Context: an optimization exercise on an open-source flow, tuned for small area. The choices shown serve that exercise and are no tape-out recipe. At most, simulation tests tie the RTL to the original design; equivalence was not proved. Not every run is shown, and edits may drop behaviour that the tests do not exercise. Only the layout flow was run in run 3; the RTL was not checked for function there.

### Nets reached from selected ports, run 1

The bar under the picture is 50 um long.
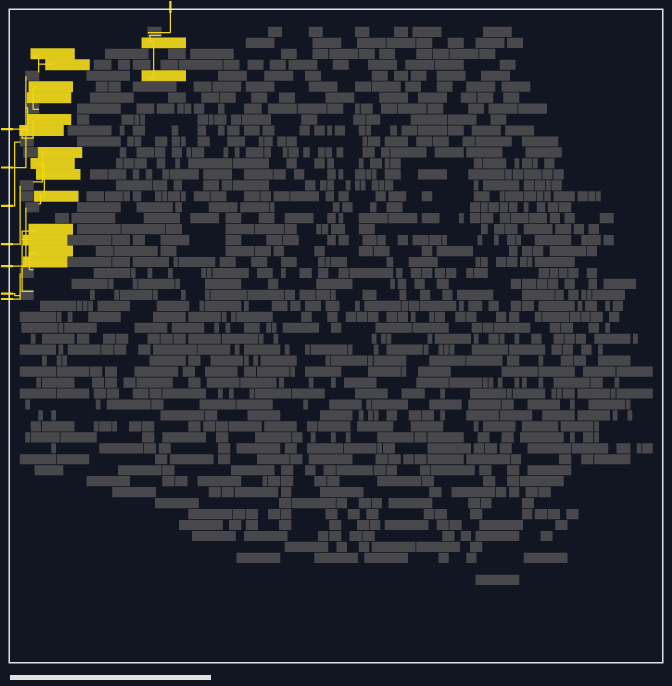
### Track usage over the die, run 1

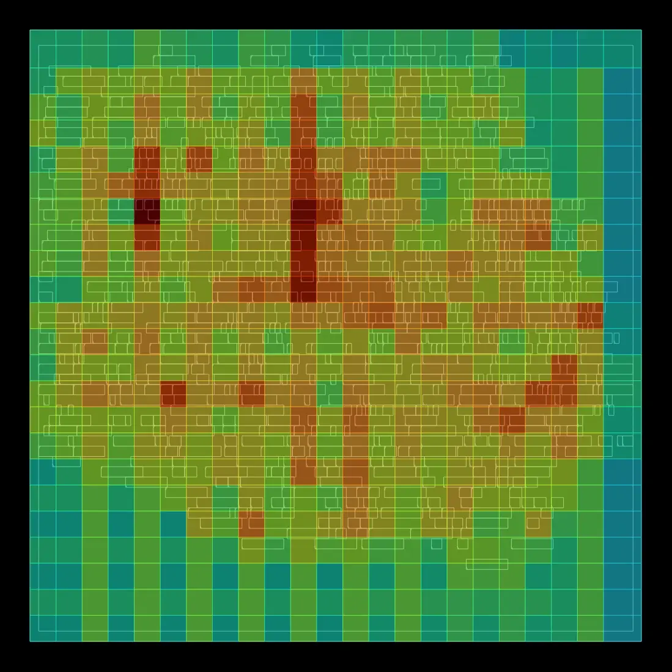
### Drive-strength map, run 1

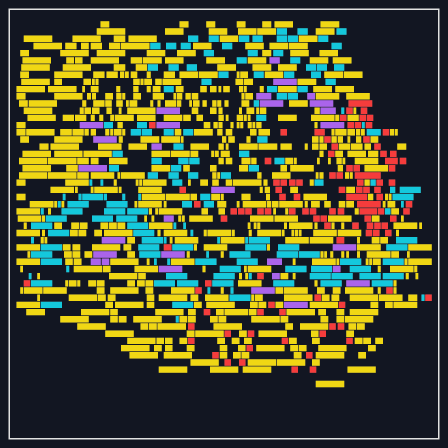
==> design.v <==
`timescale 1ns/10ps
module FP_MUL(CLK, RESET, ENABLE, DATA_IN, DATA_OUT, READY);
input        CLK;
input        RESET;
input        ENABLE;
input  [7:0] DATA_IN;
output [7:0] DATA_OUT;
output       READY;
reg  [5:0]  cnt;
reg  [63:0] A_reg;
reg  [63:0] B_reg;
reg  [55:0] X;
reg         bp;
reg         p105;
wire ld_a    = (cnt >= 6'd1)  && (cnt <= 6'd8);
wire ld_b    = (cnt >= 6'd9)  && (cnt <= 6'd16);
wire compute = (cnt >= 6'd17) && (cnt <= 6'd43);
wire first   = (cnt == 6'd17);
wire last    = (cnt == 6'd43);
wire rnd     = (cnt == 6'd44);
always @(posedge CLK or posedge RESET)
	if (RESET)
		cnt <= 6'd0;
	else if (cnt == 6'd57)
		cnt <= 6'd0;
	else
		cnt <= cnt + 6'd1;
always @(posedge CLK)
	if (ld_a)
		A_reg <= {DATA_IN, A_reg[63:8]};
always @(posedge CLK)
	if (ld_b)
		B_reg <= {DATA_IN, B_reg[63:8]};
	else
		B_reg[51:0] <= {X[1:0], B_reg[51:2]};
always @(posedge CLK)
	bp <= B_reg[1];
wire b1  = last ? 1'b0 : B_reg[1];
wire b0  = last ? 1'b1 : B_reg[0];
wire bm1 = first ? 1'b0 : bp;
wire one = compute & (b0 ^ bm1);
wire two = compute & ((b1 & ~b0 & ~bm1) | (~b1 & b0 & bm1));
wire neg = compute & b1 & ~(b0 & bm1);
wire [53:0] ma  = {1'b0, 1'b1, A_reg[51:0]};
wire [53:0] sel = ({54{one}} & ma) | ({54{two}} & {ma[52:0], 1'b0});
wire [55:0] pp  = {neg, neg, sel ^ {54{neg}}};
wire cr  = X[1] & X[0] & (X[53] | B_reg[51]);
wire cin = neg | (rnd & cr);
wire [55:0] xs = {X[55], X[55], X[55:2]};
wire [56:0] c;
wire [55:0] s;
assign c[0] = cin;
genvar k;
generate
	for (k = 0; k < 56; k = k + 1) begin : g_add
		assign s[k]   = xs[k] ^ pp[k] ^ c[k];
		assign c[k+1] = (xs[k] & pp[k]) | (xs[k] & c[k]) | (pp[k] & c[k]);
	end
endgenerate
always @(posedge CLK or posedge RESET)
	if (RESET)
		X <= 56'd0;
	else
		X <= s;
always @(posedge CLK)
	if (rnd)
		p105 <= X[53];
wire [107:0] R  = {X, B_reg[51:0]};
wire [2:0]   j  = cnt[2:0] - 3'd1;      
wire [10:0]  E  = A_reg[62:52] + B_reg[62:52] + 11'h401 + {10'd0, p105};
wire         sg = A_reg[63] ^ B_reg[63];
reg [8:0] w;
always @*
	case (j)
		3'd1: w = R[88 +: 9];
		3'd2: w = R[78 +: 9];
		3'd3: w = R[68 +: 9];
		3'd4: w = R[58 +: 9];
		3'd5: w = R[48 +: 9];
		3'd6: w = R[38 +: 9];
		default: w = R[28 +: 9];
	endcase
wire [7:0] fb = p105 ? w[8:1] : w[7:0];
wire [1:0] lo = p105 ? {R[30], R[29] ^ R[28]}
                     : {R[29] ^ (R[28] & R[27]), R[28] ^ R[27]};
reg [7:0] dout;
always @*
	case (j)
		3'd0: dout = {sg, E[10:4]};
		3'd1: dout = {E[3:0], fb[3:0]};
		3'd7: dout = {fb[7:2], lo};
		default: dout = fb;
	endcase
assign READY    = (cnt >= 6'd49) && (cnt <= 6'd56);
assign DATA_OUT = dout;
endmodule
==> run.sh <==
#!/bin/bash
# synth_recipe.tcl (not shown) runs the flow's synth.tcl, then flattens the netlist and writes it again
# the make line also repeats each setting of config.mk as NAME=value (left out here)
make -C /OpenROAD-flow-scripts/flow DESIGN_CONFIG=/design/flow/config.mk WORK_HOME=/design/flow/orfs CLKGATE_MAP_FILE= SYNTH_SCRIPT=/design/flow/synth_recipe.tcl finish
==> config.mk <==
export PLATFORM = sky130hd
export DESIGN_NAME = FP_MUL
export DESIGN_NICKNAME = FP_MUL
export VERILOG_FILES = /design/flow/design.v
export SDC_FILE = /design/flow/constraint.sdc
export NUM_CORES = 8
export LEC_CHECK = 0
export CAP_MARGIN = 20
export CORE_MARGIN = 2
export CORE_UTILIZATION = 40
export SLEW_MARGIN = 20
==> constraint.sdc <==
create_clock -name core_clock -period 10.0 [get_ports {CLK}]
set_input_delay 2.0000 -clock core_clock [delete_from_list [all_inputs] [get_ports {CLK}]]
set_output_delay 2.0000 -clock core_clock [all_outputs]
set_load 0.01 [all_outputs]
==> flow_results.xml, run 1 <==
<?xml version="1.0" encoding="UTF-8"?>
<metrics>
  <group name="critical_path">
    <metric name="cp.required" unit="ns">10.32</metric>
    <metric name="crit_type" unit="">register to register</metric>
    <metric name="cp.depth" unit="">66</metric>
    <metric name="setup.worst_path.start_class" unit="">register</metric>
    <metric name="cp_slowest_stage_delay" unit="ns">0.39</metric>
    <metric name="critical_path.most_common_cell" unit="">fa_2</metric>
    <metric name="cp_slowest_cell" unit="">dfrtp_1</metric>
    <metric name="worst_r2r_end" unit="">X[54]$_DFF_PP0_</metric>
    <metric name="worstPathMaxFanout" unit="">3</metric>
    <metric name="crit_family" unit="">adder cells</metric>
  </group>
  <group name="status">
    <metric name="check.faults" unit="">negative setup slack</metric>
    <metric name="run_status" unit="">finished with violations</metric>
  </group>
  <group name="floorplanning">
    <metric name="die-width" unit="um">162</metric>
    <metric name="design.die.area" unit="um^2">26200</metric>
  </group>
  <group name="yosys">
    <metric name="synth_edf_count" unit="">77</metric>
    <metric name="synth-async-reset-ratio" unit="%">32.3</metric>
    <metric name="synth_flop_cell" unit="">edfxtp_1</metric>
    <metric name="synth.distinct_cells" unit="">63</metric>
    <metric name="yosys-top-cells-area" unit="">edfxtp_1 23%, dfrtp_1 16%, fa_1 11%</metric>
    <metric name="synth_warnings" unit="">1</metric>
    <metric name="leading_cell_type_by_number_of_instances_after_synthesis" unit="">inv_1</metric>
    <metric name="synth_top_cells_by_count" unit="">124 x inv_1, 77 x edfxtp_1, 62 x dfrtp_1, 61 x mux2_2, 60 x xnor2_1</metric>
    <metric name="synth_fp_nets" unit="">897</metric>
    <metric name="netlist_area" unit="um^2">9960</metric>
    <metric name="post-synth-top-area-cell" unit="">edfxtp_1</metric>
  </group>
  <group name="final_layout">
    <metric name="post-route-util" unit="%">48.6</metric>
    <metric name="flow.area_growth_from_synthesis" unit="%">18.9</metric>
    <metric name="layout.cells.non_filler" unit="">1229</metric>
    <metric name="multi_input_comb_area" unit="um^2">4550</metric>
    <metric name="design.final.nets" unit="">988</metric>
    <metric name="antenna_cells" unit="">0</metric>
  </group>
  <group name="sta">
    <metric name="setup_slack" unit="ns">-10.86</metric>
    <metric name="finalClockSkew" unit="ns">0.0135</metric>
    <metric name="slew_violations" unit="">0</metric>
    <metric name="setup_viol" unit="">33</metric>
    <metric name="max_freq" unit="MHz">47.9</metric>
    <metric name="timing.final.crit_share" unit="%">209</metric>
    <metric name="maxSlewHeadroom" unit="%">34.3</metric>
  </group>
  <group name="place">
    <metric name="port-buffer-count" unit="">18</metric>
    <metric name="post-place-cells" unit="">1194</metric>
    <metric name="place_congestion" unit="">0.856</metric>
  </group>
  <group name="drt">
    <metric name="initialDrtViolationCount" unit="">414</metric>
    <metric name="drt-total-wl" unit="mm">22.0</metric>
    <metric name="drt-pass1-iter-count" unit="">5</metric>
    <metric name="antenna_violating_nets_post_route" unit="">0</metric>
    <metric name="dr_wl_met2" unit="mm">10.9</metric>
    <metric name="met1Wirelength" unit="mm">10.2</metric>
    <metric name="vias_per_cell" unit="">5.12</metric>
  </group>
  <group name="cts">
    <metric name="clkSinkCount" unit="">192</metric>
    <metric name="cts-htree-levels" unit="">4</metric>
    <metric name="bufs_on_longest_clock_path" unit="">2</metric>
    <metric name="insertion_delay_of_the_later_clocked_pin_in_the_worst_skew_pair" unit="ns">0.44</metric>
    <metric name="postCtsSetupBuffers" unit="">3</metric>
    <metric name="cts.root.buffer_cell" unit="">clkbuf_16</metric>
  </group>
  <group name="worst_hold_path">
    <metric name="min_path_type" unit="">register to register</metric>
    <metric name="holdPathStages" unit="">0</metric>
  </group>
  <group name="global_route">
    <metric name="grt_use_total" unit="%">17.7</metric>
    <metric name="antenna_found_initial" unit="">0</metric>
    <metric name="groute.layer.met3.usage" unit="%">3.14</metric>
    <metric name="global_route.overflow_total" unit="">0</metric>
    <metric name="vias_in_the_first_global_route" unit="">6491</metric>
  </group>
  <group name="flow_run">
    <metric name="max_cap_violations" unit="">0</metric>
  </group>
</metrics>
About 'Nets reached from selected ports':
DATA_IN -> yellow  # direction input, end cells 16, buffers 8, wire 208 um

About 'Track usage over the die':
GRT met1 Usage: 24.4%
met2 Use GR: 29.4%
average wire length per cell after detail routing: 17.9 um

About 'Drive-strength map':
drive 2 -> cyan  # cells 152, share 17%
drive 3 to 4 -> red  # cells 105, share 12%
drive 1 or less -> yellow  # cells 619, share 68%
drive 6 and up -> purple  # cells 29, share 3.2%
Non-clock buffers: 113
post-layout worst setup margin: -10.86 ns
area of all placed cells without fillers: 11900 um^2

run 1: cell type report:
cell class | instances | area share [%]
timing repair buffer | 113 | 7.54
clock inverter | 15 | 1.55
inverter | 125 | 3.96
clock buffer | 17 | 3.59
tap | 324 | 3.42
multi-input combinational | 443 | 38.4
sequential | 192 | 41.6
run 1: cell families after synthesis:
kind of cell    count (synthesis)  synth area share (%)
fa+ha+maj                      85                  15.0
mux                            64                  7.32
compound gates                136                  10.7
simple gates                   90                  4.62
buf+inv                       166                  6.94
xor+xnor                       68                  5.98
flops                         192                  49.4
run 1: cell usage in the layout (no fill, tap or decap), drive strengths merged, types with 4 or more instances in the layout:
cell	count
xor2	8
o211ai	4
clkdlybuf4s50	18
o21ai	8
dfxtp	53
a31oi	5
xnor2	60
a211oi	5
a22oi	15
clkinv	5
clkbuf	17
ha	28
fa	57
mux2	61
nand3	10
nand2	21
edfxtp	77
buf	95
a32oi	54
nand2b	5
nor2b	4
nor2	21
nor3b	4
nor3	12
dfrtp	62
a21oi	15
inv	133
run 1: worst max path at each step:
stage	slack (ns)	end	startpoint
finish	-10.86	X[54]$_DFF_PP0_	cnt[1]$_DFF_PP0_
floorplan	-10.73	X[54]$_DFF_PP0_	cnt[5]$_DFF_PP0_
global placement	-10.55	X[54]$_DFF_PP0_	cnt[1]$_DFF_PP0_
CTS	-10.91	X[54]$_DFF_PP0_	cnt[1]$_DFF_PP0_
detailed placement	-10.91	X[54]$_DFF_PP0_	cnt[1]$_DFF_PP0_
global route	-11.36	X[54]$_DFF_PP0_	cnt[1]$_DFF_PP0_
run 1: stage by stage:
step           TNS (ns)  hold slack, ns  setup slack (ns)  area [um^2]
2_1_floorplan   -187.47           0.331            -10.73        10100
3_3_place_gp    -180.82           0.371            -10.55        11200
3_5_place_dp    -189.62           0.371            -10.91        11200
4_1_cts         -190.07           0.379            -10.91        11900
5_1_grt         -201.33           0.380            -11.36        11900
6_report        -189.22           0.374            -10.86        11900
==> run 1 -> run 2 <==
--- a/design.v
+++ b/design.v
@@ -47,16 +47,7 @@
 wire cr  = X[1] & X[0] & (X[53] | B_reg[51]);
 wire cin = neg | (rnd & cr);
 wire [55:0] xs = {X[55], X[55], X[55:2]};
-wire [56:0] c;
-wire [55:0] s;
-assign c[0] = cin;
-genvar k;
-generate
-	for (k = 0; k < 56; k = k + 1) begin : g_add
-		assign s[k]   = xs[k] ^ pp[k] ^ c[k];
-		assign c[k+1] = (xs[k] & pp[k]) | (xs[k] & c[k]) | (pp[k] & c[k]);
-	end
-endgenerate
+wire [55:0] s = xs + pp + {55'd0, cin};
 always @(posedge CLK or posedge RESET)
 	if (RESET)
 		X <= 56'd0;
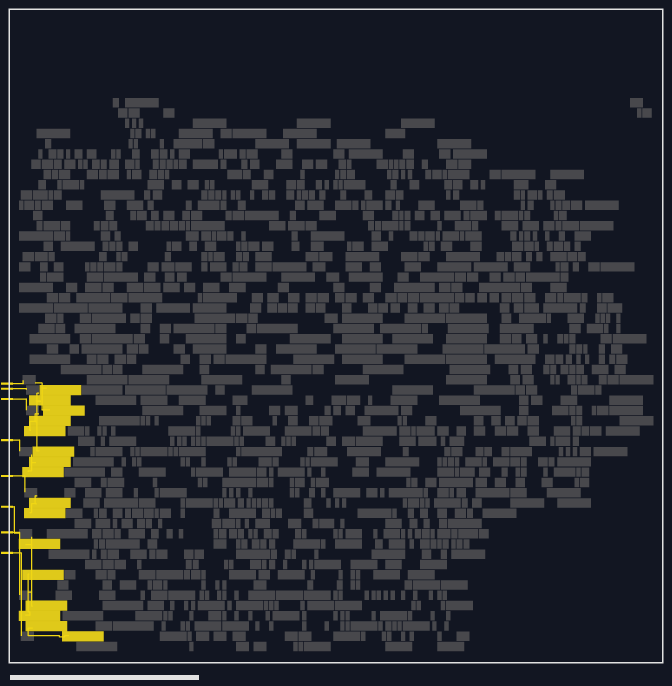
*Nets reached from selected ports, run 2*
The bar under the picture is 50 um long.
DATA_IN -> yellow  # direction input, end cells 16, buffers 8, wire 179 um

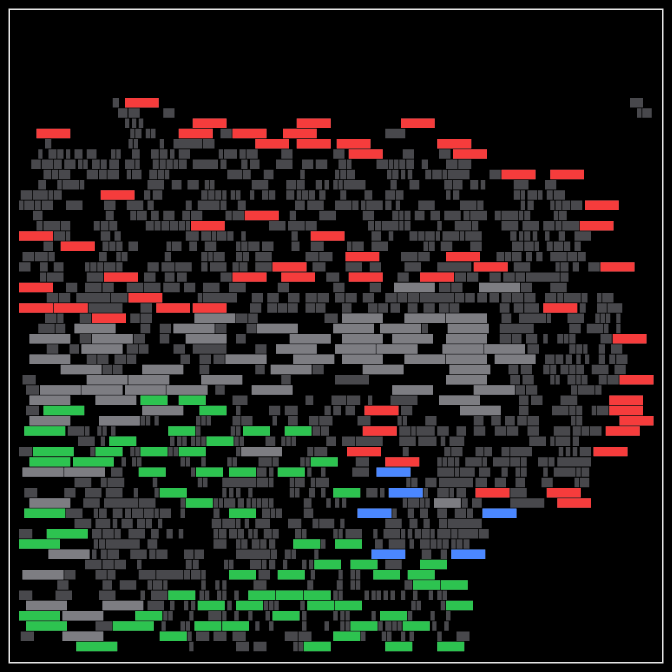
*Sequential cells coloured by netlist name, run 2*
Other sequential cells in the stronger grey, the rest of the logic in the fainter grey.
X -> red  # flops 56
B_reg -> green  # flops 64
cnt -> blue  # flops 6, where bottom centre

==> run 2 against run 1 <==
  * The run now finishes clean
  * Non-clock buffer count shrank 89
  * Wire length grew 27%
  * Sequential share of layout area shrank 2.0 points
  * Critical path depth shrank 52
  * Fmax grew to 3.2 times the previous value
  * Count of clock-buffer cells in the layout grew 2
  * Global-route usage grew 1.1 points
  * Utilization shrank 4.0 points
  * Final area grew 5.2%
  * Flip-flop and latch count is the same
  * Largest cell class is now multi-input combinational cells
==> flow_results.xml, run 2 <==
<?xml version="1.0" encoding="UTF-8"?>
<metrics>
  <group name="final_layout">
    <metric name="design.final.nets" unit="">1279</metric>
    <metric name="antenna_cells" unit="">0</metric>
    <metric name="post-route-util" unit="%">44.6</metric>
    <metric name="multi_input_comb_area" unit="um^2">6140</metric>
    <metric name="final_cell_mix" unit="">216 x nand2_1, 95 x xnor2_1, 86 x ha_1</metric>
    <metric name="most_common_cell_after_layout_fill_and_taps_aside" unit="">nand2_1</metric>
    <metric name="final_area" unit="um^2">12500</metric>
  </group>
  <group name="sta">
    <metric name="final.hold.worst_slack" unit="ns">0.389</metric>
    <metric name="setup_viol" unit="">0</metric>
    <metric name="maxSlewHeadroom" unit="%">41.0</metric>
    <metric name="finalSetupTns" unit="ns">0</metric>
    <metric name="slew_violations" unit="">0</metric>
    <metric name="timing.final.crit_share" unit="%">65.2</metric>
    <metric name="finalClockSkew" unit="ns">0.0212</metric>
    <metric name="max_freq" unit="MHz">153</metric>
  </group>
  <group name="critical_path">
    <metric name="cp_slowest_cell" unit="">edfxtp_1</metric>
    <metric name="cp_slowest_stage_delay" unit="ns">0.62</metric>
    <metric name="worst_r2r_end" unit="">X[54]$_DFF_PP0_</metric>
    <metric name="crit_type" unit="">register to primary output</metric>
    <metric name="cp.required" unit="ns">8.00</metric>
    <metric name="critical_path.most_common_cell" unit="">ha_1</metric>
    <metric name="worstPathMaxFanout" unit="">12</metric>
    <metric name="setup.worst_path.start_class" unit="">register</metric>
    <metric name="startpoint" unit="">p105$_DFFE_PP_</metric>
  </group>
  <group name="drt">
    <metric name="wl_per_cell" unit="um">17.7</metric>
    <metric name="antenna_violating_nets_post_route" unit="">0</metric>
    <metric name="initialDrtViolationCount" unit="">723</metric>
    <metric name="vias_per_cell" unit="">5.54</metric>
    <metric name="met1Wirelength" unit="mm">13.0</metric>
    <metric name="drt-pass1-iter-count" unit="">8</metric>
    <metric name="dr_wl_met2" unit="mm">13.0</metric>
  </group>
  <group name="global_route">
    <metric name="vias_in_the_first_global_route" unit="">8346</metric>
    <metric name="global_route.overflow_total" unit="">0</metric>
    <metric name="antenna_found_initial" unit="">0</metric>
    <metric name="grt_use_total" unit="%">18.8</metric>
  </group>
  <group name="yosys">
    <metric name="yosys-top-cells-area" unit="">edfxtp_1 20%, dfrtp_1 14%, ha_1 9.4%</metric>
    <metric name="synth_top_cells_by_count" unit="">216 x nand2_1, 95 x xnor2_1, 86 x ha_1, 77 x edfxtp_1, 76 x a21oi_1</metric>
    <metric name="post-synth-top-area-cell" unit="">edfxtp_1</metric>
    <metric name="synth-async-reset-ratio" unit="%">32.3</metric>
    <metric name="synth_flop_cell" unit="">edfxtp_1</metric>
    <metric name="leading_cell_type_by_number_of_instances_after_synthesis" unit="">nand2_1</metric>
    <metric name="netlist_area" unit="um^2">11400</metric>
    <metric name="synth.distinct_cells" unit="">74</metric>
  </group>
  <group name="status">
    <metric name="run_status" unit="">finished clean</metric>
  </group>
  <group name="cts">
    <metric name="cts.root.buffer_cell" unit="">clkbuf_16</metric>
    <metric name="postCtsSetupBuffers" unit="">0</metric>
    <metric name="bufs_on_longest_clock_path" unit="">2</metric>
    <metric name="cts-htree-levels" unit="">4</metric>
    <metric name="clkSinkCount" unit="">192</metric>
    <metric name="insertion_delay_of_the_later_clocked_pin_in_the_worst_skew_pair" unit="ns">0.45</metric>
  </group>
  <group name="place">
    <metric name="port-buffer-count" unit="">18</metric>
    <metric name="post-place-cells" unit="">1537</metric>
    <metric name="post-place-ws" unit="ns">3.62</metric>
    <metric name="place_congestion" unit="">0.864</metric>
    <metric name="detailed_place.area" unit="um^2">11900</metric>
  </group>
  <group name="flow_run">
    <metric name="max_cap_violations" unit="">0</metric>
  </group>
  <group name="floorplanning">
    <metric name="die-width" unit="um">173</metric>
    <metric name="design.die.area" unit="um^2">29900</metric>
  </group>
</metrics>
## run 2: worst max-delay path: cells and delay by family (launching register included)
kind	cells	cell delay, ns
DFF	1	0.62
adders and majority gates	3	0.96
and+or+nand+nor	1	0.09
xor gates and xnor gates	1	0.11
AOI/OAI and AO/OA	6	1.32
buffers and inverters	3	0.97
## run 2: cell type report
cell class | count | share of cell area (%)
multi-input combinational | 910 | 49.3
sequential | 192 | 39.5
tap | 378 | 3.79
clock buffer | 19 | 3.47
timing repair buffer | 24 | 1.91
inverter | 34 | 1.03
clock inverter | 13 | 1.01
## run 2: worst max-delay path by stage
stage,end,slack (ns),depth (start not counted)
detailed placement,X[54]$_DFF_PP0_,3.62,19
finish,DATA_OUT[6],3.48,14
global route,X[46]$_DFF_PP0_,2.91,19
global placement,X[54]$_DFF_PP0_,3.70,19
floorplan,A_reg[0]$_DFFE_PP_,1.39,5
CTS,DATA_OUT[6],3.47,14
## run 2: cells by family (layout without fill, tap and decap cells)
family	Yosys count	after routing	synth area share [%]
XOR/XNOR	120	120	9.22
AO/OA/AOI/OAI	320	320	19.2
flip-flops	192	192	43.2
adder cells (fa/ha/maj)	89	89	9.97
multiplexers	12	12	1.12
AND/OR/NAND/NOR	369	369	14.1
buffers and inverters	90	90	3.14
## run 2: routing by layer
| metal | track usage (%) | vias to the layer above |
|---|---|---|
| met5 | 0 | - |
| met1 | 25.7 | 4163 |
| met2 | 30.4 | 212 |
| li1 | - | 4289 |
| met4 | 4.91 | 0 |
| met3 | 3.83 | 39 |
## Run 3: files that changed since run 2, shown whole
removed: run.sh
==> design.v <==
`timescale 1ns/10ps
module FP_MUL(CLK, RESET, ENABLE, DATA_IN, DATA_OUT, READY);
input        CLK;
input        RESET;
input        ENABLE;
input  [7:0] DATA_IN;
output [7:0] DATA_OUT;
output       READY;
reg  [5:0]  cnt;
reg  [63:0] A_reg;
reg  [63:0] B_reg;
reg  [52:0] Xn;           
reg         p105;
reg         one, two, neg;    
reg         cb1, cb2;         
wire [52:0] X = ~Xn;
wire ld_a = (cnt >= 6'd1)  && (cnt <= 6'd8);
wire ld_b = (cnt >= 6'd9)  && (cnt <= 6'd16);
wire rnd  = (cnt == 6'd44);
always @(posedge CLK or posedge RESET)
	if (RESET)
		cnt <= 6'd0;
	else if (cnt == 6'd57)
		cnt <= 6'd0;
	else
		cnt <= cnt + 6'd1;
always @(posedge CLK)
	if (ld_a)
		A_reg <= {DATA_IN, A_reg[63:8]};
reg b1, b0, bm, dv;
always @* begin
	b1 = B_reg[3];
	b0 = B_reg[2];
	bm = B_reg[1];
	dv = (cnt >= 6'd16) && (cnt <= 6'd42);
	if (cnt == 6'd16) begin
		b1 = B_reg[9];
		b0 = B_reg[8];
		bm = 1'b0;
	end
	if (cnt == 6'd42) begin
		b1 = 1'b0;
		b0 = 1'b1;
	end
end
always @(posedge CLK) begin
	one <= dv & (b0 ^ bm);
	two <= dv & ((b1 & ~b0 & ~bm) | (~b1 & b0 & bm));
	neg <= dv & b1 & ~(b0 & bm);
end
wire [53:0] ma  = {1'b0, 1'b1, A_reg[51:0]};
wire [53:0] sel = ({54{one}} & ma) | ({54{two}} & {ma[52:0], 1'b0});
wire [54:0] pp  = {neg, sel ^ {54{neg}}};
localparam M1 = 20;
localparam M2 = 38;
wire [54:0] xs = {X[52], X[52], X[52:0]};
wire k1x   = cb1 & (&X[M2-3:M1-2]);
wire c51   = (&X[50:M2-1]) & ((cb2 & k1x) | ((cb2 | k1x) & X[M2-2]));
wire p105n = X[51] ^ c51;
wire cr  = B_reg[51] & B_reg[50] & (p105n | B_reg[49]);
wire cin = neg | (rnd & cr);
wire [55:0] c;
wire [54:0] s;
wire e0a, k0a, h0a, e1a, k1a, h1a;
wire e0b, k0b, h0b, e1b, k1b, h1b;
assign c[0] = cin;
genvar k;
generate
	for (k = 0; k < 55; k = k + 1) begin : g_add
		if (k != M1-2 && k != M1-1 && k != M2-2 && k != M2-1) begin : g_fa
			assign s[k]   = xs[k] ^ pp[k] ^ c[k];
			assign c[k+1] = (xs[k] & pp[k]) | (xs[k] & c[k]) | (pp[k] & c[k]);
		end
	end
endgenerate
assign e0a = xs[M1-2] ^ pp[M1-2] ^ cb1;
assign k0a = (xs[M1-2] & pp[M1-2]) | (xs[M1-2] & cb1) | (pp[M1-2] & cb1);
assign s[M1-2] = e0a ^ c[M1-2];
assign h0a = e0a & c[M1-2];
assign e1a = xs[M1-1] ^ pp[M1-1] ^ k0a;
assign k1a = (xs[M1-1] & pp[M1-1]) | (xs[M1-1] & k0a) | (pp[M1-1] & k0a);
assign s[M1-1] = e1a ^ h0a;
assign h1a = e1a & h0a;
assign c[M1] = k1a;
assign c[M1-1] = 1'b0;
assign e0b = xs[M2-2] ^ pp[M2-2] ^ cb2;
assign k0b = (xs[M2-2] & pp[M2-2]) | (xs[M2-2] & cb2) | (pp[M2-2] & cb2);
assign s[M2-2] = e0b ^ c[M2-2];
assign h0b = e0b & c[M2-2];
assign e1b = xs[M2-1] ^ pp[M2-1] ^ k0b;
assign k1b = (xs[M2-1] & pp[M2-1]) | (xs[M2-1] & k0b) | (pp[M2-1] & k0b);
assign s[M2-1] = e1b ^ h0b;
assign h1b = e1b & h0b;
assign c[M2] = k1b;
assign c[M2-1] = 1'b0;
always @(posedge CLK or posedge RESET)
	if (RESET) begin
		cb1 <= 1'b0;
		cb2 <= 1'b0;
	end else begin
		cb1 <= h1a;
		cb2 <= h1b;
	end
always @(posedge CLK or posedge RESET)
	if (RESET)
		Xn[52:34] <= {19{1'b1}};
	else
		Xn[52:34] <= ~s[54:36];
always @(posedge CLK)
	Xn[33:0] <= ~s[35:2];
always @(posedge CLK)
	if (ld_b)
		B_reg <= {DATA_IN, B_reg[63:8]};
	else
		B_reg[51:0] <= {s[1:0], B_reg[51:2]};
always @(posedge CLK)
	if (rnd)
		p105 <= p105n;
wire [104:0] R  = {X, B_reg[51:0]};
wire [2:0]   j  = cnt[2:0] - 3'd1;      
wire [10:0]  E  = A_reg[62:52] + B_reg[62:52] + 11'h401 + {10'd0, p105};
wire         sg = A_reg[63] ^ B_reg[63];
reg [8:0] w;
always @*
	case (j)
		3'd1: w = R[86 +: 9];
		3'd2: w = R[76 +: 9];
		3'd3: w = R[66 +: 9];
		3'd4: w = R[56 +: 9];
		3'd5: w = R[46 +: 9];
		3'd6: w = R[36 +: 9];
		default: w = R[26 +: 9];
	endcase
wire [7:0] fb = p105 ? w[8:1] : w[7:0];
wire [1:0] lo = p105 ? {R[28], R[27] ^ R[26]}
                     : {R[27] ^ (R[26] & R[25]), R[26] ^ R[25]};
reg [7:0] dout;
always @*
	case (j)
		3'd0: dout = {sg, E[10:4]};
		3'd1: dout = {E[3:0], fb[3:0]};
		3'd7: dout = {fb[7:2], lo};
		default: dout = fb;
	endcase
assign READY    = (cnt >= 6'd49) && (cnt <= 6'd56);
assign DATA_OUT = dout;
endmodule
==> flow/run.sh <==
#!/bin/bash
# Standard layout, unchanged (used to inspect the work folder).
bash standard.sh > standard.log 2>&1
==> standard.sh <==
#!/bin/bash
# synth_recipe.tcl (not shown) runs the flow's synth.tcl, then flattens the netlist and writes it again
# the make line also repeats each setting of config.mk as NAME=value (left out here)
make -C /OpenROAD-flow-scripts/flow DESIGN_CONFIG=/design/flow/config.mk WORK_HOME=/design/flow/orfs CLKGATE_MAP_FILE= SYNTH_SCRIPT=/design/flow/synth_recipe.tcl "${@:-finish}"
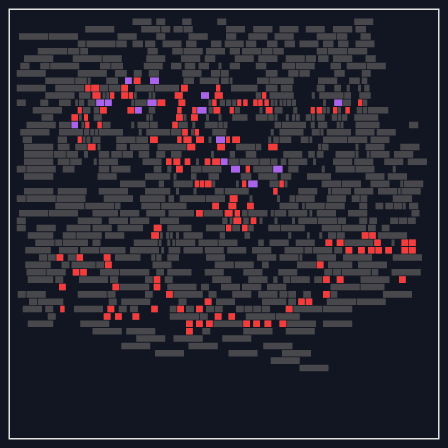
*Logic cells by family, run 3*
AND-OR and OR-AND gates -> purple  # cells 15, most used a221o_1
inverting AOI/OAI gates -> red  # cells 132, most used a22oi_1
final instance count without filler cells: 1079
multi-input combinational area share: 41.6%
most common cell after layout, fill and taps aside: dfxtp_1

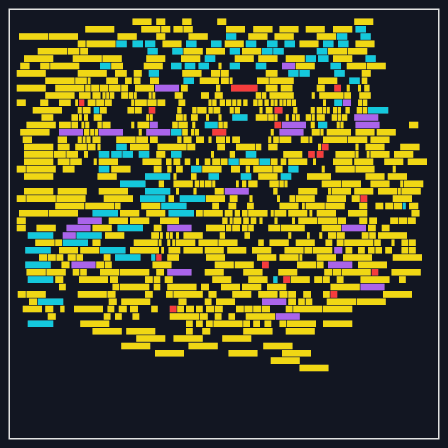
*Drive-strength map, run 3*
drive 6 and up -> purple  # cells 24, share 3.2%
drive 2 -> cyan  # cells 81, share 11%
drive 3 to 4 -> red  # cells 17, share 2.2%
drive 1 or less -> yellow  # cells 638, share 84%
Non-clock buffers: 28
layout-stage area growth over the synthesis result: 11.2%
area of all placed cells without fillers: 10600 um^2
post-layout worst setup margin: 0.656 ns

==> run 3 against run 2 <==
  * Global-route usage shrank 1.3 points
  * Synthesized cell count down 38%
  * Critical path depth is 15 higher
  * Sequential share of layout area increased by 5.7 points
  * First-iteration DRC count shrank 28%
  * Setup slack worse by 2.8 ns
  * Critical path type is now register to register
  * Highest routed layer unchanged
==> flow_results.xml, run 3 <==
<?xml version="1.0" encoding="UTF-8"?>
<metrics>
  <group name="drt">
    <metric name="antenna_violating_nets_post_route" unit="">0</metric>
    <metric name="wl_per_cell" unit="um">18.8</metric>
    <metric name="drt-total-wl" unit="mm">20.3</metric>
    <metric name="initialDrtViolationCount" unit="">522</metric>
    <metric name="drt-pass1-iter-count" unit="">5</metric>
  </group>
  <group name="place">
    <metric name="post-place-ws" unit="ns">0.791</metric>
    <metric name="place_congestion" unit="">0.954</metric>
    <metric name="port-buffer-count" unit="">18</metric>
  </group>
  <group name="yosys">
    <metric name="synth_edf_count" unit="">77</metric>
    <metric name="synth.distinct_cells" unit="">58</metric>
    <metric name="post-synth-top-area-cell" unit="">edfxtp_1</metric>
    <metric name="yosys-top-cells-area" unit="">edfxtp_1 24%, dfxtp_1 19%, fa_1 12%</metric>
    <metric name="netlist_area" unit="um^2">9490</metric>
    <metric name="synth-async-reset-ratio" unit="%">14.1</metric>
    <metric name="synth_flop_cell" unit="">dfxtp_1</metric>
    <metric name="synth_fp_nets" unit="">836</metric>
    <metric name="synth.top_cell.area_share" unit="%">24.4</metric>
    <metric name="synth_top_cells_by_count" unit="">88 x dfxtp_1, 77 x edfxtp_1, 59 x xor2_1, 55 x fa_1, 54 x a22oi_1</metric>
    <metric name="leading_cell_type_by_number_of_instances_after_synthesis" unit="">dfxtp_1</metric>
    <metric name="synth_warnings" unit="">1</metric>
  </group>
  <group name="sta">
    <metric name="finalClockSkew" unit="ns">0.0128</metric>
    <metric name="setup_viol" unit="">0</metric>
    <metric name="finalSetupTns" unit="ns">0</metric>
    <metric name="timing_hold_violations_final" unit="">0</metric>
    <metric name="max_freq" unit="MHz">107</metric>
    <metric name="timing.final.crit_share" unit="%">93.4</metric>
    <metric name="maxSlewHeadroom" unit="%">49.7</metric>
    <metric name="final.hold.worst_slack" unit="ns">0.452</metric>
    <metric name="final_period_minus_worst_setup_slack" unit="ns">9.34</metric>
    <metric name="slew_violations" unit="">0</metric>
  </group>
  <group name="final_layout">
    <metric name="largest_register_ff_count" unit="">64</metric>
    <metric name="final_cell_mix" unit="">87 x dfxtp_1, 77 x edfxtp_1, 59 x xor2_1</metric>
    <metric name="design.final.nets" unit="">844</metric>
  </group>
  <group name="cts">
    <metric name="bufs_on_longest_clock_path" unit="">2</metric>
    <metric name="insertion_delay_of_the_later_clocked_pin_in_the_worst_skew_pair" unit="ns">0.44</metric>
    <metric name="clkSinkCount" unit="">192</metric>
    <metric name="cts-htree-levels" unit="">4</metric>
    <metric name="worst_setup_hold_path_clk_slew" unit="ns">0.08</metric>
    <metric name="cts.root.buffer_cell" unit="">clkbuf_16</metric>
  </group>
  <group name="global_route">
    <metric name="groute.layer.met2.usage" unit="%">28.7</metric>
    <metric name="groute.layer.met3.usage" unit="%">3.89</metric>
    <metric name="global_route.usage.met1" unit="%">23.5</metric>
    <metric name="vias_in_the_first_global_route" unit="">5980</metric>
    <metric name="largest_net_degree_at_the_start_of_global_routing" unit="">53</metric>
    <metric name="grt_use_total" unit="%">17.5</metric>
    <metric name="global_route.overflow_total" unit="">0</metric>
    <metric name="antenna_found_initial" unit="">0</metric>
    <metric name="top_usage_layer" unit="">met2</metric>
  </group>
  <group name="floorplanning">
    <metric name="io-pin-count" unit="">20</metric>
    <metric name="die-width" unit="um">158</metric>
    <metric name="design.die.area" unit="um^2">25000</metric>
    <metric name="coreArea" unit="um^2">23400</metric>
  </group>
  <group name="critical_path">
    <metric name="worstPathMaxFanout" unit="">9</metric>
    <metric name="cp_slowest_stage_delay" unit="ns">0.61</metric>
    <metric name="cp.required" unit="ns">10.38</metric>
    <metric name="crit_family" unit="">adder cells</metric>
    <metric name="path_buf_inv" unit="">5</metric>
    <metric name="setup.worst_path.start_class" unit="">register</metric>
    <metric name="cp_slowest_cell" unit="">nor4_1</metric>
  </group>
  <group name="worst_hold_path">
    <metric name="min_path_type" unit="">register to register</metric>
  </group>
  <group name="flow_run">
    <metric name="max_cap_violations" unit="">0</metric>
  </group>
  <group name="status">
    <metric name="run_status" unit="">finished clean</metric>
  </group>
</metrics>
## run 3: changes by cell type in the layout (fill, tap and decap cells not counted), moves of 19 or more
cell     change
dfrtp_1     -54
dfxtp_1     +34
fa_1        +52
o21ai_0     -42
xnor2_1     -81
dfstp_2     +19
nor2_1      -30
a21oi_1     -59
xor2_1      +34
nand2_1    -196
mux2_2      +47
ha_1        -55
## run 3: logic make-up (layout without fill, tap and decap cells)
| family | Yosys count | after routing | synth area share [%] |
|---|---|---|---|
| adders and majority gates | 86 | 86 | 15.7 |
| xor gates and xnor gates | 75 | 75 | 7.20 |
| muxes | 60 | 60 | 7.12 |
| and+or+nand+nor | 99 | 99 | 5.13 |
| buffers and inverters | 80 | 101 | 3.45 |
| AOI/OAI and AO/OA | 147 | 147 | 11.1 |
| DFF | 192 | 192 | 50.3 |
## run 3: final cells by class
type	instances	area (um^2)
tap	319	399
inverter	41	154
sequential	192	4770
fill	2159	12800
clock inverter	9	67.6
multi-input combinational	467	4400
clock buffer	23	512
timing repair buffer	28	255
## run 3: metal layers
layer	wire length (um)	vias to the layer above	part of all wire, %
li1	-	2694	-
met1	8860	2914	44
met2	10100	174	50
met3	1120	24	5.5
met4	279	0	1.4
met5	0	-	0
## run 3: per-stage QoR
stage          instances  area, um^2  util (%)
2_1_floorplan        739        9490         -
3_3_place_gp        1047        9980      42.6
3_5_place_dp        1047        9980      42.6
4_1_cts             1079       10600      45.1
5_1_grt             1079       10600      45.1
6_report            1079       10600      45.1
## run 3: final timing paths
| path | slack [ns] | startpoint | end | depth (start not counted) |
|---|---|---|---|---|
| worst min-delay path | 0.45 | B_reg[60]$_DFFE_PP_ | B_reg[52]$_DFFE_PP_ | 0 |
| worst max-delay path | 0.66 | cnt[0]$_DFF_PP0_ | Xn[17]$_DFF_P_ | 29 |
| max in group asynchronous | 7.62 | RESET | cb2$_DFF_PP0_ | 2 |
| worst min register to register | 0.45 | B_reg[60]$_DFFE_PP_ | B_reg[52]$_DFFE_PP_ | 0 |
| min in group asynchronous | 1.96 | RESET | cnt[2]$_DFF_PP0_ | 2 |
| worst max register to register | 0.66 | cnt[0]$_DFF_PP0_ | Xn[17]$_DFF_P_ | 29 |
==> run 4: a larger rewrite; changed files in full <==
==> design.v <==
`timescale 1ns/10ps
module FP_MUL(CLK, RESET, ENABLE, DATA_IN, DATA_OUT, READY);
input        CLK;
input        RESET;
input        ENABLE;
input  [7:0] DATA_IN;
output [7:0] DATA_OUT;
output       READY;
reg  [5:0]  cnt;
reg  [63:0] A_reg;
reg  [63:0] B_reg;
reg  [52:0] Xn;           
reg         p105;
reg         one, two, neg;    
reg  [2:0]  cb;               
wire [52:0] X = ~Xn;
wire ld_a = (cnt >= 6'd1)  && (cnt <= 6'd8);
wire ld_b = (cnt >= 6'd9)  && (cnt <= 6'd16);
reg  rnd;                     
always @(posedge CLK or posedge RESET)
	if (RESET)
		cnt <= 6'd0;
	else if (cnt == 6'd57)
		cnt <= 6'd0;
	else
		cnt <= cnt + 6'd1;
always @(posedge CLK)
	if (ld_a)
		A_reg <= {DATA_IN, A_reg[63:8]};
reg b1, b0, bm, dv;
always @* begin
	b1 = B_reg[3];
	b0 = B_reg[2];
	bm = B_reg[1];
	dv = (cnt >= 6'd16) && (cnt <= 6'd42);
	if (cnt == 6'd16) begin
		b1 = B_reg[9];
		b0 = B_reg[8];
		bm = 1'b0;
	end
	if (cnt == 6'd42) begin
		b1 = 1'b0;
		b0 = 1'b1;
	end
end
always @(posedge CLK) begin
	rnd <= (cnt == 6'd43);
	one <= dv & (b0 ^ bm);
	two <= dv & ((b1 & ~b0 & ~bm) | (~b1 & b0 & bm));
	neg <= dv & b1 & ~(b0 & bm);
end
wire [53:0] ma  = {1'b0, 1'b1, A_reg[51:0]};
wire [53:0] sel = ({54{one}} & ma) | ({54{two}} & {ma[52:0], 1'b0});
wire [54:0] pp  = {neg, sel ^ {54{neg}}};
localparam NC = 3;
localparam [8*NC-1:0] CUT = {8'd40, 8'd26, 8'd12};
wire [54:0] xs = {X[52], X[52], X[52:0]};
function is_cut_bit;    
	input integer k;
	integer q;
	begin
		is_cut_bit = 1'b0;
		for (q = 0; q < NC; q = q + 1)
			if (k == CUT[8*q +: 8] - 2 || k == CUT[8*q +: 8] - 1)
				is_cut_bit = 1'b1;
	end
endfunction
wire [NC:0] kx;
assign kx[0] = 1'b0;
genvar k, q;
generate
	for (q = 0; q < NC; q = q + 1) begin : g_la
		localparam integer P  = CUT[8*q +: 8] - 2;
		localparam integer HI = (q == NC - 1) ? 50 : CUT[8*(q+1) +: 8] - 3;
		assign kx[q+1] = (&X[HI:P+1]) & ((cb[q] & kx[q]) | ((cb[q] | kx[q]) & X[P]));
	end
endgenerate
wire p105n = X[51] ^ kx[NC];
wire cr  = B_reg[51] & B_reg[50] & (p105n | B_reg[49]);
wire cin = neg | (rnd & cr);
wire [55:0] c;
wire [54:0] s;
wire [NC-1:0] hc;
assign c[0] = cin;
generate
	for (k = 0; k < 55; k = k + 1) begin : g_add
		if (!is_cut_bit(k)) begin : g_fa
			assign s[k]   = xs[k] ^ pp[k] ^ c[k];
			assign c[k+1] = (xs[k] & pp[k]) | (xs[k] & c[k]) | (pp[k] & c[k]);
		end
	end
	for (q = 0; q < NC; q = q + 1) begin : g_cut
		localparam integer M = CUT[8*q +: 8];
		wire e0, k0, h0, e1, k1;
		assign e0 = xs[M-2] ^ pp[M-2] ^ cb[q];
		assign k0 = (xs[M-2] & pp[M-2]) | (xs[M-2] & cb[q]) | (pp[M-2] & cb[q]);
		assign s[M-2] = e0 ^ c[M-2];
		assign h0 = e0 & c[M-2];
		assign e1 = xs[M-1] ^ pp[M-1] ^ k0;
		assign k1 = (xs[M-1] & pp[M-1]) | (xs[M-1] & k0) | (pp[M-1] & k0);
		assign s[M-1] = e1 ^ h0;
		assign hc[q] = e1 & h0;
		assign c[M] = k1;
		assign c[M-1] = 1'b0;
	end
endgenerate
always @(posedge CLK or posedge RESET)
	if (RESET)
		cb <= {NC{1'b0}};
	else
		cb <= hc;
always @(posedge CLK or posedge RESET)
	if (RESET)
		Xn[52:34] <= {19{1'b1}};
	else
		Xn[52:34] <= ~s[54:36];
always @(posedge CLK)
	Xn[33:0] <= ~s[35:2];
always @(posedge CLK)
	if (ld_b)
		B_reg <= {DATA_IN, B_reg[63:8]};
	else
		B_reg[51:0] <= {s[1:0], B_reg[51:2]};
always @(posedge CLK)
	if (rnd)
		p105 <= p105n;
wire [104:0] R  = {X, B_reg[51:0]};
wire [10:0] ea = A_reg[62:52];
wire [10:0] eb = B_reg[62:52];
wire [11:0] ec;
wire [10:0] et;
wire [11:0] ei;
wire [10:0] E;
assign ec[0] = 1'b1;
assign ei[0] = p105;
generate
	for (k = 0; k < 11; k = k + 1) begin : g_exp
		assign et[k]   = ea[k] ^ eb[k] ^ ec[k];
		assign ec[k+1] = (ea[k] & eb[k]) | (ea[k] & ec[k]) | (eb[k] & ec[k]);
		assign E[k]    = et[k] ^ ei[k] ^ (k == 10);
		assign ei[k+1] = et[k] & ei[k];
	end
endgenerate
wire         sg = A_reg[63] ^ B_reg[63];
wire [7:0] bs;
generate
	for (k = 0; k < 8; k = k + 1) begin : g_bs
		assign bs[k] = (cnt[2:0] == ((k + 1) % 8));
	end
endgenerate
wire [8:0] w = ({9{bs[1]}} & R[86 +: 9]) | ({9{bs[2]}} & R[76 +: 9])
             | ({9{bs[3]}} & R[66 +: 9]) | ({9{bs[4]}} & R[56 +: 9])
             | ({9{bs[5]}} & R[46 +: 9]) | ({9{bs[6]}} & R[36 +: 9])
             | ({9{bs[7]}} & R[26 +: 9]);
wire [7:0] fb = p105 ? w[8:1] : w[7:0];
wire [1:0] lo = p105 ? {R[28], R[27] ^ R[26]}
                     : {R[27] ^ (R[26] & R[25]), R[26] ^ R[25]};
wire [7:0] dout = ({8{bs[0]}} & {sg, E[10:4]})
                | ({8{bs[1]}} & {E[3:0], fb[3:0]})
                | ({8{bs[2] | bs[3] | bs[4] | bs[5] | bs[6]}} & fb)
                | ({8{bs[7]}} & {fb[7:2], lo});
assign READY    = (cnt[5:3] == 3'd6 && cnt[2:0] != 3'd0) || cnt == 6'd56;
assign DATA_OUT = dout;
endmodule
==> flow/run.sh <==
#!/bin/bash
# Layout flow: the standard ORFS flow (standard.sh) with
#  - synthesis by flow/synth.tcl: the standard script, no ABC pass before
#    the full adders are extracted (-noabc), final ABC mapping by
#    flow/area.abc (area-oriented);
#  - clock tree without dummy loads, built from clkbuf_8;
#  - ports buffered with buf_1;
#  - power recovery (downsizing of cells off the critical paths).
# Each tool's output is in flow.log and in ORFS's own logs under orfs/logs.
set -euo pipefail
W=$PWD
export FLOW_ABC_SCRIPT=$W/flow/area.abc
export SYNTH_ARGS=-noabc
export CTS_ARGS="-sink_clustering_enable -repair_clock_nets -dont_use_dummy_load -buf_list sky130_fd_sc_hd__clkbuf_8"
export BUFFER_PORTS_ARGS="-buffer_cell sky130_fd_sc_hd__buf_1"
export RECOVER_POWER=100
sed -e "s|SYNTH_SCRIPT=[^ ]*|SYNTH_SCRIPT=$W/flow/synth.tcl|" standard.sh > flow_standard.sh
bash flow_standard.sh > flow.log 2>&1
==> flow/area.abc <==
&get -n
&st
&dch -f
&nf -R 1000 -p
&put
==> flow/synth.tcl <==
proc synth {args} { yosys synth -nofsm -noshare {*}$args }
proc abc {args} {
  set i [lsearch -exact $args -script]
  if {$i >= 0} { lset args [expr {$i + 1}] $::env(FLOW_ABC_SCRIPT) }
  yosys abc {*}$args
}
source $::env(SCRIPTS_DIR)/synth.tcl
# left out here: clear keep_hierarchy, flatten, clean up, hide names made inside functions, write 1_2_yosys.v
==> config.mk <==
export PLATFORM = sky130hd
export DESIGN_NAME = FP_MUL
export DESIGN_NICKNAME = FP_MUL
export VERILOG_FILES = /design/flow/design.v
export SDC_FILE = /design/flow/constraint.sdc
export NUM_CORES = 8
export LEC_CHECK = 0
export CAP_MARGIN = 20
export CORE_MARGIN = 2
export CORE_UTILIZATION = 70
export SLEW_MARGIN = 20
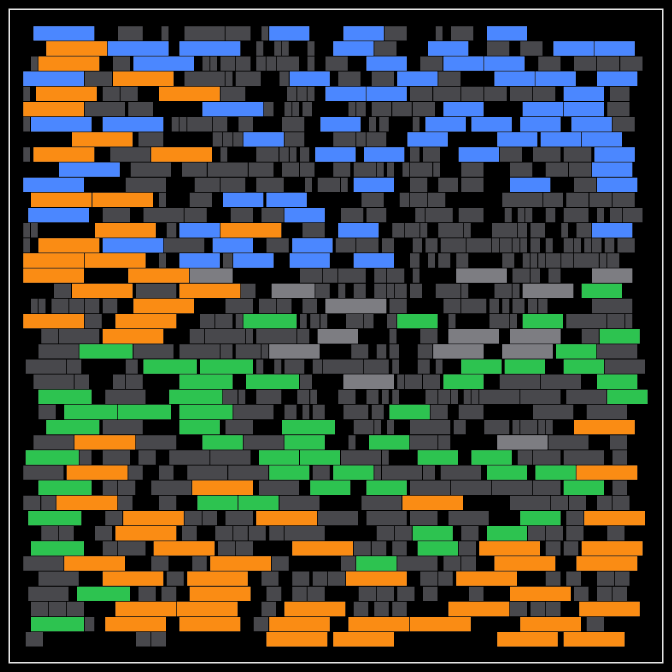
*Sequential cells coloured by netlist name, run 4*
Other sequential cells in the stronger grey, the rest of the logic in the fainter grey.
Xn -> green  # flops 53
A_reg -> orange  # flops 64, where all over the die
B_reg -> blue  # flops 63

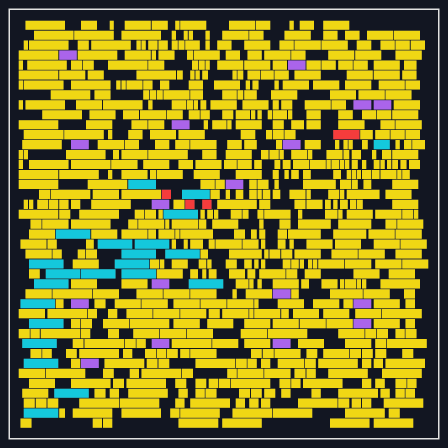
*Drive-strength map, run 4*
Non-clock buffers: 23
area of all placed cells without fillers: 9520 um^2
layout-stage area growth over the synthesis result: 6.33%
post-layout worst setup margin: 1.74 ns

==> run 4 against run 3 <==
  * Now fails the layout checks on max-capacitance violations, max-slew violations
  * Cell count decreased by 22%
  * Sequential share of layout area increased by 5.4 points
  * Utilization increased by 31 points
  * First-iteration DRC count decreased by 11%
  * Register-to-register slack improved by 1.1 ns
  * Hold slack got worse by 0.014 ns
  * Area after synthesis decreased by 5.7%
  * Critical endpoint is now Xn[23]$_DFF_P_
  * Die area decreased by 45%
  * Via count decreased by 10%
  * Flip-flop and latch count increased by 2
==> flow_results.xml, run 4 <==
<?xml version="1.0" encoding="UTF-8"?>
<metrics>
  <group name="flow_run">
    <metric name="max_cap_violations" unit="">2</metric>
  </group>
  <group name="floorplanning">
    <metric name="cell_rows" unit="">41</metric>
    <metric name="die-width" unit="um">117</metric>
    <metric name="io-pin-count" unit="">20</metric>
    <metric name="floorplan.initialDensity" unit="%">71.2</metric>
    <metric name="design.die.area" unit="um^2">13700</metric>
    <metric name="dieHeight" unit="um">117</metric>
    <metric name="coreArea" unit="um^2">12600</metric>
  </group>
  <group name="yosys">
    <metric name="synth_flop_cell" unit="">dfxtp_1</metric>
    <metric name="synth_cells" unit="">635</metric>
    <metric name="synth_edf_count" unit="">77</metric>
    <metric name="synth_top_cells_by_count" unit="">89 x dfxtp_1, 77 x edfxtp_1, 63 x fa_1, 57 x a22oi_1, 57 x xor2_1</metric>
    <metric name="synth_fp_nets" unit="">734</metric>
    <metric name="synth-seq-cells" unit="">194</metric>
    <metric name="yosys-top-cells-area" unit="">edfxtp_1 26%, dfxtp_1 20%, fa_1 14%</metric>
    <metric name="synth.distinct_cells" unit="">48</metric>
    <metric name="synth_warnings" unit="">1</metric>
    <metric name="netlist_area" unit="um^2">8950</metric>
    <metric name="post-synth-top-area-cell" unit="">edfxtp_1</metric>
    <metric name="synth_seq_area_share" unit="%">53.8</metric>
    <metric name="synth-async-reset-ratio" unit="%">14.4</metric>
    <metric name="synth.top_cell.area_share" unit="%">25.8</metric>
    <metric name="postSynthAreaPerCell" unit="um^2">14.1</metric>
    <metric name="leading_cell_type_by_number_of_instances_after_synthesis" unit="">dfxtp_1</metric>
  </group>
  <group name="drt">
    <metric name="wl_per_cell" unit="um">20.7</metric>
    <metric name="vias_per_cell" unit="">6.14</metric>
    <metric name="initialDrtViolationCount" unit="">462</metric>
    <metric name="drt-pass1-iter-count" unit="">6</metric>
    <metric name="drc" unit="">0</metric>
    <metric name="vias" unit="">5199</metric>
    <metric name="drt-total-wl" unit="mm">17.6</metric>
    <metric name="antenna_violating_nets_post_route" unit="">0</metric>
  </group>
  <group name="worst_hold_path">
    <metric name="worst_hold_startpoint" unit="">B_reg[4]$_DFF_P_</metric>
    <metric name="min_path_type" unit="">register to register</metric>
    <metric name="holdPathStages" unit="">1</metric>
    <metric name="hold_path_end" unit="">B_reg[2]$_DFF_P_</metric>
  </group>
  <group name="global_route">
    <metric name="antenna_found_initial" unit="">0</metric>
    <metric name="grt_use_total" unit="%">28.4</metric>
    <metric name="grt_first_pass_wirelength" unit="mm">28.1</metric>
    <metric name="vias_in_the_first_global_route" unit="">5281</metric>
    <metric name="global_route.overflow_total" unit="">0</metric>
    <metric name="largest_net_degree_at_the_start_of_global_routing" unit="">67</metric>
  </group>
  <group name="sta">
    <metric name="finalClockSkew" unit="ns">0.0191</metric>
    <metric name="maxSlewHeadroom" unit="%">-134</metric>
    <metric name="worst_pin_slew" unit="ns">3.51</metric>
    <metric name="final_period_minus_worst_setup_slack" unit="ns">8.26</metric>
    <metric name="max_freq" unit="MHz">121</metric>
    <metric name="timing_hold_violations_final" unit="">0</metric>
    <metric name="finalSetupTns" unit="ns">0</metric>
    <metric name="slew_violations" unit="">132</metric>
    <metric name="setup_repair_after_global_routing_missed_its_margin" unit="">no</metric>
    <metric name="setup_viol" unit="">0</metric>
    <metric name="timing.final.crit_share" unit="%">82.6</metric>
  </group>
  <group name="critical_path">
    <metric name="worst_r2r_end" unit="">Xn[23]$_DFF_P_</metric>
    <metric name="setup.worst_path.start_class" unit="">register</metric>
    <metric name="critical_path_cell_by_cell" unit="">buf_4, a22oi_1, xor2_1, fa_1, fa_1, fa_1, fa_1, fa_1, fa_1, fa_1, fa_1, fa_1, fa_1, fa_1, fa_1, fa_1, fa_1, clkinv_1, ha_1, ha_1, clkinv_1</metric>
    <metric name="crit_type" unit="">register to register</metric>
    <metric name="critical_path.most_common_cell" unit="">fa_1</metric>
    <metric name="end_kind" unit="">register</metric>
    <metric name="path_buf_inv" unit="">3</metric>
    <metric name="timing.reg2reg.setup_slack" unit="ns">1.74</metric>
    <metric name="cp.required" unit="ns">10.42</metric>
    <metric name="worstPathMaxFanout" unit="">51</metric>
    <metric name="crit_family" unit="">adder cells</metric>
    <metric name="cp_slowest_cell" unit="">buf_4</metric>
    <metric name="cp.depth" unit="">21</metric>
    <metric name="critPathArrivalTime" unit="ns">8.68</metric>
    <metric name="number_of_cell_instances_on_the_worst_register_to_register_path" unit="">21</metric>
    <metric name="cp_slowest_stage_delay" unit="ns">0.50</metric>
    <metric name="regToRegStartpoint" unit="">one$_DFF_P_</metric>
  </group>
  <group name="place">
    <metric name="place_congestion" unit="">0.908</metric>
    <metric name="port-buffer-count" unit="">18</metric>
    <metric name="dp_hpwl" unit="mm">12.7</metric>
    <metric name="post-place-cells" unit="">830</metric>
  </group>
  <group name="final_layout">
    <metric name="layout.cells.non_filler" unit="">847</metric>
    <metric name="layout-drive-gt1-share" unit="%">6.37</metric>
    <metric name="antenna_cells" unit="">0</metric>
    <metric name="largest_register_ff_count" unit="">64</metric>
    <metric name="number_of_filler_cells_placed_in_the_layout" unit="">841</metric>
    <metric name="design.final.nets" unit="">776</metric>
    <metric name="final_cell_mix" unit="">87 x dfxtp_1, 77 x edfxtp_1, 63 x fa_1</metric>
    <metric name="most_common_cell_after_layout_fill_and_taps_aside" unit="">dfxtp_1</metric>
  </group>
  <group name="cts">
    <metric name="worst_setup_hold_path_clk_slew" unit="ns">0.08</metric>
    <metric name="clkSinkCount" unit="">194</metric>
    <metric name="postCtsSetupBuffers" unit="">0</metric>
    <metric name="cts.root.buffer_cell" unit="">clkbuf_8</metric>
    <metric name="bufs_on_longest_clock_path" unit="">2</metric>
    <metric name="cts-htree-levels" unit="">4</metric>
    <metric name="insertion_delay_of_the_later_clocked_pin_in_the_worst_skew_pair" unit="ns">0.47</metric>
    <metric name="cts_resized" unit="">0</metric>
    <metric name="holdBufCountCts" unit="">0</metric>
    <metric name="tritoncts" unit="">built</metric>
    <metric name="cts_made_buffers" unit="">17</metric>
  </group>
  <group name="status">
    <metric name="run_status" unit="">finished with violations</metric>
    <metric name="check.faults" unit="">max-capacitance violations, max-slew violations</metric>
  </group>
</metrics>
[run 4: layout make-up]
type | instances | area, um^2 | share of cell area, %
clock buffers | 17 | 234 | 2.46
inverters | 26 | 97.6 | 1.03
multi-input cells | 415 | 4050 | 42.6
flip-flops and latches | 194 | 4820 | 50.7
well taps | 172 | 215 | 2.26
repair buffers | 23 | 97.6 | 1.03
[run 4: routing by layer]
layer	vias up	wire length, um	track usage [%]
met2	145	8810	45.8
met1	2629	7540	38.8
li1	2392	-	-
met4	0	352	10.1
met5	-	0	0
met3	33	868	6.02
[run 4: per-stage QoR]
stage	hold slack [ns]	utilization (%)	cell area (um^2)	worst slack, ns
global placement	0.415	73.9	9290	1.88
CTS	0.445	75.8	9520	1.68
floorplan	0.411	-	8950	0.557
global route	0.452	75.7	9520	1.41
detailed placement	0.423	73.9	9290	1.71
finish	0.438	75.7	9520	1.74
[run 4: worst max-delay path by stage]
stage                       endpoint  slack, ns                 from
global route        Xn[52]$_DFF_PP1_       1.41  A_reg[38]$_DFFE_PP_
floorplan           Xn[52]$_DFF_PP1_       0.56          neg$_DFF_P_
CTS                 Xn[52]$_DFF_PP1_       1.68  A_reg[38]$_DFFE_PP_
global placement    Xn[52]$_DFF_PP1_       1.88  A_reg[37]$_DFFE_PP_
detailed placement  Xn[52]$_DFF_PP1_       1.71  A_reg[38]$_DFFE_PP_
finish                Xn[23]$_DFF_P_       1.74          one$_DFF_P_
[run 4: cells by family (layout without fill, tap and decap cells)]
kind of cell | Yosys count | after routing | synth area share [%]
flip-flops | 194 | 194 | 53.8
multiplexers | 53 | 53 | 6.61
XOR/XNOR | 64 | 64 | 6.26
AND/OR/NAND/NOR | 86 | 86 | 4.82
AO/OA/AOI/OAI | 122 | 122 | 9.55
buffers and inverters | 26 | 66 | 1.09
adder cells (fa/ha/maj) | 90 | 90 | 17.8
==> run 4 -> run 5 <==
--- a/flow/run.sh
+++ b/flow/run.sh
@@ -5,7 +5,6 @@
 #    flow/area.abc (area-oriented);
 #  - clock tree without dummy loads, built from clkbuf_8;
 #  - ports buffered with buf_1;
-#  - power recovery (downsizing of cells off the critical paths).
 # Each tool's output is in flow.log and in ORFS's own logs under orfs/logs.
 set -euo pipefail
 W=$PWD
@@ -13,6 +12,5 @@
 export SYNTH_ARGS=-noabc
 export CTS_ARGS="-sink_clustering_enable -repair_clock_nets -dont_use_dummy_load -buf_list sky130_fd_sc_hd__clkbuf_8"
 export BUFFER_PORTS_ARGS="-buffer_cell sky130_fd_sc_hd__buf_1"
-export RECOVER_POWER=100
 sed -e "s|SYNTH_SCRIPT=[^ ]*|SYNTH_SCRIPT=$W/flow/synth.tcl|" standard.sh > flow_standard.sh
 bash flow_standard.sh > flow.log 2>&1
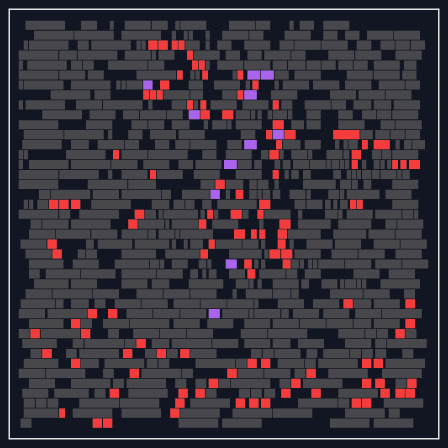
*Logic cells by family, run 5*
final instance count without filler cells: 847
multi-input combinational area share: 42.5%

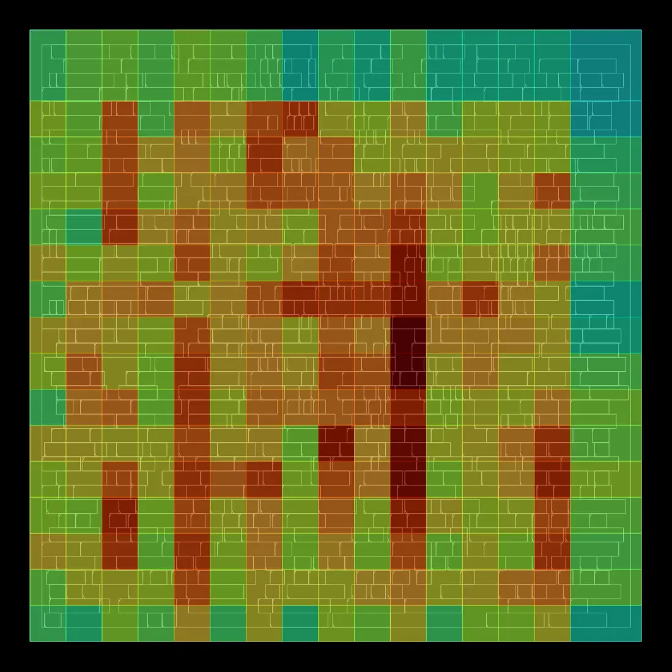
*Track usage over the die, run 5*
busiest metal layer after global routing: met2
met2 Use GR: 45.8%
GRT met1 Usage: 38.8%
average wire length per cell after detail routing: 20.8 um

==> run 5 against run 4 <==
  * The run now finishes clean
  * Final area about the same
  * Synthesized cell count unchanged
  * Utilization increased by 0.060 points
  * Count of clock-buffer cells in the layout unchanged
  * Via count about the same
  * Flip-flop and latch count unchanged
  * Die area unchanged
==> flow_results.xml, run 5 <==
<?xml version="1.0" encoding="UTF-8"?>
<metrics>
  <group name="yosys">
    <metric name="synth_top_cells_by_count" unit="">89 x dfxtp_1, 77 x edfxtp_1, 63 x fa_1, 57 x a22oi_1, 57 x xor2_1</metric>
    <metric name="synth-simple-area-share" unit="%">4.82</metric>
    <metric name="synth-async-reset-ratio" unit="%">14.4</metric>
    <metric name="post-synth-top-area-cell" unit="">edfxtp_1</metric>
    <metric name="synth.top_cell.area_share" unit="%">25.8</metric>
    <metric name="leading_cell_type_by_number_of_instances_after_synthesis" unit="">dfxtp_1</metric>
    <metric name="synth_seq_area_share" unit="%">53.8</metric>
    <metric name="main_combinational_cell_family_by_area_after_synthesis" unit="">adder cells</metric>
    <metric name="synth_warnings" unit="">1</metric>
    <metric name="synth_flop_cell" unit="">dfxtp_1</metric>
    <metric name="synth-seq-cells" unit="">194</metric>
    <metric name="yosys.area_share.adder" unit="%">17.8</metric>
    <metric name="synthXorXnorAreaFrac" unit="%">6.26</metric>
    <metric name="synth.distinct_cells" unit="">48</metric>
    <metric name="synth_edf_count" unit="">77</metric>
    <metric name="netlist_area" unit="um^2">8950</metric>
    <metric name="yosys-top-cells-area" unit="">edfxtp_1 26%, dfxtp_1 20%, fa_1 14%</metric>
    <metric name="postSynthAreaPerCell" unit="um^2">14.1</metric>
    <metric name="post_synth_mux_area_share" unit="%">6.61</metric>
    <metric name="synth_cells" unit="">635</metric>
    <metric name="synth_fp_nets" unit="">734</metric>
    <metric name="synth_compound_area_share" unit="%">9.55</metric>
  </group>
  <group name="final_layout">
    <metric name="layout-drive-gt1-share" unit="%">6.81</metric>
    <metric name="design.final.nets" unit="">776</metric>
    <metric name="most_common_cell_after_layout_fill_and_taps_aside" unit="">dfxtp_1</metric>
    <metric name="final_area" unit="um^2">9520</metric>
    <metric name="final_cell_mix" unit="">87 x dfxtp_1, 77 x edfxtp_1, 63 x fa_1</metric>
    <metric name="antenna_cells" unit="">0</metric>
    <metric name="post-route-util" unit="%">75.8</metric>
    <metric name="largest_register_ff_count" unit="">64</metric>
    <metric name="flow.area_growth_from_synthesis" unit="%">6.42</metric>
  </group>
  <group name="sta">
    <metric name="finalSetupTns" unit="ns">0</metric>
    <metric name="timing_hold_violations_final" unit="">0</metric>
    <metric name="finalClockSkew" unit="ns">0.0185</metric>
    <metric name="final.hold.worst_slack" unit="ns">0.438</metric>
    <metric name="worst_pin_slew" unit="ns">0.872</metric>
    <metric name="final_period_minus_worst_setup_slack" unit="ns">8.27</metric>
    <metric name="max_freq" unit="MHz">121</metric>
    <metric name="setup_viol" unit="">0</metric>
    <metric name="maxSlewHeadroom" unit="%">41.7</metric>
    <metric name="slew_violations" unit="">0</metric>
    <metric name="timing.final.crit_share" unit="%">82.7</metric>
    <metric name="setup_repair_after_global_routing_missed_its_margin" unit="">no</metric>
    <metric name="setup_slack" unit="ns">1.73</metric>
  </group>
  <group name="cts">
    <metric name="postCtsSetupBuffers" unit="">0</metric>
    <metric name="cts_resized" unit="">0</metric>
    <metric name="insertion_delay_of_the_later_clocked_pin_in_the_worst_skew_pair" unit="ns">0.47</metric>
    <metric name="tritoncts" unit="">built</metric>
    <metric name="clkSinkCount" unit="">194</metric>
    <metric name="worst_setup_hold_path_clk_slew" unit="ns">0.08</metric>
    <metric name="holdBufCountCts" unit="">0</metric>
    <metric name="cts_made_buffers" unit="">17</metric>
    <metric name="bufs_on_longest_clock_path" unit="">2</metric>
    <metric name="cts.root.buffer_cell" unit="">clkbuf_8</metric>
    <metric name="cts-htree-levels" unit="">4</metric>
  </group>
  <group name="global_route">
    <metric name="grt_first_pass_wirelength" unit="mm">28.1</metric>
    <metric name="grt_use_total" unit="%">28.4</metric>
    <metric name="antenna_found_initial" unit="">0</metric>
    <metric name="vias_in_the_first_global_route" unit="">5281</metric>
    <metric name="global_route.overflow_total" unit="">0</metric>
    <metric name="largest_net_degree_at_the_start_of_global_routing" unit="">67</metric>
  </group>
  <group name="floorplanning">
    <metric name="floorplan.initialDensity" unit="%">71.2</metric>
    <metric name="cell_rows" unit="">41</metric>
    <metric name="io-pin-count" unit="">20</metric>
    <metric name="die-width" unit="um">117</metric>
    <metric name="coreArea" unit="um^2">12600</metric>
    <metric name="dieHeight" unit="um">117</metric>
    <metric name="design.die.area" unit="um^2">13700</metric>
  </group>
  <group name="drt">
    <metric name="drt-total-wl" unit="mm">17.6</metric>
    <metric name="vias_per_cell" unit="">6.14</metric>
    <metric name="vias" unit="">5202</metric>
    <metric name="antenna_violating_nets_post_route" unit="">0</metric>
    <metric name="drt-pass1-iter-count" unit="">5</metric>
    <metric name="initialDrtViolationCount" unit="">467</metric>
    <metric name="drc" unit="">0</metric>
  </group>
  <group name="critical_path">
    <metric name="worstPathMaxFanout" unit="">51</metric>
    <metric name="worst_r2r_end" unit="">Xn[23]$_DFF_P_</metric>
    <metric name="cp.required" unit="ns">10.42</metric>
    <metric name="regToRegStartpoint" unit="">one$_DFF_P_</metric>
    <metric name="setup.worst_path.start_class" unit="">register</metric>
    <metric name="end_kind" unit="">register</metric>
    <metric name="crit_type" unit="">register to register</metric>
    <metric name="timing.reg2reg.setup_slack" unit="ns">1.73</metric>
    <metric name="crit_path_end" unit="">Xn[23]$_DFF_P_</metric>
    <metric name="critPathArrivalTime" unit="ns">8.69</metric>
    <metric name="number_of_cell_instances_on_the_worst_register_to_register_path" unit="">21</metric>
    <metric name="startpoint" unit="">one$_DFF_P_</metric>
  </group>
  <group name="place">
    <metric name="port-buffer-count" unit="">18</metric>
    <metric name="post-place-ws" unit="ns">1.71</metric>
    <metric name="post-place-cells" unit="">830</metric>
    <metric name="place_congestion" unit="">0.908</metric>
    <metric name="dp_hpwl" unit="mm">12.7</metric>
    <metric name="detailed_place.area" unit="um^2">9290</metric>
  </group>
  <group name="worst_hold_path">
    <metric name="min_path_type" unit="">register to register</metric>
  </group>
  <group name="flow_run">
    <metric name="max_cap_violations" unit="">0</metric>
  </group>
  <group name="status">
    <metric name="run_status" unit="">finished clean</metric>
  </group>
</metrics>
run 5: worst min path at each step:
stage	from	endpoint	slack, ns	cells after the start
finish	B_reg[4]$_DFF_P_	B_reg[2]$_DFF_P_	0.44	1
global route	B_reg[6]$_DFF_P_	B_reg[4]$_DFF_P_	0.45	1
CTS	B_reg[4]$_DFF_P_	B_reg[2]$_DFF_P_	0.44	1
detailed placement	B_reg[4]$_DFF_P_	B_reg[2]$_DFF_P_	0.42	1
global placement	B_reg[7]$_DFF_P_	B_reg[5]$_DFF_P_	0.42	1
floorplan	B_reg[4]$_DFF_P_	B_reg[2]$_DFF_P_	0.41	1
run 5: per-layer routing:
metal | up-vias | GRT usage [%] | share of wire, %
li1 | 2392 | - | -
met1 | 2620 | 38.8 | 43
met2 | 155 | 45.8 | 50
met3 | 35 | 6.02 | 5.3
met4 | 0 | 10.1 | 2.2
met5 | - | 0 | 0
run 5: logic make-up after synthesis:
family,count (synthesis)
AO/OA/AOI/OAI,122
XOR/XNOR,64
flip-flops,194
AND/OR/NAND/NOR,86
buffers and inverters,26
multiplexers,53
adder cells (fa/ha/maj),90
run 5: layout make-up:
type / instances / area (um^2)
Clock buffer: 17 / 234
Fill cell: 838 / 3050
Inverter: 26 / 97.6
Multi-Input combinational cell: 415 / 4050
Sequential cell: 194 / 4820
Tap cell: 172 / 215
Timing Repair Buffer: 23 / 105
run 5: critical path: stages, from the launching register on:
cell      delay (ns)
dfxtp_1         0.46
buf_4           0.50
a22oi_1         0.22
xor2_1          0.20
fa_1            0.42
fa_1            0.39
fa_1            0.42
fa_1            0.46
fa_1            0.46
fa_1            0.46
fa_1            0.46
fa_1            0.46
fa_1            0.47
fa_1            0.48
fa_1            0.46
fa_1            0.48
fa_1            0.47
fa_1            0.43
clkinv_1        0.06
ha_1            0.16
ha_1            0.23
clkinv_1        0.04
==> run 5 -> run 6 <==
--- a/design.v
+++ b/design.v
@@ -8,14 +8,15 @@
 output       READY;
 reg  [5:0]  cnt;
 reg  [63:0] A_reg;
-reg  [63:0] B_reg;
+reg  [55:0] B_reg;
 reg  [52:0] Xn;           
 reg         p105;
 reg         one, two, neg;    
 reg  [2:0]  cb;               
 wire [52:0] X = ~Xn;
 wire ld_a = (cnt >= 6'd1)  && (cnt <= 6'd8);
-wire ld_b = (cnt >= 6'd9)  && (cnt <= 6'd16);
+wire ld_b = (cnt >= 6'd9)  && (cnt <= 6'd15);
+wire ld_e = (cnt == 6'd16);
 reg  rnd;                     
 always @(posedge CLK or posedge RESET)
 	if (RESET)
@@ -24,27 +25,40 @@
 		cnt <= 6'd0;
 	else
 		cnt <= cnt + 6'd1;
+wire [10:0] eb  = {DATA_IN[6:0], B_reg[55:52]};
+wire [11:0] ec;
+wire [10:0] es;
+assign ec[0] = 1'b1;
+genvar k, q;
+generate
+	for (k = 0; k < 11; k = k + 1) begin : g_exp
+		assign es[k]   = A_reg[52+k] ^ eb[k] ^ ec[k];
+		assign ec[k+1] = (A_reg[52+k] & eb[k]) | (A_reg[52+k] & ec[k]) | (eb[k] & ec[k]);
+	end
+endgenerate
 always @(posedge CLK)
 	if (ld_a)
 		A_reg <= {DATA_IN, A_reg[63:8]};
+	else if (ld_e)
+		A_reg[63:52] <= {A_reg[63] ^ DATA_IN[7], ~es[10], es[9:0]};
 reg b1, b0, bm, dv;
 always @* begin
 	b1 = B_reg[3];
 	b0 = B_reg[2];
 	bm = B_reg[1];
-	dv = (cnt >= 6'd16) && (cnt <= 6'd42);
-	if (cnt == 6'd16) begin
+	dv = (cnt >= 6'd15) && (cnt <= 6'd41);
+	if (cnt == 6'd15) begin
 		b1 = B_reg[9];
 		b0 = B_reg[8];
 		bm = 1'b0;
 	end
-	if (cnt == 6'd42) begin
+	if (cnt == 6'd41) begin
 		b1 = 1'b0;
 		b0 = 1'b1;
 	end
 end
 always @(posedge CLK) begin
-	rnd <= (cnt == 6'd43);
+	rnd <= (cnt == 6'd42);
 	one <= dv & (b0 ^ bm);
 	two <= dv & ((b1 & ~b0 & ~bm) | (~b1 & b0 & bm));
 	neg <= dv & b1 & ~(b0 & bm);
@@ -67,7 +81,6 @@
 endfunction
 wire [NC:0] kx;
 assign kx[0] = 1'b0;
-genvar k, q;
 generate
 	for (q = 0; q < NC; q = q + 1) begin : g_la
 		localparam integer P  = CUT[8*q +: 8] - 2;
@@ -111,50 +124,45 @@
 		cb <= hc;
 always @(posedge CLK or posedge RESET)
 	if (RESET)
-		Xn[52:34] <= {19{1'b1}};
+		Xn[52:32] <= {21{1'b1}};
 	else
-		Xn[52:34] <= ~s[54:36];
+		Xn[52:32] <= ~s[54:34];
 always @(posedge CLK)
-	Xn[33:0] <= ~s[35:2];
+	Xn[31:0] <= ~s[33:2];
 always @(posedge CLK)
 	if (ld_b)
-		B_reg <= {DATA_IN, B_reg[63:8]};
+		B_reg[51:0] <= {DATA_IN[3:0], B_reg[55:8]};
 	else
 		B_reg[51:0] <= {s[1:0], B_reg[51:2]};
+always @(posedge CLK)
+	B_reg[55:52] <= DATA_IN[7:4];
 always @(posedge CLK)
 	if (rnd)
 		p105 <= p105n;
 wire [104:0] R  = {X, B_reg[51:0]};
-wire [10:0] ea = A_reg[62:52];
-wire [10:0] eb = B_reg[62:52];
-wire [11:0] ec;
-wire [10:0] et;
 wire [11:0] ei;
 wire [10:0] E;
-assign ec[0] = 1'b1;
 assign ei[0] = p105;
 generate
-	for (k = 0; k < 11; k = k + 1) begin : g_exp
-		assign et[k]   = ea[k] ^ eb[k] ^ ec[k];
-		assign ec[k+1] = (ea[k] & eb[k]) | (ea[k] & ec[k]) | (eb[k] & ec[k]);
-		assign E[k]    = et[k] ^ ei[k] ^ (k == 10);
-		assign ei[k+1] = et[k] & ei[k];
+	for (k = 0; k < 11; k = k + 1) begin : g_inc
+		assign E[k]    = A_reg[52+k] ^ ei[k];
+		assign ei[k+1] = A_reg[52+k] & ei[k];
 	end
 endgenerate
-wire         sg = A_reg[63] ^ B_reg[63];
+wire         sg = A_reg[63];
 wire [7:0] bs;
 generate
 	for (k = 0; k < 8; k = k + 1) begin : g_bs
 		assign bs[k] = (cnt[2:0] == ((k + 1) % 8));
 	end
 endgenerate
-wire [8:0] w = ({9{bs[1]}} & R[86 +: 9]) | ({9{bs[2]}} & R[76 +: 9])
-             | ({9{bs[3]}} & R[66 +: 9]) | ({9{bs[4]}} & R[56 +: 9])
-             | ({9{bs[5]}} & R[46 +: 9]) | ({9{bs[6]}} & R[36 +: 9])
-             | ({9{bs[7]}} & R[26 +: 9]);
+wire [8:0] w = ({9{bs[1]}} & R[84 +: 9]) | ({9{bs[2]}} & R[74 +: 9])
+             | ({9{bs[3]}} & R[64 +: 9]) | ({9{bs[4]}} & R[54 +: 9])
+             | ({9{bs[5]}} & R[44 +: 9]) | ({9{bs[6]}} & R[34 +: 9])
+             | ({9{bs[7]}} & R[24 +: 9]);
 wire [7:0] fb = p105 ? w[8:1] : w[7:0];
-wire [1:0] lo = p105 ? {R[28], R[27] ^ R[26]}
-                     : {R[27] ^ (R[26] & R[25]), R[26] ^ R[25]};
+wire [1:0] lo = p105 ? {R[26], R[25] ^ R[24]}
+                     : {R[25] ^ (R[24] & R[23]), R[24] ^ R[23]};
 wire [7:0] dout = ({8{bs[0]}} & {sg, E[10:4]})
                 | ({8{bs[1]}} & {E[3:0], fb[3:0]})
                 | ({8{bs[2] | bs[3] | bs[4] | bs[5] | bs[6]}} & fb)
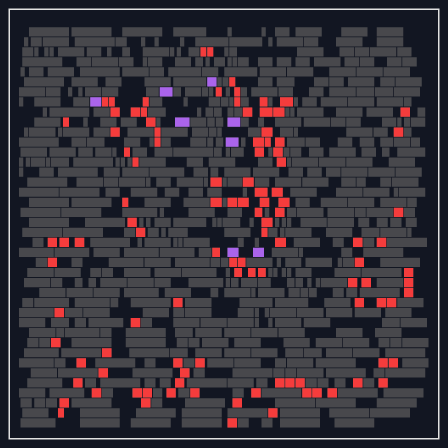
*Logic cells by family, run 6*
AND-OR and OR-AND gates -> purple  # cells 8
inverting AOI/OAI gates -> red  # cells 106, most used a22oi_1, where all over the die

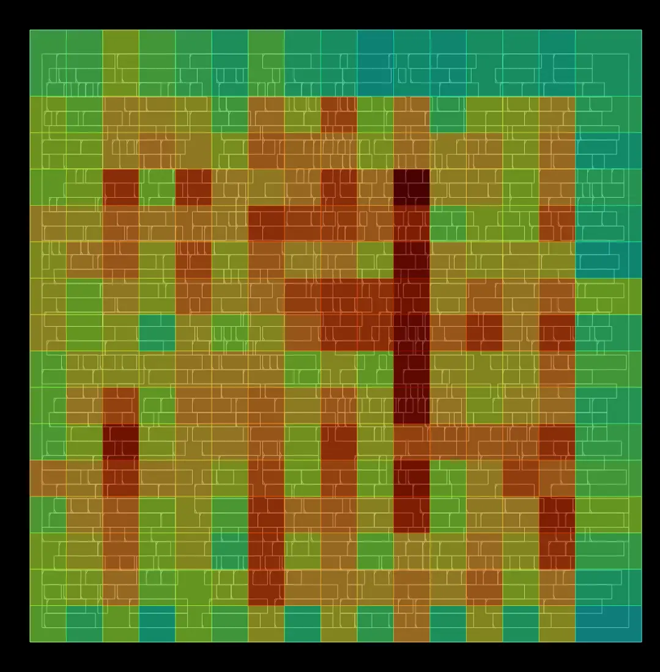
*Track usage over the die, run 6*
GR Util met3: 7.69%
average wire length per cell after detail routing: 20.9 um
total routing resource utilization after global routing: 29.2%
final cell utilization of the core: 77.3%
met2 Use GR: 45.9%

==> run 6 against run 5 <==
  * Flip-flop and latch count is 8 lower
  * Count of clock-buffer cells in the layout unchanged
  * Critical endpoint is now Xn[52]$_DFF_PP1_
  * Cell count fell by 0.24%
  * Non-clock buffer count rose by 2
  * Critical path type unchanged
  * Synthesized cell count did not move
  * Wire length is 0.59% higher
  * Clock skew is 0.0043 ns higher
  * Final area down 1.7%
  * Critical path depth is 3 lower
  * Hold slack improved by 0.0021 ns
  * Utilization up 1.5 points
==> flow_results.xml, run 6 <==
<?xml version="1.0" encoding="UTF-8"?>
<metrics>
  <group name="final_layout">
    <metric name="flow.area_growth_from_synthesis" unit="%">6.52</metric>
    <metric name="final_area" unit="um^2">9360</metric>
    <metric name="layout.cells.non_filler" unit="">845</metric>
    <metric name="layout-drive-gt1-share" unit="%">7.09</metric>
    <metric name="register_area" unit="um^2">4550</metric>
    <metric name="most_common_cell_after_layout_fill_and_taps_aside" unit="">dfxtp_1</metric>
    <metric name="design.final.nets" unit="">778</metric>
    <metric name="final_cell_mix" unit="">90 x dfxtp_1, 65 x edfxtp_1, 63 x fa_1</metric>
  </group>
  <group name="critical_path">
    <metric name="end_kind" unit="">register</metric>
    <metric name="setup.worst_path.start_class" unit="">register</metric>
    <metric name="worstPathMaxFanout" unit="">30</metric>
    <metric name="cp_slowest_cell" unit="">buf_4</metric>
    <metric name="cp.required" unit="ns">10.38</metric>
    <metric name="critical_path.most_common_cell" unit="">fa_1</metric>
    <metric name="cp_slowest_stage_delay" unit="ns">0.48</metric>
    <metric name="crit_family" unit="">adder cells</metric>
    <metric name="crit_type" unit="">register to register</metric>
  </group>
  <group name="drt">
    <metric name="vias" unit="">5286</metric>
    <metric name="antenna_violating_nets_post_route" unit="">0</metric>
    <metric name="drt-total-wl" unit="mm">17.7</metric>
    <metric name="drc" unit="">0</metric>
    <metric name="initialDrtViolationCount" unit="">579</metric>
    <metric name="drt-pass1-iter-count" unit="">5</metric>
  </group>
  <group name="sta">
    <metric name="slew_violations" unit="">0</metric>
    <metric name="max_freq" unit="MHz">121</metric>
    <metric name="maxSlewHeadroom" unit="%">37.8</metric>
    <metric name="timing.final.crit_share" unit="%">82.4</metric>
    <metric name="final.hold.worst_slack" unit="ns">0.440</metric>
    <metric name="finalSetupTns" unit="ns">0</metric>
    <metric name="setup_slack" unit="ns">1.76</metric>
  </group>
  <group name="yosys">
    <metric name="post-synth-top-area-cell" unit="">edfxtp_1</metric>
    <metric name="synth_flop_cell" unit="">dfxtp_1</metric>
    <metric name="synth_cells" unit="">635</metric>
    <metric name="synth.distinct_cells" unit="">48</metric>
    <metric name="synth-async-reset-ratio" unit="%">16.1</metric>
    <metric name="netlist_area" unit="um^2">8790</metric>
    <metric name="synth_warnings" unit="">1</metric>
    <metric name="yosys-top-cells-area" unit="">edfxtp_1 22%, dfxtp_1 21%, fa_1 14%</metric>
    <metric name="synth_edf_count" unit="">65</metric>
    <metric name="synth_fp_nets" unit="">734</metric>
    <metric name="postSynthAreaPerCell" unit="um^2">13.8</metric>
    <metric name="leading_cell_type_by_number_of_instances_after_synthesis" unit="">dfxtp_1</metric>
    <metric name="synth_seq_area_share" unit="%">51.8</metric>
  </group>
  <group name="place">
    <metric name="post-place-ws" unit="ns">1.69</metric>
    <metric name="detailed_place.area" unit="um^2">9130</metric>
    <metric name="port-buffer-count" unit="">18</metric>
    <metric name="place_congestion" unit="">0.952</metric>
    <metric name="dp_hpwl" unit="mm">13.2</metric>
    <metric name="post-place-cells" unit="">828</metric>
  </group>
  <group name="cts">
    <metric name="cts.root.buffer_cell" unit="">clkbuf_8</metric>
    <metric name="tritoncts" unit="">built</metric>
    <metric name="postCtsSetupBuffers" unit="">0</metric>
    <metric name="cts-htree-levels" unit="">4</metric>
    <metric name="insertion_delay_of_the_later_clocked_pin_in_the_worst_skew_pair" unit="ns">0.46</metric>
    <metric name="cts_made_buffers" unit="">17</metric>
    <metric name="worst_setup_hold_path_clk_slew" unit="ns">0.08</metric>
    <metric name="bufs_on_longest_clock_path" unit="">2</metric>
    <metric name="cts_resized" unit="">0</metric>
    <metric name="clkSinkCount" unit="">186</metric>
  </group>
  <group name="floorplanning">
    <metric name="cell_rows" unit="">40</metric>
    <metric name="dieHeight" unit="um">116</metric>
    <metric name="design.die.area" unit="um^2">13500</metric>
  </group>
  <group name="global_route">
    <metric name="vias_in_the_first_global_route" unit="">5350</metric>
    <metric name="grt_first_pass_wirelength" unit="mm">28.7</metric>
    <metric name="antenna_found_initial" unit="">0</metric>
  </group>
  <group name="status">
    <metric name="run_status" unit="">finished clean</metric>
  </group>
  <group name="worst_hold_path">
    <metric name="min_path_type" unit="">register to register</metric>
  </group>
</metrics>
==> run 6: cell type report <==
| class | count | area share [%] |
|---|---|---|
| inverter | 27 | 1.08 |
| tap | 168 | 2.24 |
| multi-input combinational | 422 | 44.2 |
| clock buffer | 17 | 2.50 |
| sequential | 186 | 48.6 |
| timing repair buffer | 25 | 1.36 |
==> run 6: worst register-to-register path: stages (launching register included) <==
cell and delay [ns]:
dfxtp_2 0.40, buf_4 0.45, buf_4 0.50, xor2_1 0.17, fa_1 0.44, fa_1 0.46
fa_1 0.46, fa_1 0.46, fa_1 0.46, fa_1 0.46, fa_1 0.46, fa_1 0.46
fa_1 0.47, fa_1 0.46, fa_1 0.47, fa_1 0.46, fa_1 0.46, fa_1 0.46
xnor2_1 0.20
==> run 6: per-layer routing <==
layer  track usage [%]  up-vias  part of all wire [%]
li1                  -     2403                     -
met1              41.4     2693                    44
met2              45.9      169                    49
met3              7.69       21                   5.8
met4              7.30        0                   1.5
met5                 0        -                     0
==> run 6: cells by family (layout without fill, tap and decap cells) <==
family | count (synthesis) | count (layout) | share of synthesized area, %
AOI/OAI and AO/OA | 114 | 114 | 9.49
xor gates and xnor gates | 64 | 64 | 6.38
adders and majority gates | 90 | 90 | 18.1
buffers and inverters | 27 | 69 | 1.15
DFF | 186 | 186 | 51.8
muxes | 62 | 62 | 7.87
and+or+nand+nor | 92 | 92 | 5.21
==> run 6: final timing paths <==
check	from	to	slack [ns]	cells after the start
min in group asynchronous	RESET	cnt[0]$_DFF_PP0_	1.50	2
hold / removal	B_reg[5]$_DFF_P_	B_reg[3]$_DFF_P_	0.44	1
max in group asynchronous	RESET	Xn[47]$_DFF_PP1_	7.92	3
setup / recovery	neg$_DFF_P_	Xn[52]$_DFF_PP1_	1.76	18
hold reg to reg	B_reg[5]$_DFF_P_	B_reg[3]$_DFF_P_	0.44	1
setup reg to reg	neg$_DFF_P_	Xn[52]$_DFF_PP1_	1.76	18
--- run 7 (changed files replaced; the others as in run 6) ---
==> design.v <==
`timescale 1ns/10ps
module FP_MUL(CLK, RESET, ENABLE, DATA_IN, DATA_OUT, READY);
input        CLK;
input        RESET;
input        ENABLE;
input  [7:0] DATA_IN;
output [7:0] DATA_OUT;
output       READY;
reg  [5:0]  cnt;
reg  [63:0] A_reg;
reg  [39:0] B_reg;
reg         bp;           
reg  [52:0] Xn;           
reg         p105;
reg  [2:0]  cb;           
reg         ec4;          
wire [52:0] X = ~Xn;
genvar k, q;
always @(posedge CLK or posedge RESET)
	if (RESET)
		cnt <= 6'd0;
	else if (cnt == 6'd57)
		cnt <= 6'd0;
	else
		cnt <= cnt + 6'd1;
wire ld_a = (cnt >= 6'd1) && (cnt <= 6'd8);
wire ld_l = (cnt == 6'd15);       
wire ld_h = (cnt == 6'd16);       
wire rnd  = (cnt == 6'd37);
reg one, two, neg;
reg b1, b0, bm, dv;
always @* begin
	b1 = B_reg[3];
	b0 = B_reg[2];
	bm = B_reg[1];
	dv = (cnt >= 6'd9) && (cnt <= 6'd35);
	if (cnt == 6'd9) begin
		b1 = DATA_IN[1];
		b0 = DATA_IN[0];
		bm = 1'b0;
	end
	if (cnt == 6'd35) begin
		b1 = 1'b0;
		b0 = 1'b1;
	end
end
always @(posedge CLK) begin
	one <= dv & (b0 ^ bm);
	two <= dv & ((b1 & ~b0 & ~bm) | (~b1 & b0 & bm));
	neg <= dv & b1 & ~(b0 & bm);
end
wire [53:0] ma  = {1'b0, 1'b1, A_reg[51:0]};
wire [53:0] sel = ({54{one}} & ma) | ({54{two}} & {ma[52:0], 1'b0});
wire [54:0] pp  = {neg, sel ^ {54{neg}}};
localparam NC = 3;
localparam [8*NC-1:0] CUT = {8'd40, 8'd26, 8'd12};
wire [54:0] xs = {X[52], X[52], X[52:0]};
function is_cut_bit;    
	input integer k;
	integer q;
	begin
		is_cut_bit = 1'b0;
		for (q = 0; q < NC; q = q + 1)
			if (k == CUT[8*q +: 8] - 2 || k == CUT[8*q +: 8] - 1)
				is_cut_bit = 1'b1;
	end
endfunction
wire [NC:0] kx;
assign kx[0] = 1'b0;
generate
	for (q = 0; q < NC; q = q + 1) begin : g_la
		localparam integer P  = CUT[8*q +: 8] - 2;
		localparam integer HI = (q == NC - 1) ? 50 : CUT[8*(q+1) +: 8] - 3;
		assign kx[q+1] = (&X[HI:P+1]) & ((cb[q] & kx[q]) | ((cb[q] | kx[q]) & X[P]));
	end
endgenerate
wire p105n = X[51] ^ kx[NC];
wire        ex_a = ld_l | ld_h | rnd;
wire [10:0] eb   = {DATA_IN[6:0], DATA_IN[7:4]} & {11{ld_l | ld_h}};
wire [11:0] ec;
wire [10:0] es;
assign ec[0] = ld_l | p105n;
generate
	for (k = 0; k < 11; k = k + 1) begin : g_exp
		wire ci = (k == 4) ? (ld_h ? ec4 : ec[4]) : ec[k];
		assign es[k]   = A_reg[52+k] ^ eb[k] ^ ci;
		assign ec[k+1] = (A_reg[52+k] & eb[k]) | (A_reg[52+k] & ci) | (eb[k] & ci);
	end
endgenerate
always @(posedge CLK)
	ec4 <= ec[4];
always @(posedge CLK)
	if (ld_a)
		A_reg <= {DATA_IN, A_reg[63:8]};
	else if (ex_a) begin
		if (!ld_h)
			A_reg[55:52] <= es[3:0];
		if (!ld_l)
			A_reg[62:56] <= {es[10] ^ ld_h, es[9:4]};
		if (ld_h)
			A_reg[63] <= A_reg[63] ^ DATA_IN[7];
	end
wire cr  = B_reg[39] & B_reg[38] & (p105n | B_reg[37]);
wire cin = neg | (rnd & cr);
wire [55:0] c;
wire [54:0] s;
wire [NC-1:0] hc;
assign c[0] = cin;
generate
	for (k = 0; k < 55; k = k + 1) begin : g_add
		if (!is_cut_bit(k)) begin : g_fa
			assign s[k]   = xs[k] ^ pp[k] ^ c[k];
			assign c[k+1] = (xs[k] & pp[k]) | (xs[k] & c[k]) | (pp[k] & c[k]);
		end
	end
	for (q = 0; q < NC; q = q + 1) begin : g_cut
		localparam integer M = CUT[8*q +: 8];
		wire e0, k0, h0, e1, k1;
		assign e0 = xs[M-2] ^ pp[M-2] ^ cb[q];
		assign k0 = (xs[M-2] & pp[M-2]) | (xs[M-2] & cb[q]) | (pp[M-2] & cb[q]);
		assign s[M-2] = e0 ^ c[M-2];
		assign h0 = e0 & c[M-2];
		assign e1 = xs[M-1] ^ pp[M-1] ^ k0;
		assign k1 = (xs[M-1] & pp[M-1]) | (xs[M-1] & k0) | (pp[M-1] & k0);
		assign s[M-1] = e1 ^ h0;
		assign hc[q] = e1 & h0;
		assign c[M] = k1;
		assign c[M-1] = 1'b0;
	end
endgenerate
always @(posedge CLK)
	if (cnt == 6'd0)
		cb <= {NC{1'b0}};
	else
		cb <= hc;
always @(posedge CLK)
	if (cnt == 6'd0)
		Xn[52:18] <= {35{1'b1}};
	else
		Xn[52:18] <= ~s[54:20];
always @(posedge CLK)
	Xn[17:0] <= ~s[19:2];
wire [41:0] bsh = {s[1:0], B_reg[39:0]};
generate
	for (k = 0; k < 40; k = k + 1) begin : g_b
		localparam integer KH = k / 6;
		localparam integer KL = (k % 6 <= 1 && k >= 6) ? KH - 1 : KH;
		wire ldh = (cnt == 9 + KH);
		wire ldl = (cnt == 9 + KL);
		always @(posedge CLK)
			if (ldh)
				B_reg[k] <= DATA_IN[k - 6 * KH];
			else if (ldl)
				B_reg[k] <= DATA_IN[k - 6 * KL];
			else
				B_reg[k] <= bsh[k + 2];
	end
endgenerate
always @(posedge CLK)
	bp <= B_reg[1];
always @(posedge CLK)
	if (rnd)
		p105 <= p105n;
wire [93:0] R  = {X, B_reg, bp};
wire [10:0] E  = A_reg[62:52];
wire        sg = A_reg[63];
wire [7:0] bs;
generate
	for (k = 0; k < 8; k = k + 1) begin : g_bs
		assign bs[k] = (cnt[2:0] == ((k + 1) % 8));
	end
endgenerate
wire [8:0] w = ({9{bs[1]}} & R[61 +: 9]) | ({9{bs[2]}} & R[51 +: 9])
             | ({9{bs[3]}} & R[41 +: 9]) | ({9{bs[4]}} & R[31 +: 9])
             | ({9{bs[5]}} & R[21 +: 9]) | ({9{bs[6]}} & R[11 +: 9])
             | ({9{bs[7]}} & R[1 +: 9]);
wire [7:0] fb = p105 ? w[8:1] : w[7:0];
wire [1:0] lo = p105 ? {R[3], R[2] ^ R[1]}
                     : {R[2] ^ (R[1] & R[0]), R[1] ^ R[0]};
wire [7:0] dout = ({8{bs[0]}} & {sg, E[10:4]})
                | ({8{bs[1]}} & {E[3:0], fb[3:0]})
                | ({8{bs[2] | bs[3] | bs[4] | bs[5] | bs[6]}} & fb)
                | ({8{bs[7]}} & {fb[7:2], lo});
assign READY    = (cnt[5:3] == 3'd6 && cnt[2:0] != 3'd0) || cnt == 6'd56;
assign DATA_OUT = dout;
endmodule
==> config.mk <==
export PLATFORM = sky130hd
export DESIGN_NAME = FP_MUL
export DESIGN_NICKNAME = FP_MUL
export VERILOG_FILES = /design/flow/design.v
export SDC_FILE = /design/flow/constraint.sdc
export NUM_CORES = 8
export LEC_CHECK = 0
export CAP_MARGIN = 20
export CORE_MARGIN = 2
export CORE_UTILIZATION = 65
export SLEW_MARGIN = 20
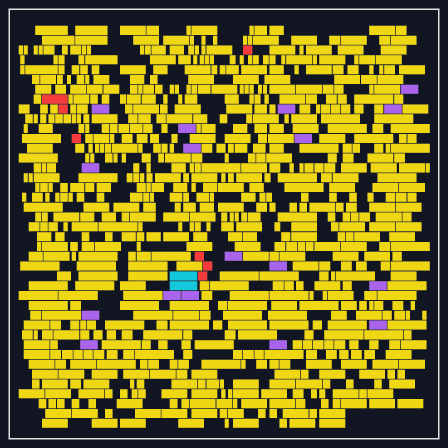
*Drive-strength map, run 7*
drive 6 and up -> purple  # cells 17, share 2.3%
drive 2 -> cyan  # cells 2, share 0.28%
drive 3 to 4 -> red  # cells 7, share 0.96%
drive 1 or less -> yellow  # cells 701, share 96%
Non-clock buffers: 24
post-layout worst setup margin: 1.66 ns
layout-stage area growth over the synthesis result: 6.77%

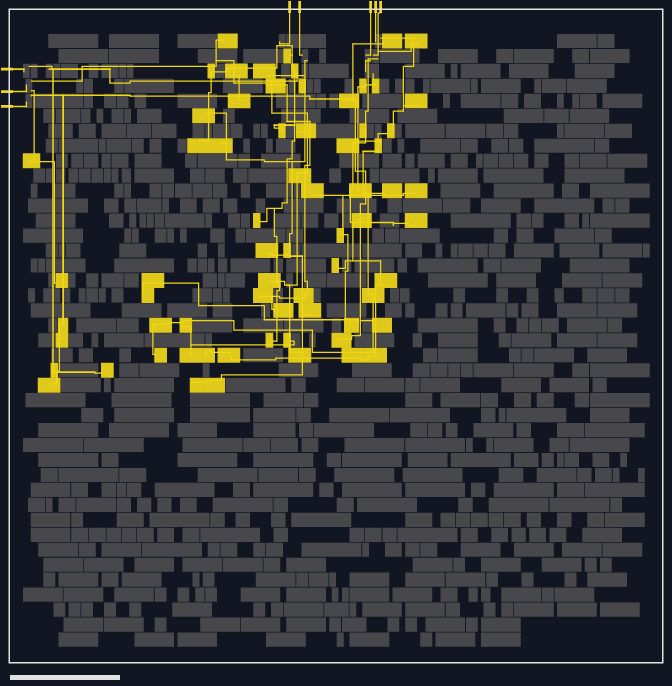
*Nets reached from selected ports, run 7*
The bar under the picture is 20 um long.
DATA_IN -> yellow  # direction input, end cells 69, buffers 9, wire 1230 um
IO Port Bufs: 18
I/O pin count: 20

==> run 7 against run 6 <==
  * Still clean
  * Cell count rose by 6.4%
  * Final area decreased by 2.8%
  * Utilization decreased by 5.8 points
  * Highest routed layer unchanged
==> flow_results.xml, run 7 <==
<?xml version="1.0" encoding="UTF-8"?>
<metrics>
  <group name="floorplanning">
    <metric name="floorplan.initialDensity" unit="%">67.0</metric>
    <metric name="cell_rows" unit="">41</metric>
    <metric name="die-width" unit="um">119</metric>
    <metric name="coreArea" unit="um^2">12700</metric>
    <metric name="design.die.area" unit="um^2">14000</metric>
    <metric name="dieHeight" unit="um">119</metric>
  </group>
  <group name="drt">
    <metric name="vias" unit="">5609</metric>
    <metric name="drt-pass1-iter-count" unit="">5</metric>
    <metric name="drt-total-wl" unit="mm">18.7</metric>
    <metric name="drc" unit="">0</metric>
    <metric name="initialDrtViolationCount" unit="">700</metric>
    <metric name="antenna_violating_nets_post_route" unit="">0</metric>
    <metric name="vias_per_cell" unit="">6.24</metric>
  </group>
  <group name="global_route">
    <metric name="grt_first_pass_wirelength" unit="mm">30.1</metric>
    <metric name="grt_use_total" unit="%">28.2</metric>
    <metric name="global_route.overflow_total" unit="">0</metric>
    <metric name="largest_net_degree_at_the_start_of_global_routing" unit="">68</metric>
    <metric name="antenna_found_initial" unit="">0</metric>
    <metric name="vias_in_the_first_global_route" unit="">5555</metric>
  </group>
  <group name="cts">
    <metric name="holdBufCountCts" unit="">0</metric>
    <metric name="cts_made_buffers" unit="">17</metric>
    <metric name="cts.root.buffer_cell" unit="">clkbuf_8</metric>
    <metric name="cts_resized" unit="">0</metric>
    <metric name="bufs_on_longest_clock_path" unit="">2</metric>
    <metric name="postCtsSetupBuffers" unit="">0</metric>
    <metric name="tritoncts" unit="">built</metric>
    <metric name="cts-htree-levels" unit="">4</metric>
    <metric name="worst_setup_hold_path_clk_slew" unit="ns">0.08</metric>
  </group>
  <group name="final_layout">
    <metric name="largest_register_ff_count" unit="">64</metric>
    <metric name="final_area" unit="um^2">9100</metric>
    <metric name="number_of_filler_cells_placed_in_the_layout" unit="">956</metric>
    <metric name="antenna_cells" unit="">0</metric>
    <metric name="post-route-util" unit="%">71.5</metric>
    <metric name="layout-drive-gt1-share" unit="%">3.58</metric>
    <metric name="layout.cells.non_filler" unit="">899</metric>
    <metric name="design.final.nets" unit="">818</metric>
  </group>
  <group name="yosys">
    <metric name="synth-seq-cells" unit="">172</metric>
    <metric name="post-synth-top-area-cell" unit="">dfxtp_1</metric>
    <metric name="synth_top_cells_by_count" unit="">101 x dfxtp_1, 65 x edfxtp_1, 64 x fa_1, 60 x a22oi_1, 55 x xor2_1</metric>
    <metric name="synth_flop_cell" unit="">dfxtp_1</metric>
    <metric name="netlist_area" unit="um^2">8520</metric>
    <metric name="synth_edf_count" unit="">65</metric>
    <metric name="synth_fp_nets" unit="">775</metric>
    <metric name="synth_seq_area_share" unit="%">48.4</metric>
    <metric name="synth_warnings" unit="">1</metric>
    <metric name="synth.top_cell.area_share" unit="%">23.7</metric>
    <metric name="synth_cells" unit="">686</metric>
    <metric name="postSynthAreaPerCell" unit="um^2">12.4</metric>
    <metric name="synth.distinct_cells" unit="">42</metric>
    <metric name="yosys-top-cells-area" unit="">dfxtp_1 24%, edfxtp_1 23%, fa_1 15%</metric>
    <metric name="leading_cell_type_by_number_of_instances_after_synthesis" unit="">dfxtp_1</metric>
    <metric name="synth-async-reset-ratio" unit="%">3.49</metric>
  </group>
  <group name="sta">
    <metric name="maxSlewHeadroom" unit="%">39.6</metric>
    <metric name="max_freq" unit="MHz">120</metric>
    <metric name="worst_pin_slew" unit="ns">0.903</metric>
    <metric name="slew_violations" unit="">0</metric>
    <metric name="timing_hold_violations_final" unit="">0</metric>
    <metric name="final_period_minus_worst_setup_slack" unit="ns">8.34</metric>
    <metric name="final.hold.worst_slack" unit="ns">0.428</metric>
    <metric name="timing.final.crit_share" unit="%">83.4</metric>
    <metric name="finalSetupTns" unit="ns">0</metric>
    <metric name="setup_repair_after_global_routing_missed_its_margin" unit="">no</metric>
    <metric name="setup_viol" unit="">0</metric>
    <metric name="finalClockSkew" unit="ns">0.0137</metric>
  </group>
  <group name="critical_path">
    <metric name="critical_path.most_common_cell" unit="">fa_1</metric>
    <metric name="regToRegStartpoint" unit="">one$_DFF_P_</metric>
    <metric name="worstPathMaxFanout" unit="">52</metric>
    <metric name="critPathArrivalTime" unit="ns">8.67</metric>
    <metric name="cp_slowest_cell" unit="">fa_1</metric>
    <metric name="cp_slowest_stage_delay" unit="ns">0.47</metric>
    <metric name="cp.required" unit="ns">10.33</metric>
    <metric name="crit_family" unit="">adder cells</metric>
    <metric name="cp.depth" unit="">20</metric>
    <metric name="worst_r2r_end" unit="">Xn[52]$_SDFF_PN1_</metric>
    <metric name="critical_path_cell_by_cell" unit="">buf_4, a22oi_1, xor2_1, fa_1, fa_1, fa_1, fa_1, fa_1, fa_1, fa_1, fa_1, fa_1, fa_1, fa_1, fa_1, fa_1, fa_1, fa_1, xnor2_1, nand2_1</metric>
    <metric name="end_kind" unit="">register</metric>
    <metric name="startpoint" unit="">one$_DFF_P_</metric>
    <metric name="number_of_cell_instances_on_the_worst_register_to_register_path" unit="">20</metric>
    <metric name="crit_path_end" unit="">Xn[52]$_SDFF_PN1_</metric>
    <metric name="crit_type" unit="">register to register</metric>
    <metric name="timing.reg2reg.setup_slack" unit="ns">1.66</metric>
  </group>
  <group name="place">
    <metric name="detailed_place.area" unit="um^2">8870</metric>
    <metric name="post-place-cells" unit="">882</metric>
    <metric name="post-place-ws" unit="ns">1.63</metric>
    <metric name="dp_hpwl" unit="mm">13.4</metric>
    <metric name="place_congestion" unit="">0.859</metric>
  </group>
  <group name="status">
    <metric name="run_status" unit="">finished clean</metric>
  </group>
  <group name="flow_run">
    <metric name="max_cap_violations" unit="">0</metric>
  </group>
  <group name="worst_hold_path">
    <metric name="min_path_type" unit="">register to register</metric>
  </group>
</metrics>
-- run 7: changes by cell type in the layout (fill, tap and decap cells not counted), moves of 14 or more --
cell	delta
nand2b_1	+31
mux2_1	-24
dfstp_2	-21
a21oi_1	+15
nand2_1	+14
nor2_1	+14
-- run 7: worst min path at each step --
stage,startpoint,to,cells after the start
final,B_reg[19]$_DFF_P_,B_reg[17]$_DFF_P_,1
after global routing,B_reg[1]$_DFF_P_,bp$_DFF_P_,0
after CTS,B_reg[1]$_DFF_P_,bp$_DFF_P_,0
after detailed placement,B_reg[1]$_DFF_P_,bp$_DFF_P_,0
after global placement,B_reg[1]$_DFF_P_,bp$_DFF_P_,0
after floorplan,B_reg[1]$_DFF_P_,bp$_DFF_P_,0
-- run 7: worst reg2reg max path: stages, from the launching register on --
cell,delay (ns)
dfxtp_1,0.33
buf_4,0.45
a22oi_1,0.20
xor2_1,0.21
fa_1,0.42
fa_1,0.40
fa_1,0.46
fa_1,0.46
fa_1,0.46
fa_1,0.46
fa_1,0.46
fa_1,0.46
fa_1,0.47
fa_1,0.47
fa_1,0.46
fa_1,0.46
fa_1,0.46
fa_1,0.46
fa_1,0.44
xnor2_1,0.15
nand2_1,0.06
-- run 7: layout make-up --
| class | instances | area (um^2) | area share [%] |
|---|---|---|---|
| clock buffers | 17 | 234 | 2.57 |
| inverters | 21 | 78.8 | 0.866 |
| multi-input cells | 493 | 4330 | 47.6 |
| flip-flops and latches | 172 | 4130 | 45.3 |
| well taps | 172 | 215 | 2.36 |
| repair buffers | 24 | 113 | 1.24 |
-- run 7: cell families (layout without fill, tap and decap cells) --
group,count (synthesis),count (layout),synth area share [%]
adder cells (fa/ha/maj),80,80,17.3
flip-flops,172,172,48.4
buffers and inverters,21,62,0.925
AND/OR/NAND/NOR,176,176,10.6
multiplexers,48,48,6.12
AO/OA/AOI/OAI,126,126,10.1
XOR/XNOR,63,63,6.47
-- run 7: metal layers --
layer | routed length (um) | vias to the layer above | track usage [%]
li1 | - | 2547 | -
met1 | 8240 | 2810 | 40.7
met2 | 9020 | 225 | 43.4
met3 | 1080 | 27 | 5.74
met4 | 349 | 0 | 8.71
met5 | 0 | - | 0
==> run 7 -> run 8 <==
--- a/design.v
+++ b/design.v
@@ -10,11 +10,12 @@
 reg  [63:0] A_reg;
 reg  [39:0] B_reg;
 reg         bp;           
-reg  [52:0] Xn;           
+reg  [52:20] Xt;          
+reg  [19:0] Xl;           
 reg         p105;
 reg  [2:0]  cb;           
 reg         ec4;          
-wire [52:0] X = ~Xn;
+wire [52:0] X = {Xt, Xl};
 genvar k, q;
 always @(posedge CLK or posedge RESET)
 	if (RESET)
@@ -133,13 +134,13 @@
 		cb <= {NC{1'b0}};
 	else
 		cb <= hc;
+always @(posedge CLK or posedge RESET)
+	if (RESET)
+		Xt <= 33'd0;
+	else
+		Xt <= s[54:22];
 always @(posedge CLK)
-	if (cnt == 6'd0)
-		Xn[52:18] <= {35{1'b1}};
-	else
-		Xn[52:18] <= ~s[54:20];
-always @(posedge CLK)
-	Xn[17:0] <= ~s[19:2];
+	Xl <= s[21:2];
 wire [41:0] bsh = {s[1:0], B_reg[39:0]};
 generate
 	for (k = 0; k < 40; k = k + 1) begin : g_b
==> flow/area.abc (replaced) <==
&get -n
&st
&dch -f
&nf -R 1000 -p -C 32 -F 8 -A 8
&put
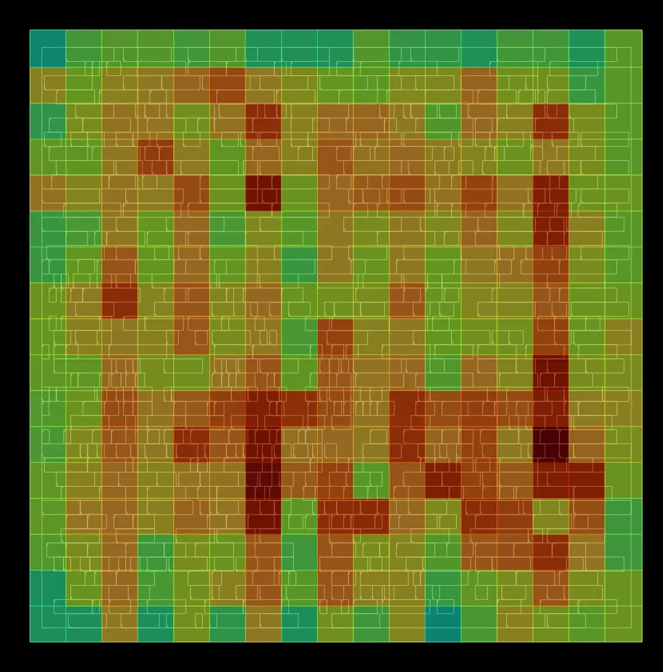
*Track usage over the die, run 8*
final cell utilization of the core: 70.9%
GR Util met3: 6.10%
met2 Use GR: 46.1%

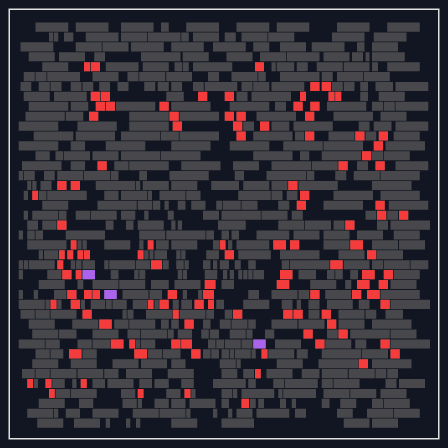
*Logic cells by family, run 8*
final instance count without filler cells: 821
multi-input combinational area share: 45.6%

==> run 8 against run 7 <==
  * Sequential share of layout area is 2.6 points higher
  * Flip-flop and latch count is the same
  * First-iteration DRC count down 19%
  * Critical endpoint is now Xt[52]$_DFF_PP0_
  * Fmax is 1.3% lower
  * Still clean
==> flow_results.xml, run 8 <==
<?xml version="1.0" encoding="UTF-8"?>
<metrics>
  <group name="status">
    <metric name="run_status" unit="">finished clean</metric>
  </group>
  <group name="cts">
    <metric name="worst_setup_hold_path_clk_slew" unit="ns">0.08</metric>
    <metric name="postCtsSetupBuffers" unit="">0</metric>
    <metric name="clkSinkCount" unit="">172</metric>
    <metric name="holdBufCountCts" unit="">0</metric>
    <metric name="cts-htree-levels" unit="">4</metric>
    <metric name="cts.root.buffer_cell" unit="">clkbuf_8</metric>
    <metric name="insertion_delay_of_the_later_clocked_pin_in_the_worst_skew_pair" unit="ns">0.46</metric>
    <metric name="tritoncts" unit="">built</metric>
    <metric name="cts_made_buffers" unit="">17</metric>
    <metric name="cts_resized" unit="">0</metric>
    <metric name="bufs_on_longest_clock_path" unit="">2</metric>
  </group>
  <group name="critical_path">
    <metric name="worstPathMaxFanout" unit="">24</metric>
    <metric name="worst_r2r_end" unit="">Xt[52]$_DFF_PP0_</metric>
    <metric name="cp_slowest_stage_delay" unit="ns">0.86</metric>
    <metric name="critical_path.most_common_cell" unit="">fa_1</metric>
    <metric name="crit_type" unit="">register to register</metric>
    <metric name="cp.required" unit="ns">10.34</metric>
    <metric name="timing.reg2reg.setup_slack" unit="ns">1.56</metric>
    <metric name="path_buf_inv" unit="">0</metric>
    <metric name="crit_family" unit="">adder cells</metric>
    <metric name="cp_slowest_cell" unit="">dfxtp_1</metric>
    <metric name="number_of_cell_instances_on_the_worst_register_to_register_path" unit="">20</metric>
    <metric name="regToRegStartpoint" unit="">one$_DFF_P_</metric>
    <metric name="setup.worst_path.start_class" unit="">register</metric>
    <metric name="critPathArrivalTime" unit="ns">8.79</metric>
    <metric name="critical_path_cell_by_cell" unit="">a22oi_1, xnor2_1, fa_1, fa_1, fa_1, fa_1, fa_1, fa_1, fa_1, fa_1, fa_1, fa_1, fa_1, fa_1, fa_1, fa_1, fa_1, fa_1, xnor2_1, xnor2_1</metric>
    <metric name="end_kind" unit="">register</metric>
  </group>
  <group name="place">
    <metric name="dp_hpwl" unit="mm">13.3</metric>
    <metric name="post-place-cells" unit="">804</metric>
    <metric name="port-buffer-count" unit="">18</metric>
    <metric name="post-place-ws" unit="ns">1.56</metric>
    <metric name="place_congestion" unit="">0.930</metric>
  </group>
  <group name="yosys">
    <metric name="yosys.area_share.adder" unit="%">17.4</metric>
    <metric name="synth_seq_area_share" unit="%">51.2</metric>
    <metric name="main_combinational_cell_family_by_area_after_synthesis" unit="">adder cells</metric>
    <metric name="synth-seq-cells" unit="">172</metric>
    <metric name="synth-simple-area-share" unit="%">7.45</metric>
    <metric name="synth_top_cells_by_count" unit="">68 x dfxtp_1, 66 x a22oi_1, 65 x edfxtp_1, 64 x fa_1, 61 x xnor2_1</metric>
    <metric name="netlist_area" unit="um^2">8380</metric>
    <metric name="post-synth-top-area-cell" unit="">edfxtp_1</metric>
    <metric name="synth_compound_area_share" unit="%">10.3</metric>
    <metric name="leading_cell_type_by_number_of_instances_after_synthesis" unit="">dfxtp_1</metric>
    <metric name="synth.distinct_cells" unit="">41</metric>
    <metric name="postSynthAreaPerCell" unit="um^2">13.8</metric>
    <metric name="post_synth_mux_area_share" unit="%">6.79</metric>
    <metric name="synth-async-reset-ratio" unit="%">22.7</metric>
    <metric name="synthXorXnorAreaFrac" unit="%">6.69</metric>
    <metric name="synth.top_cell.area_share" unit="%">23.3</metric>
    <metric name="synth_cells" unit="">609</metric>
    <metric name="synth_fp_nets" unit="">698</metric>
    <metric name="synth_flop_cell" unit="">dfxtp_1</metric>
    <metric name="yosys-top-cells-area" unit="">edfxtp_1 23%, dfxtp_1 16%, fa_1 15%</metric>
    <metric name="synth_warnings" unit="">1</metric>
    <metric name="synth_edf_count" unit="">65</metric>
  </group>
  <group name="global_route">
    <metric name="antenna_found_initial" unit="">0</metric>
    <metric name="grt_use_total" unit="%">28.5</metric>
    <metric name="grt_first_pass_wirelength" unit="mm">30.1</metric>
    <metric name="global_route.overflow_total" unit="">0</metric>
    <metric name="largest_net_degree_at_the_start_of_global_routing" unit="">68</metric>
    <metric name="vias_in_the_first_global_route" unit="">5588</metric>
  </group>
  <group name="sta">
    <metric name="timing.final.crit_share" unit="%">84.4</metric>
    <metric name="maxSlewHeadroom" unit="%">43.1</metric>
    <metric name="finalClockSkew" unit="ns">0.0201</metric>
    <metric name="setup_repair_after_global_routing_missed_its_margin" unit="">no</metric>
    <metric name="finalSetupTns" unit="ns">0</metric>
    <metric name="slew_violations" unit="">0</metric>
    <metric name="final_period_minus_worst_setup_slack" unit="ns">8.44</metric>
    <metric name="setup_viol" unit="">0</metric>
    <metric name="timing_hold_violations_final" unit="">0</metric>
    <metric name="worst_pin_slew" unit="ns">0.854</metric>
    <metric name="setup_slack" unit="ns">1.56</metric>
    <metric name="max_freq" unit="MHz">118</metric>
  </group>
  <group name="worst_hold_path">
    <metric name="holdPathStages" unit="">1</metric>
    <metric name="hold_path_end" unit="">B_reg[27]$_DFF_P_</metric>
    <metric name="worst_hold_startpoint" unit="">B_reg[29]$_DFF_P_</metric>
    <metric name="min_path_type" unit="">register to register</metric>
  </group>
  <group name="floorplanning">
    <metric name="coreArea" unit="um^2">12600</metric>
    <metric name="design.die.area" unit="um^2">13800</metric>
    <metric name="cell_rows" unit="">41</metric>
    <metric name="io-pin-count" unit="">20</metric>
    <metric name="dieHeight" unit="um">118</metric>
    <metric name="floorplan.initialDensity" unit="%">66.4</metric>
    <metric name="die-width" unit="um">118</metric>
  </group>
  <group name="drt">
    <metric name="initialDrtViolationCount" unit="">565</metric>
    <metric name="drt-pass1-iter-count" unit="">5</metric>
    <metric name="drc" unit="">0</metric>
    <metric name="antenna_violating_nets_post_route" unit="">0</metric>
    <metric name="met1Wirelength" unit="mm">7.82</metric>
    <metric name="met3RoutedLength" unit="mm">1.05</metric>
    <metric name="topRoutingLayerUsed" unit="">met4</metric>
    <metric name="wl_per_cell" unit="um">22.2</metric>
    <metric name="dr_wl_met2" unit="mm">9.18</metric>
    <metric name="drt-total-wl" unit="mm">18.3</metric>
    <metric name="vias" unit="">5298</metric>
    <metric name="vias_per_cell" unit="">6.45</metric>
  </group>
  <group name="final_layout">
    <metric name="flow.area_growth_from_synthesis" unit="%">6.67</metric>
    <metric name="antenna_cells" unit="">0</metric>
    <metric name="layout-drive-gt1-share" unit="%">4.01</metric>
    <metric name="final_cell_mix" unit="">66 x dfxtp_1, 66 x a22oi_1, 65 x edfxtp_1</metric>
    <metric name="design.final.nets" unit="">740</metric>
    <metric name="largest_register_ff_count" unit="">64</metric>
  </group>
  <group name="flow_run">
    <metric name="max_cap_violations" unit="">0</metric>
  </group>
</metrics>
[run 8: changes by cell type after synthesis, moves of 9 or more]
cell      change
nand2b_1     -32
dfxtp_1      -33
o22ai_1       -9
nor2_1       -18
xnor2_1      +53
nor2b_1      -10
xor2_1       -52
nand2_1      -13
clkinv_1     -15
a222oi_1     +10
a21oi_1      -10
dfrtp_1      +33
[run 8: logic make-up (layout without fill, tap and decap cells)]
family | count (synthesis) | count (layout)
compound gates | 119 | 119
flops | 172 | 172
mux | 52 | 52
xor+xnor | 64 | 64
fa+ha+maj | 78 | 78
simple gates | 118 | 118
buf+inv | 6 | 46
[run 8: worst reg2reg max path: cells and delay by family (launching register included)]
| family | cells | cell delay (ns) |
|---|---|---|
| AO/OA/AOI/OAI | 1 | 0.23 |
| XOR/XNOR | 3 | 0.50 |
| adder cells (fa/ha/maj) | 16 | 6.72 |
| flip-flops | 1 | 0.86 |
[run 8: worst max path at each step]
stage,start,endpoint,cells past startpoint,slack (ns)
floorplan,neg$_DFF_P_,Xt[52]$_DFF_PP0_,19,0.68
global placement,one$_DFF_P_,Xt[52]$_DFF_PP0_,20,1.77
detailed placement,one$_DFF_P_,Xt[52]$_DFF_PP0_,20,1.56
CTS,one$_DFF_P_,Xt[52]$_DFF_PP0_,20,1.53
global route,one$_DFF_P_,Xt[52]$_DFF_PP0_,20,1.17
finish,one$_DFF_P_,Xt[52]$_DFF_PP0_,20,1.56
[run 8: routing by layer]
layer / vias up / GRT usage, %
li1: 2354 / -
met1: 2735 / 39.4
met2: 190 / 46.1
met3: 19 / 6.10
met4: 0 / 8.58
met5: - / 0
[run 8: stage by stage]
step | utilization, % | cell area (um^2) | hold WS, ns
3_3_place_gp | 69.0 | 8710 | 0.421
6_report | 70.9 | 8940 | 0.435
2_1_floorplan | - | 8380 | 0.383
4_1_cts | 70.9 | 8940 | 0.439
3_5_place_dp | 69.0 | 8710 | 0.420
5_1_grt | 70.9 | 8940 | 0.476
[run 8: cell type report]
type                       instances  area [um^2]
sequential                       172         4290
multi-input combinational        431         4080
fill                             920         3680
clock buffer                      17          234
tap                              172          215
timing repair buffer              23          105
inverter                           6         22.5

==> notes/layouts.md <==
Pictures saved along the way, in no particular order.

Drive-strength map.
picture 1
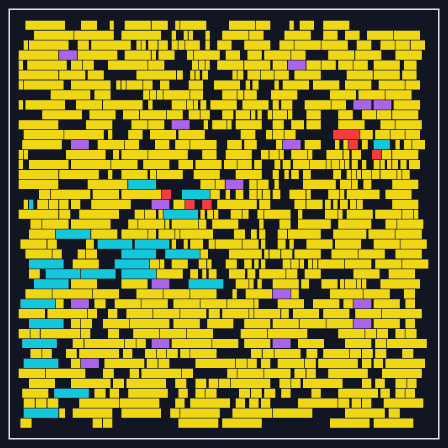
picture 2
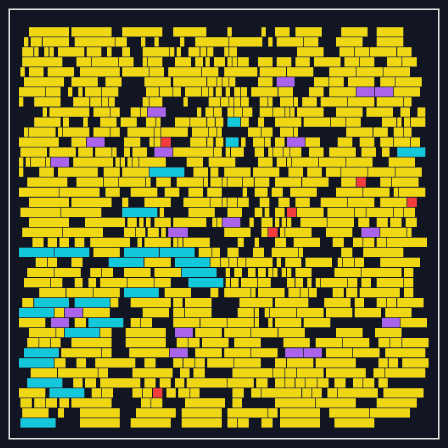
picture 3
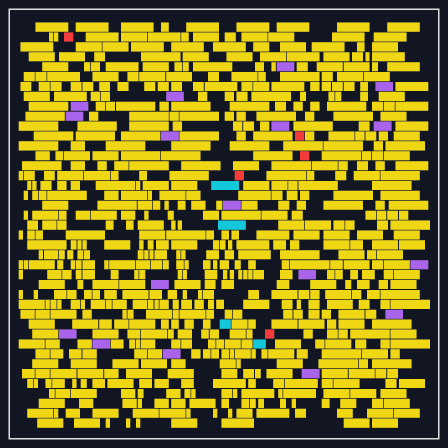
picture 4
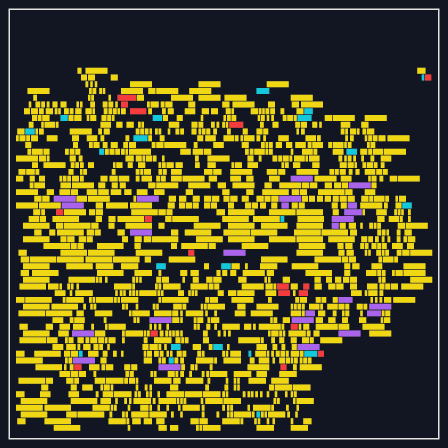
- most cells: picture 4
Picture 2 comes from run 6.
Picture 1 comes from run 5.
Picture 3 comes from run 8.
Picture 4 comes from run 2.

Key to picture 1:
drive 2 -> cyan  # cells 23, share 3.4%
drive 3 to 4 -> red  # cells 6, share 0.89%
drive 6 and up -> purple  # cells 17, share 2.5%
drive 1 or less -> yellow  # cells 629, share 93%


## Gallery

Logic cells by family.
shot_01.png
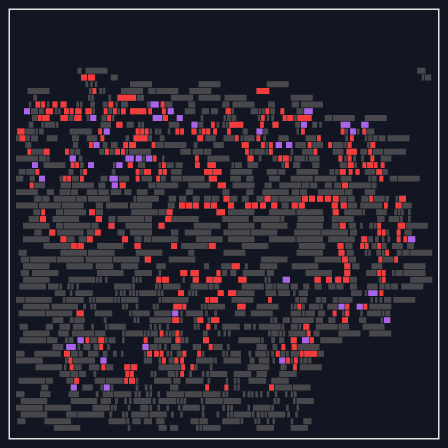
shot_02.png
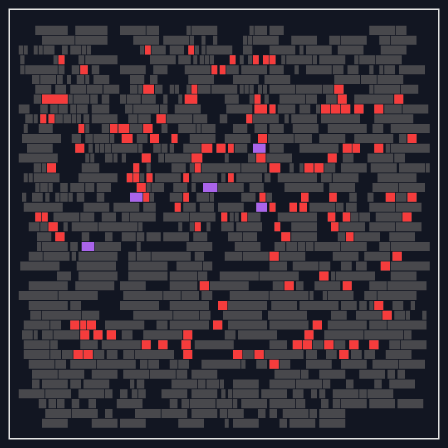
shot_03.png
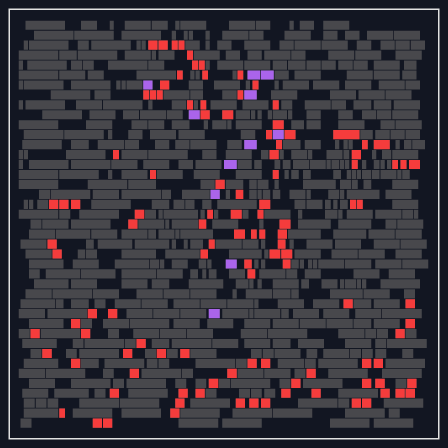
shot_04.png
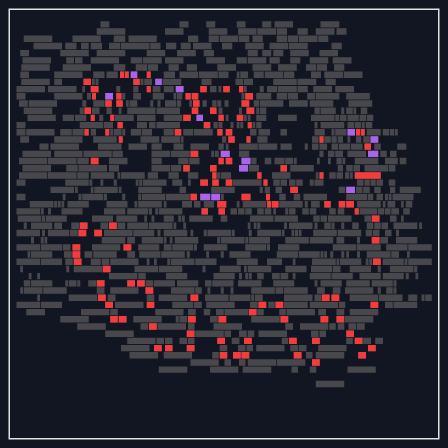
shot_01.png: run 2
shot_04.png: run 1
shot_03.png: run 4
shot_02.png: run 7
- most cells: shot_01.png

[afterwards: timing with drivers on the ports]
How much do the figures lean on ideal ports? The routed layouts below were timed once more, with nothing changed but the port constraints. Step 1 (the two cells are an assumption about what drives the block):
set clk [get_ports {CLK}]
set_driving_cell -lib_cell sky130_fd_sc_hd__clkbuf_16 $clk
set_driving_cell -lib_cell sky130_fd_sc_hd__buf_2 [delete_from_list [all_inputs] $clk]
Step 2 times the ports against the registers' clock, not the clock port: input delays grow and output delays shrink by t, the midpoint of the rising clock arrivals with the driver on. Slacks: ideal ports / drivers / drivers and shift; pairs: ideal ports / drivers.
run	t (ns)	setup slack, ns	worst setup path at the end	worst register clock-pin slew, ns	worst data-port slew with drivers (ns)
run 1	0.480	-10.863 / -10.863 / -10.863	register to register	0.08 / 0.08	0.03
run 2	0.486	3.478 / 3.430 / 3.484	register to register	0.08 / 0.08	0.04
run 3	0.483	0.656 / 0.656 / 0.656	register to register	0.08 / 0.08	0.04
run 4	0.500	1.735 / 1.735 / 1.735	register to register	0.09 / 0.09	0.03
run 5	0.502	1.731 / 1.731 / 1.731	register to register	0.09 / 0.09	0.03
run 6	0.489	1.760 / 1.760 / 1.760	register to register	0.09 / 0.09	0.03
run 7	0.493	1.664 / 1.664 / 1.664	register to register	0.08 / 0.08	0.03
run 8	0.490	1.555 / 1.555 / 1.555	register to register	0.09 / 0.09	0.03
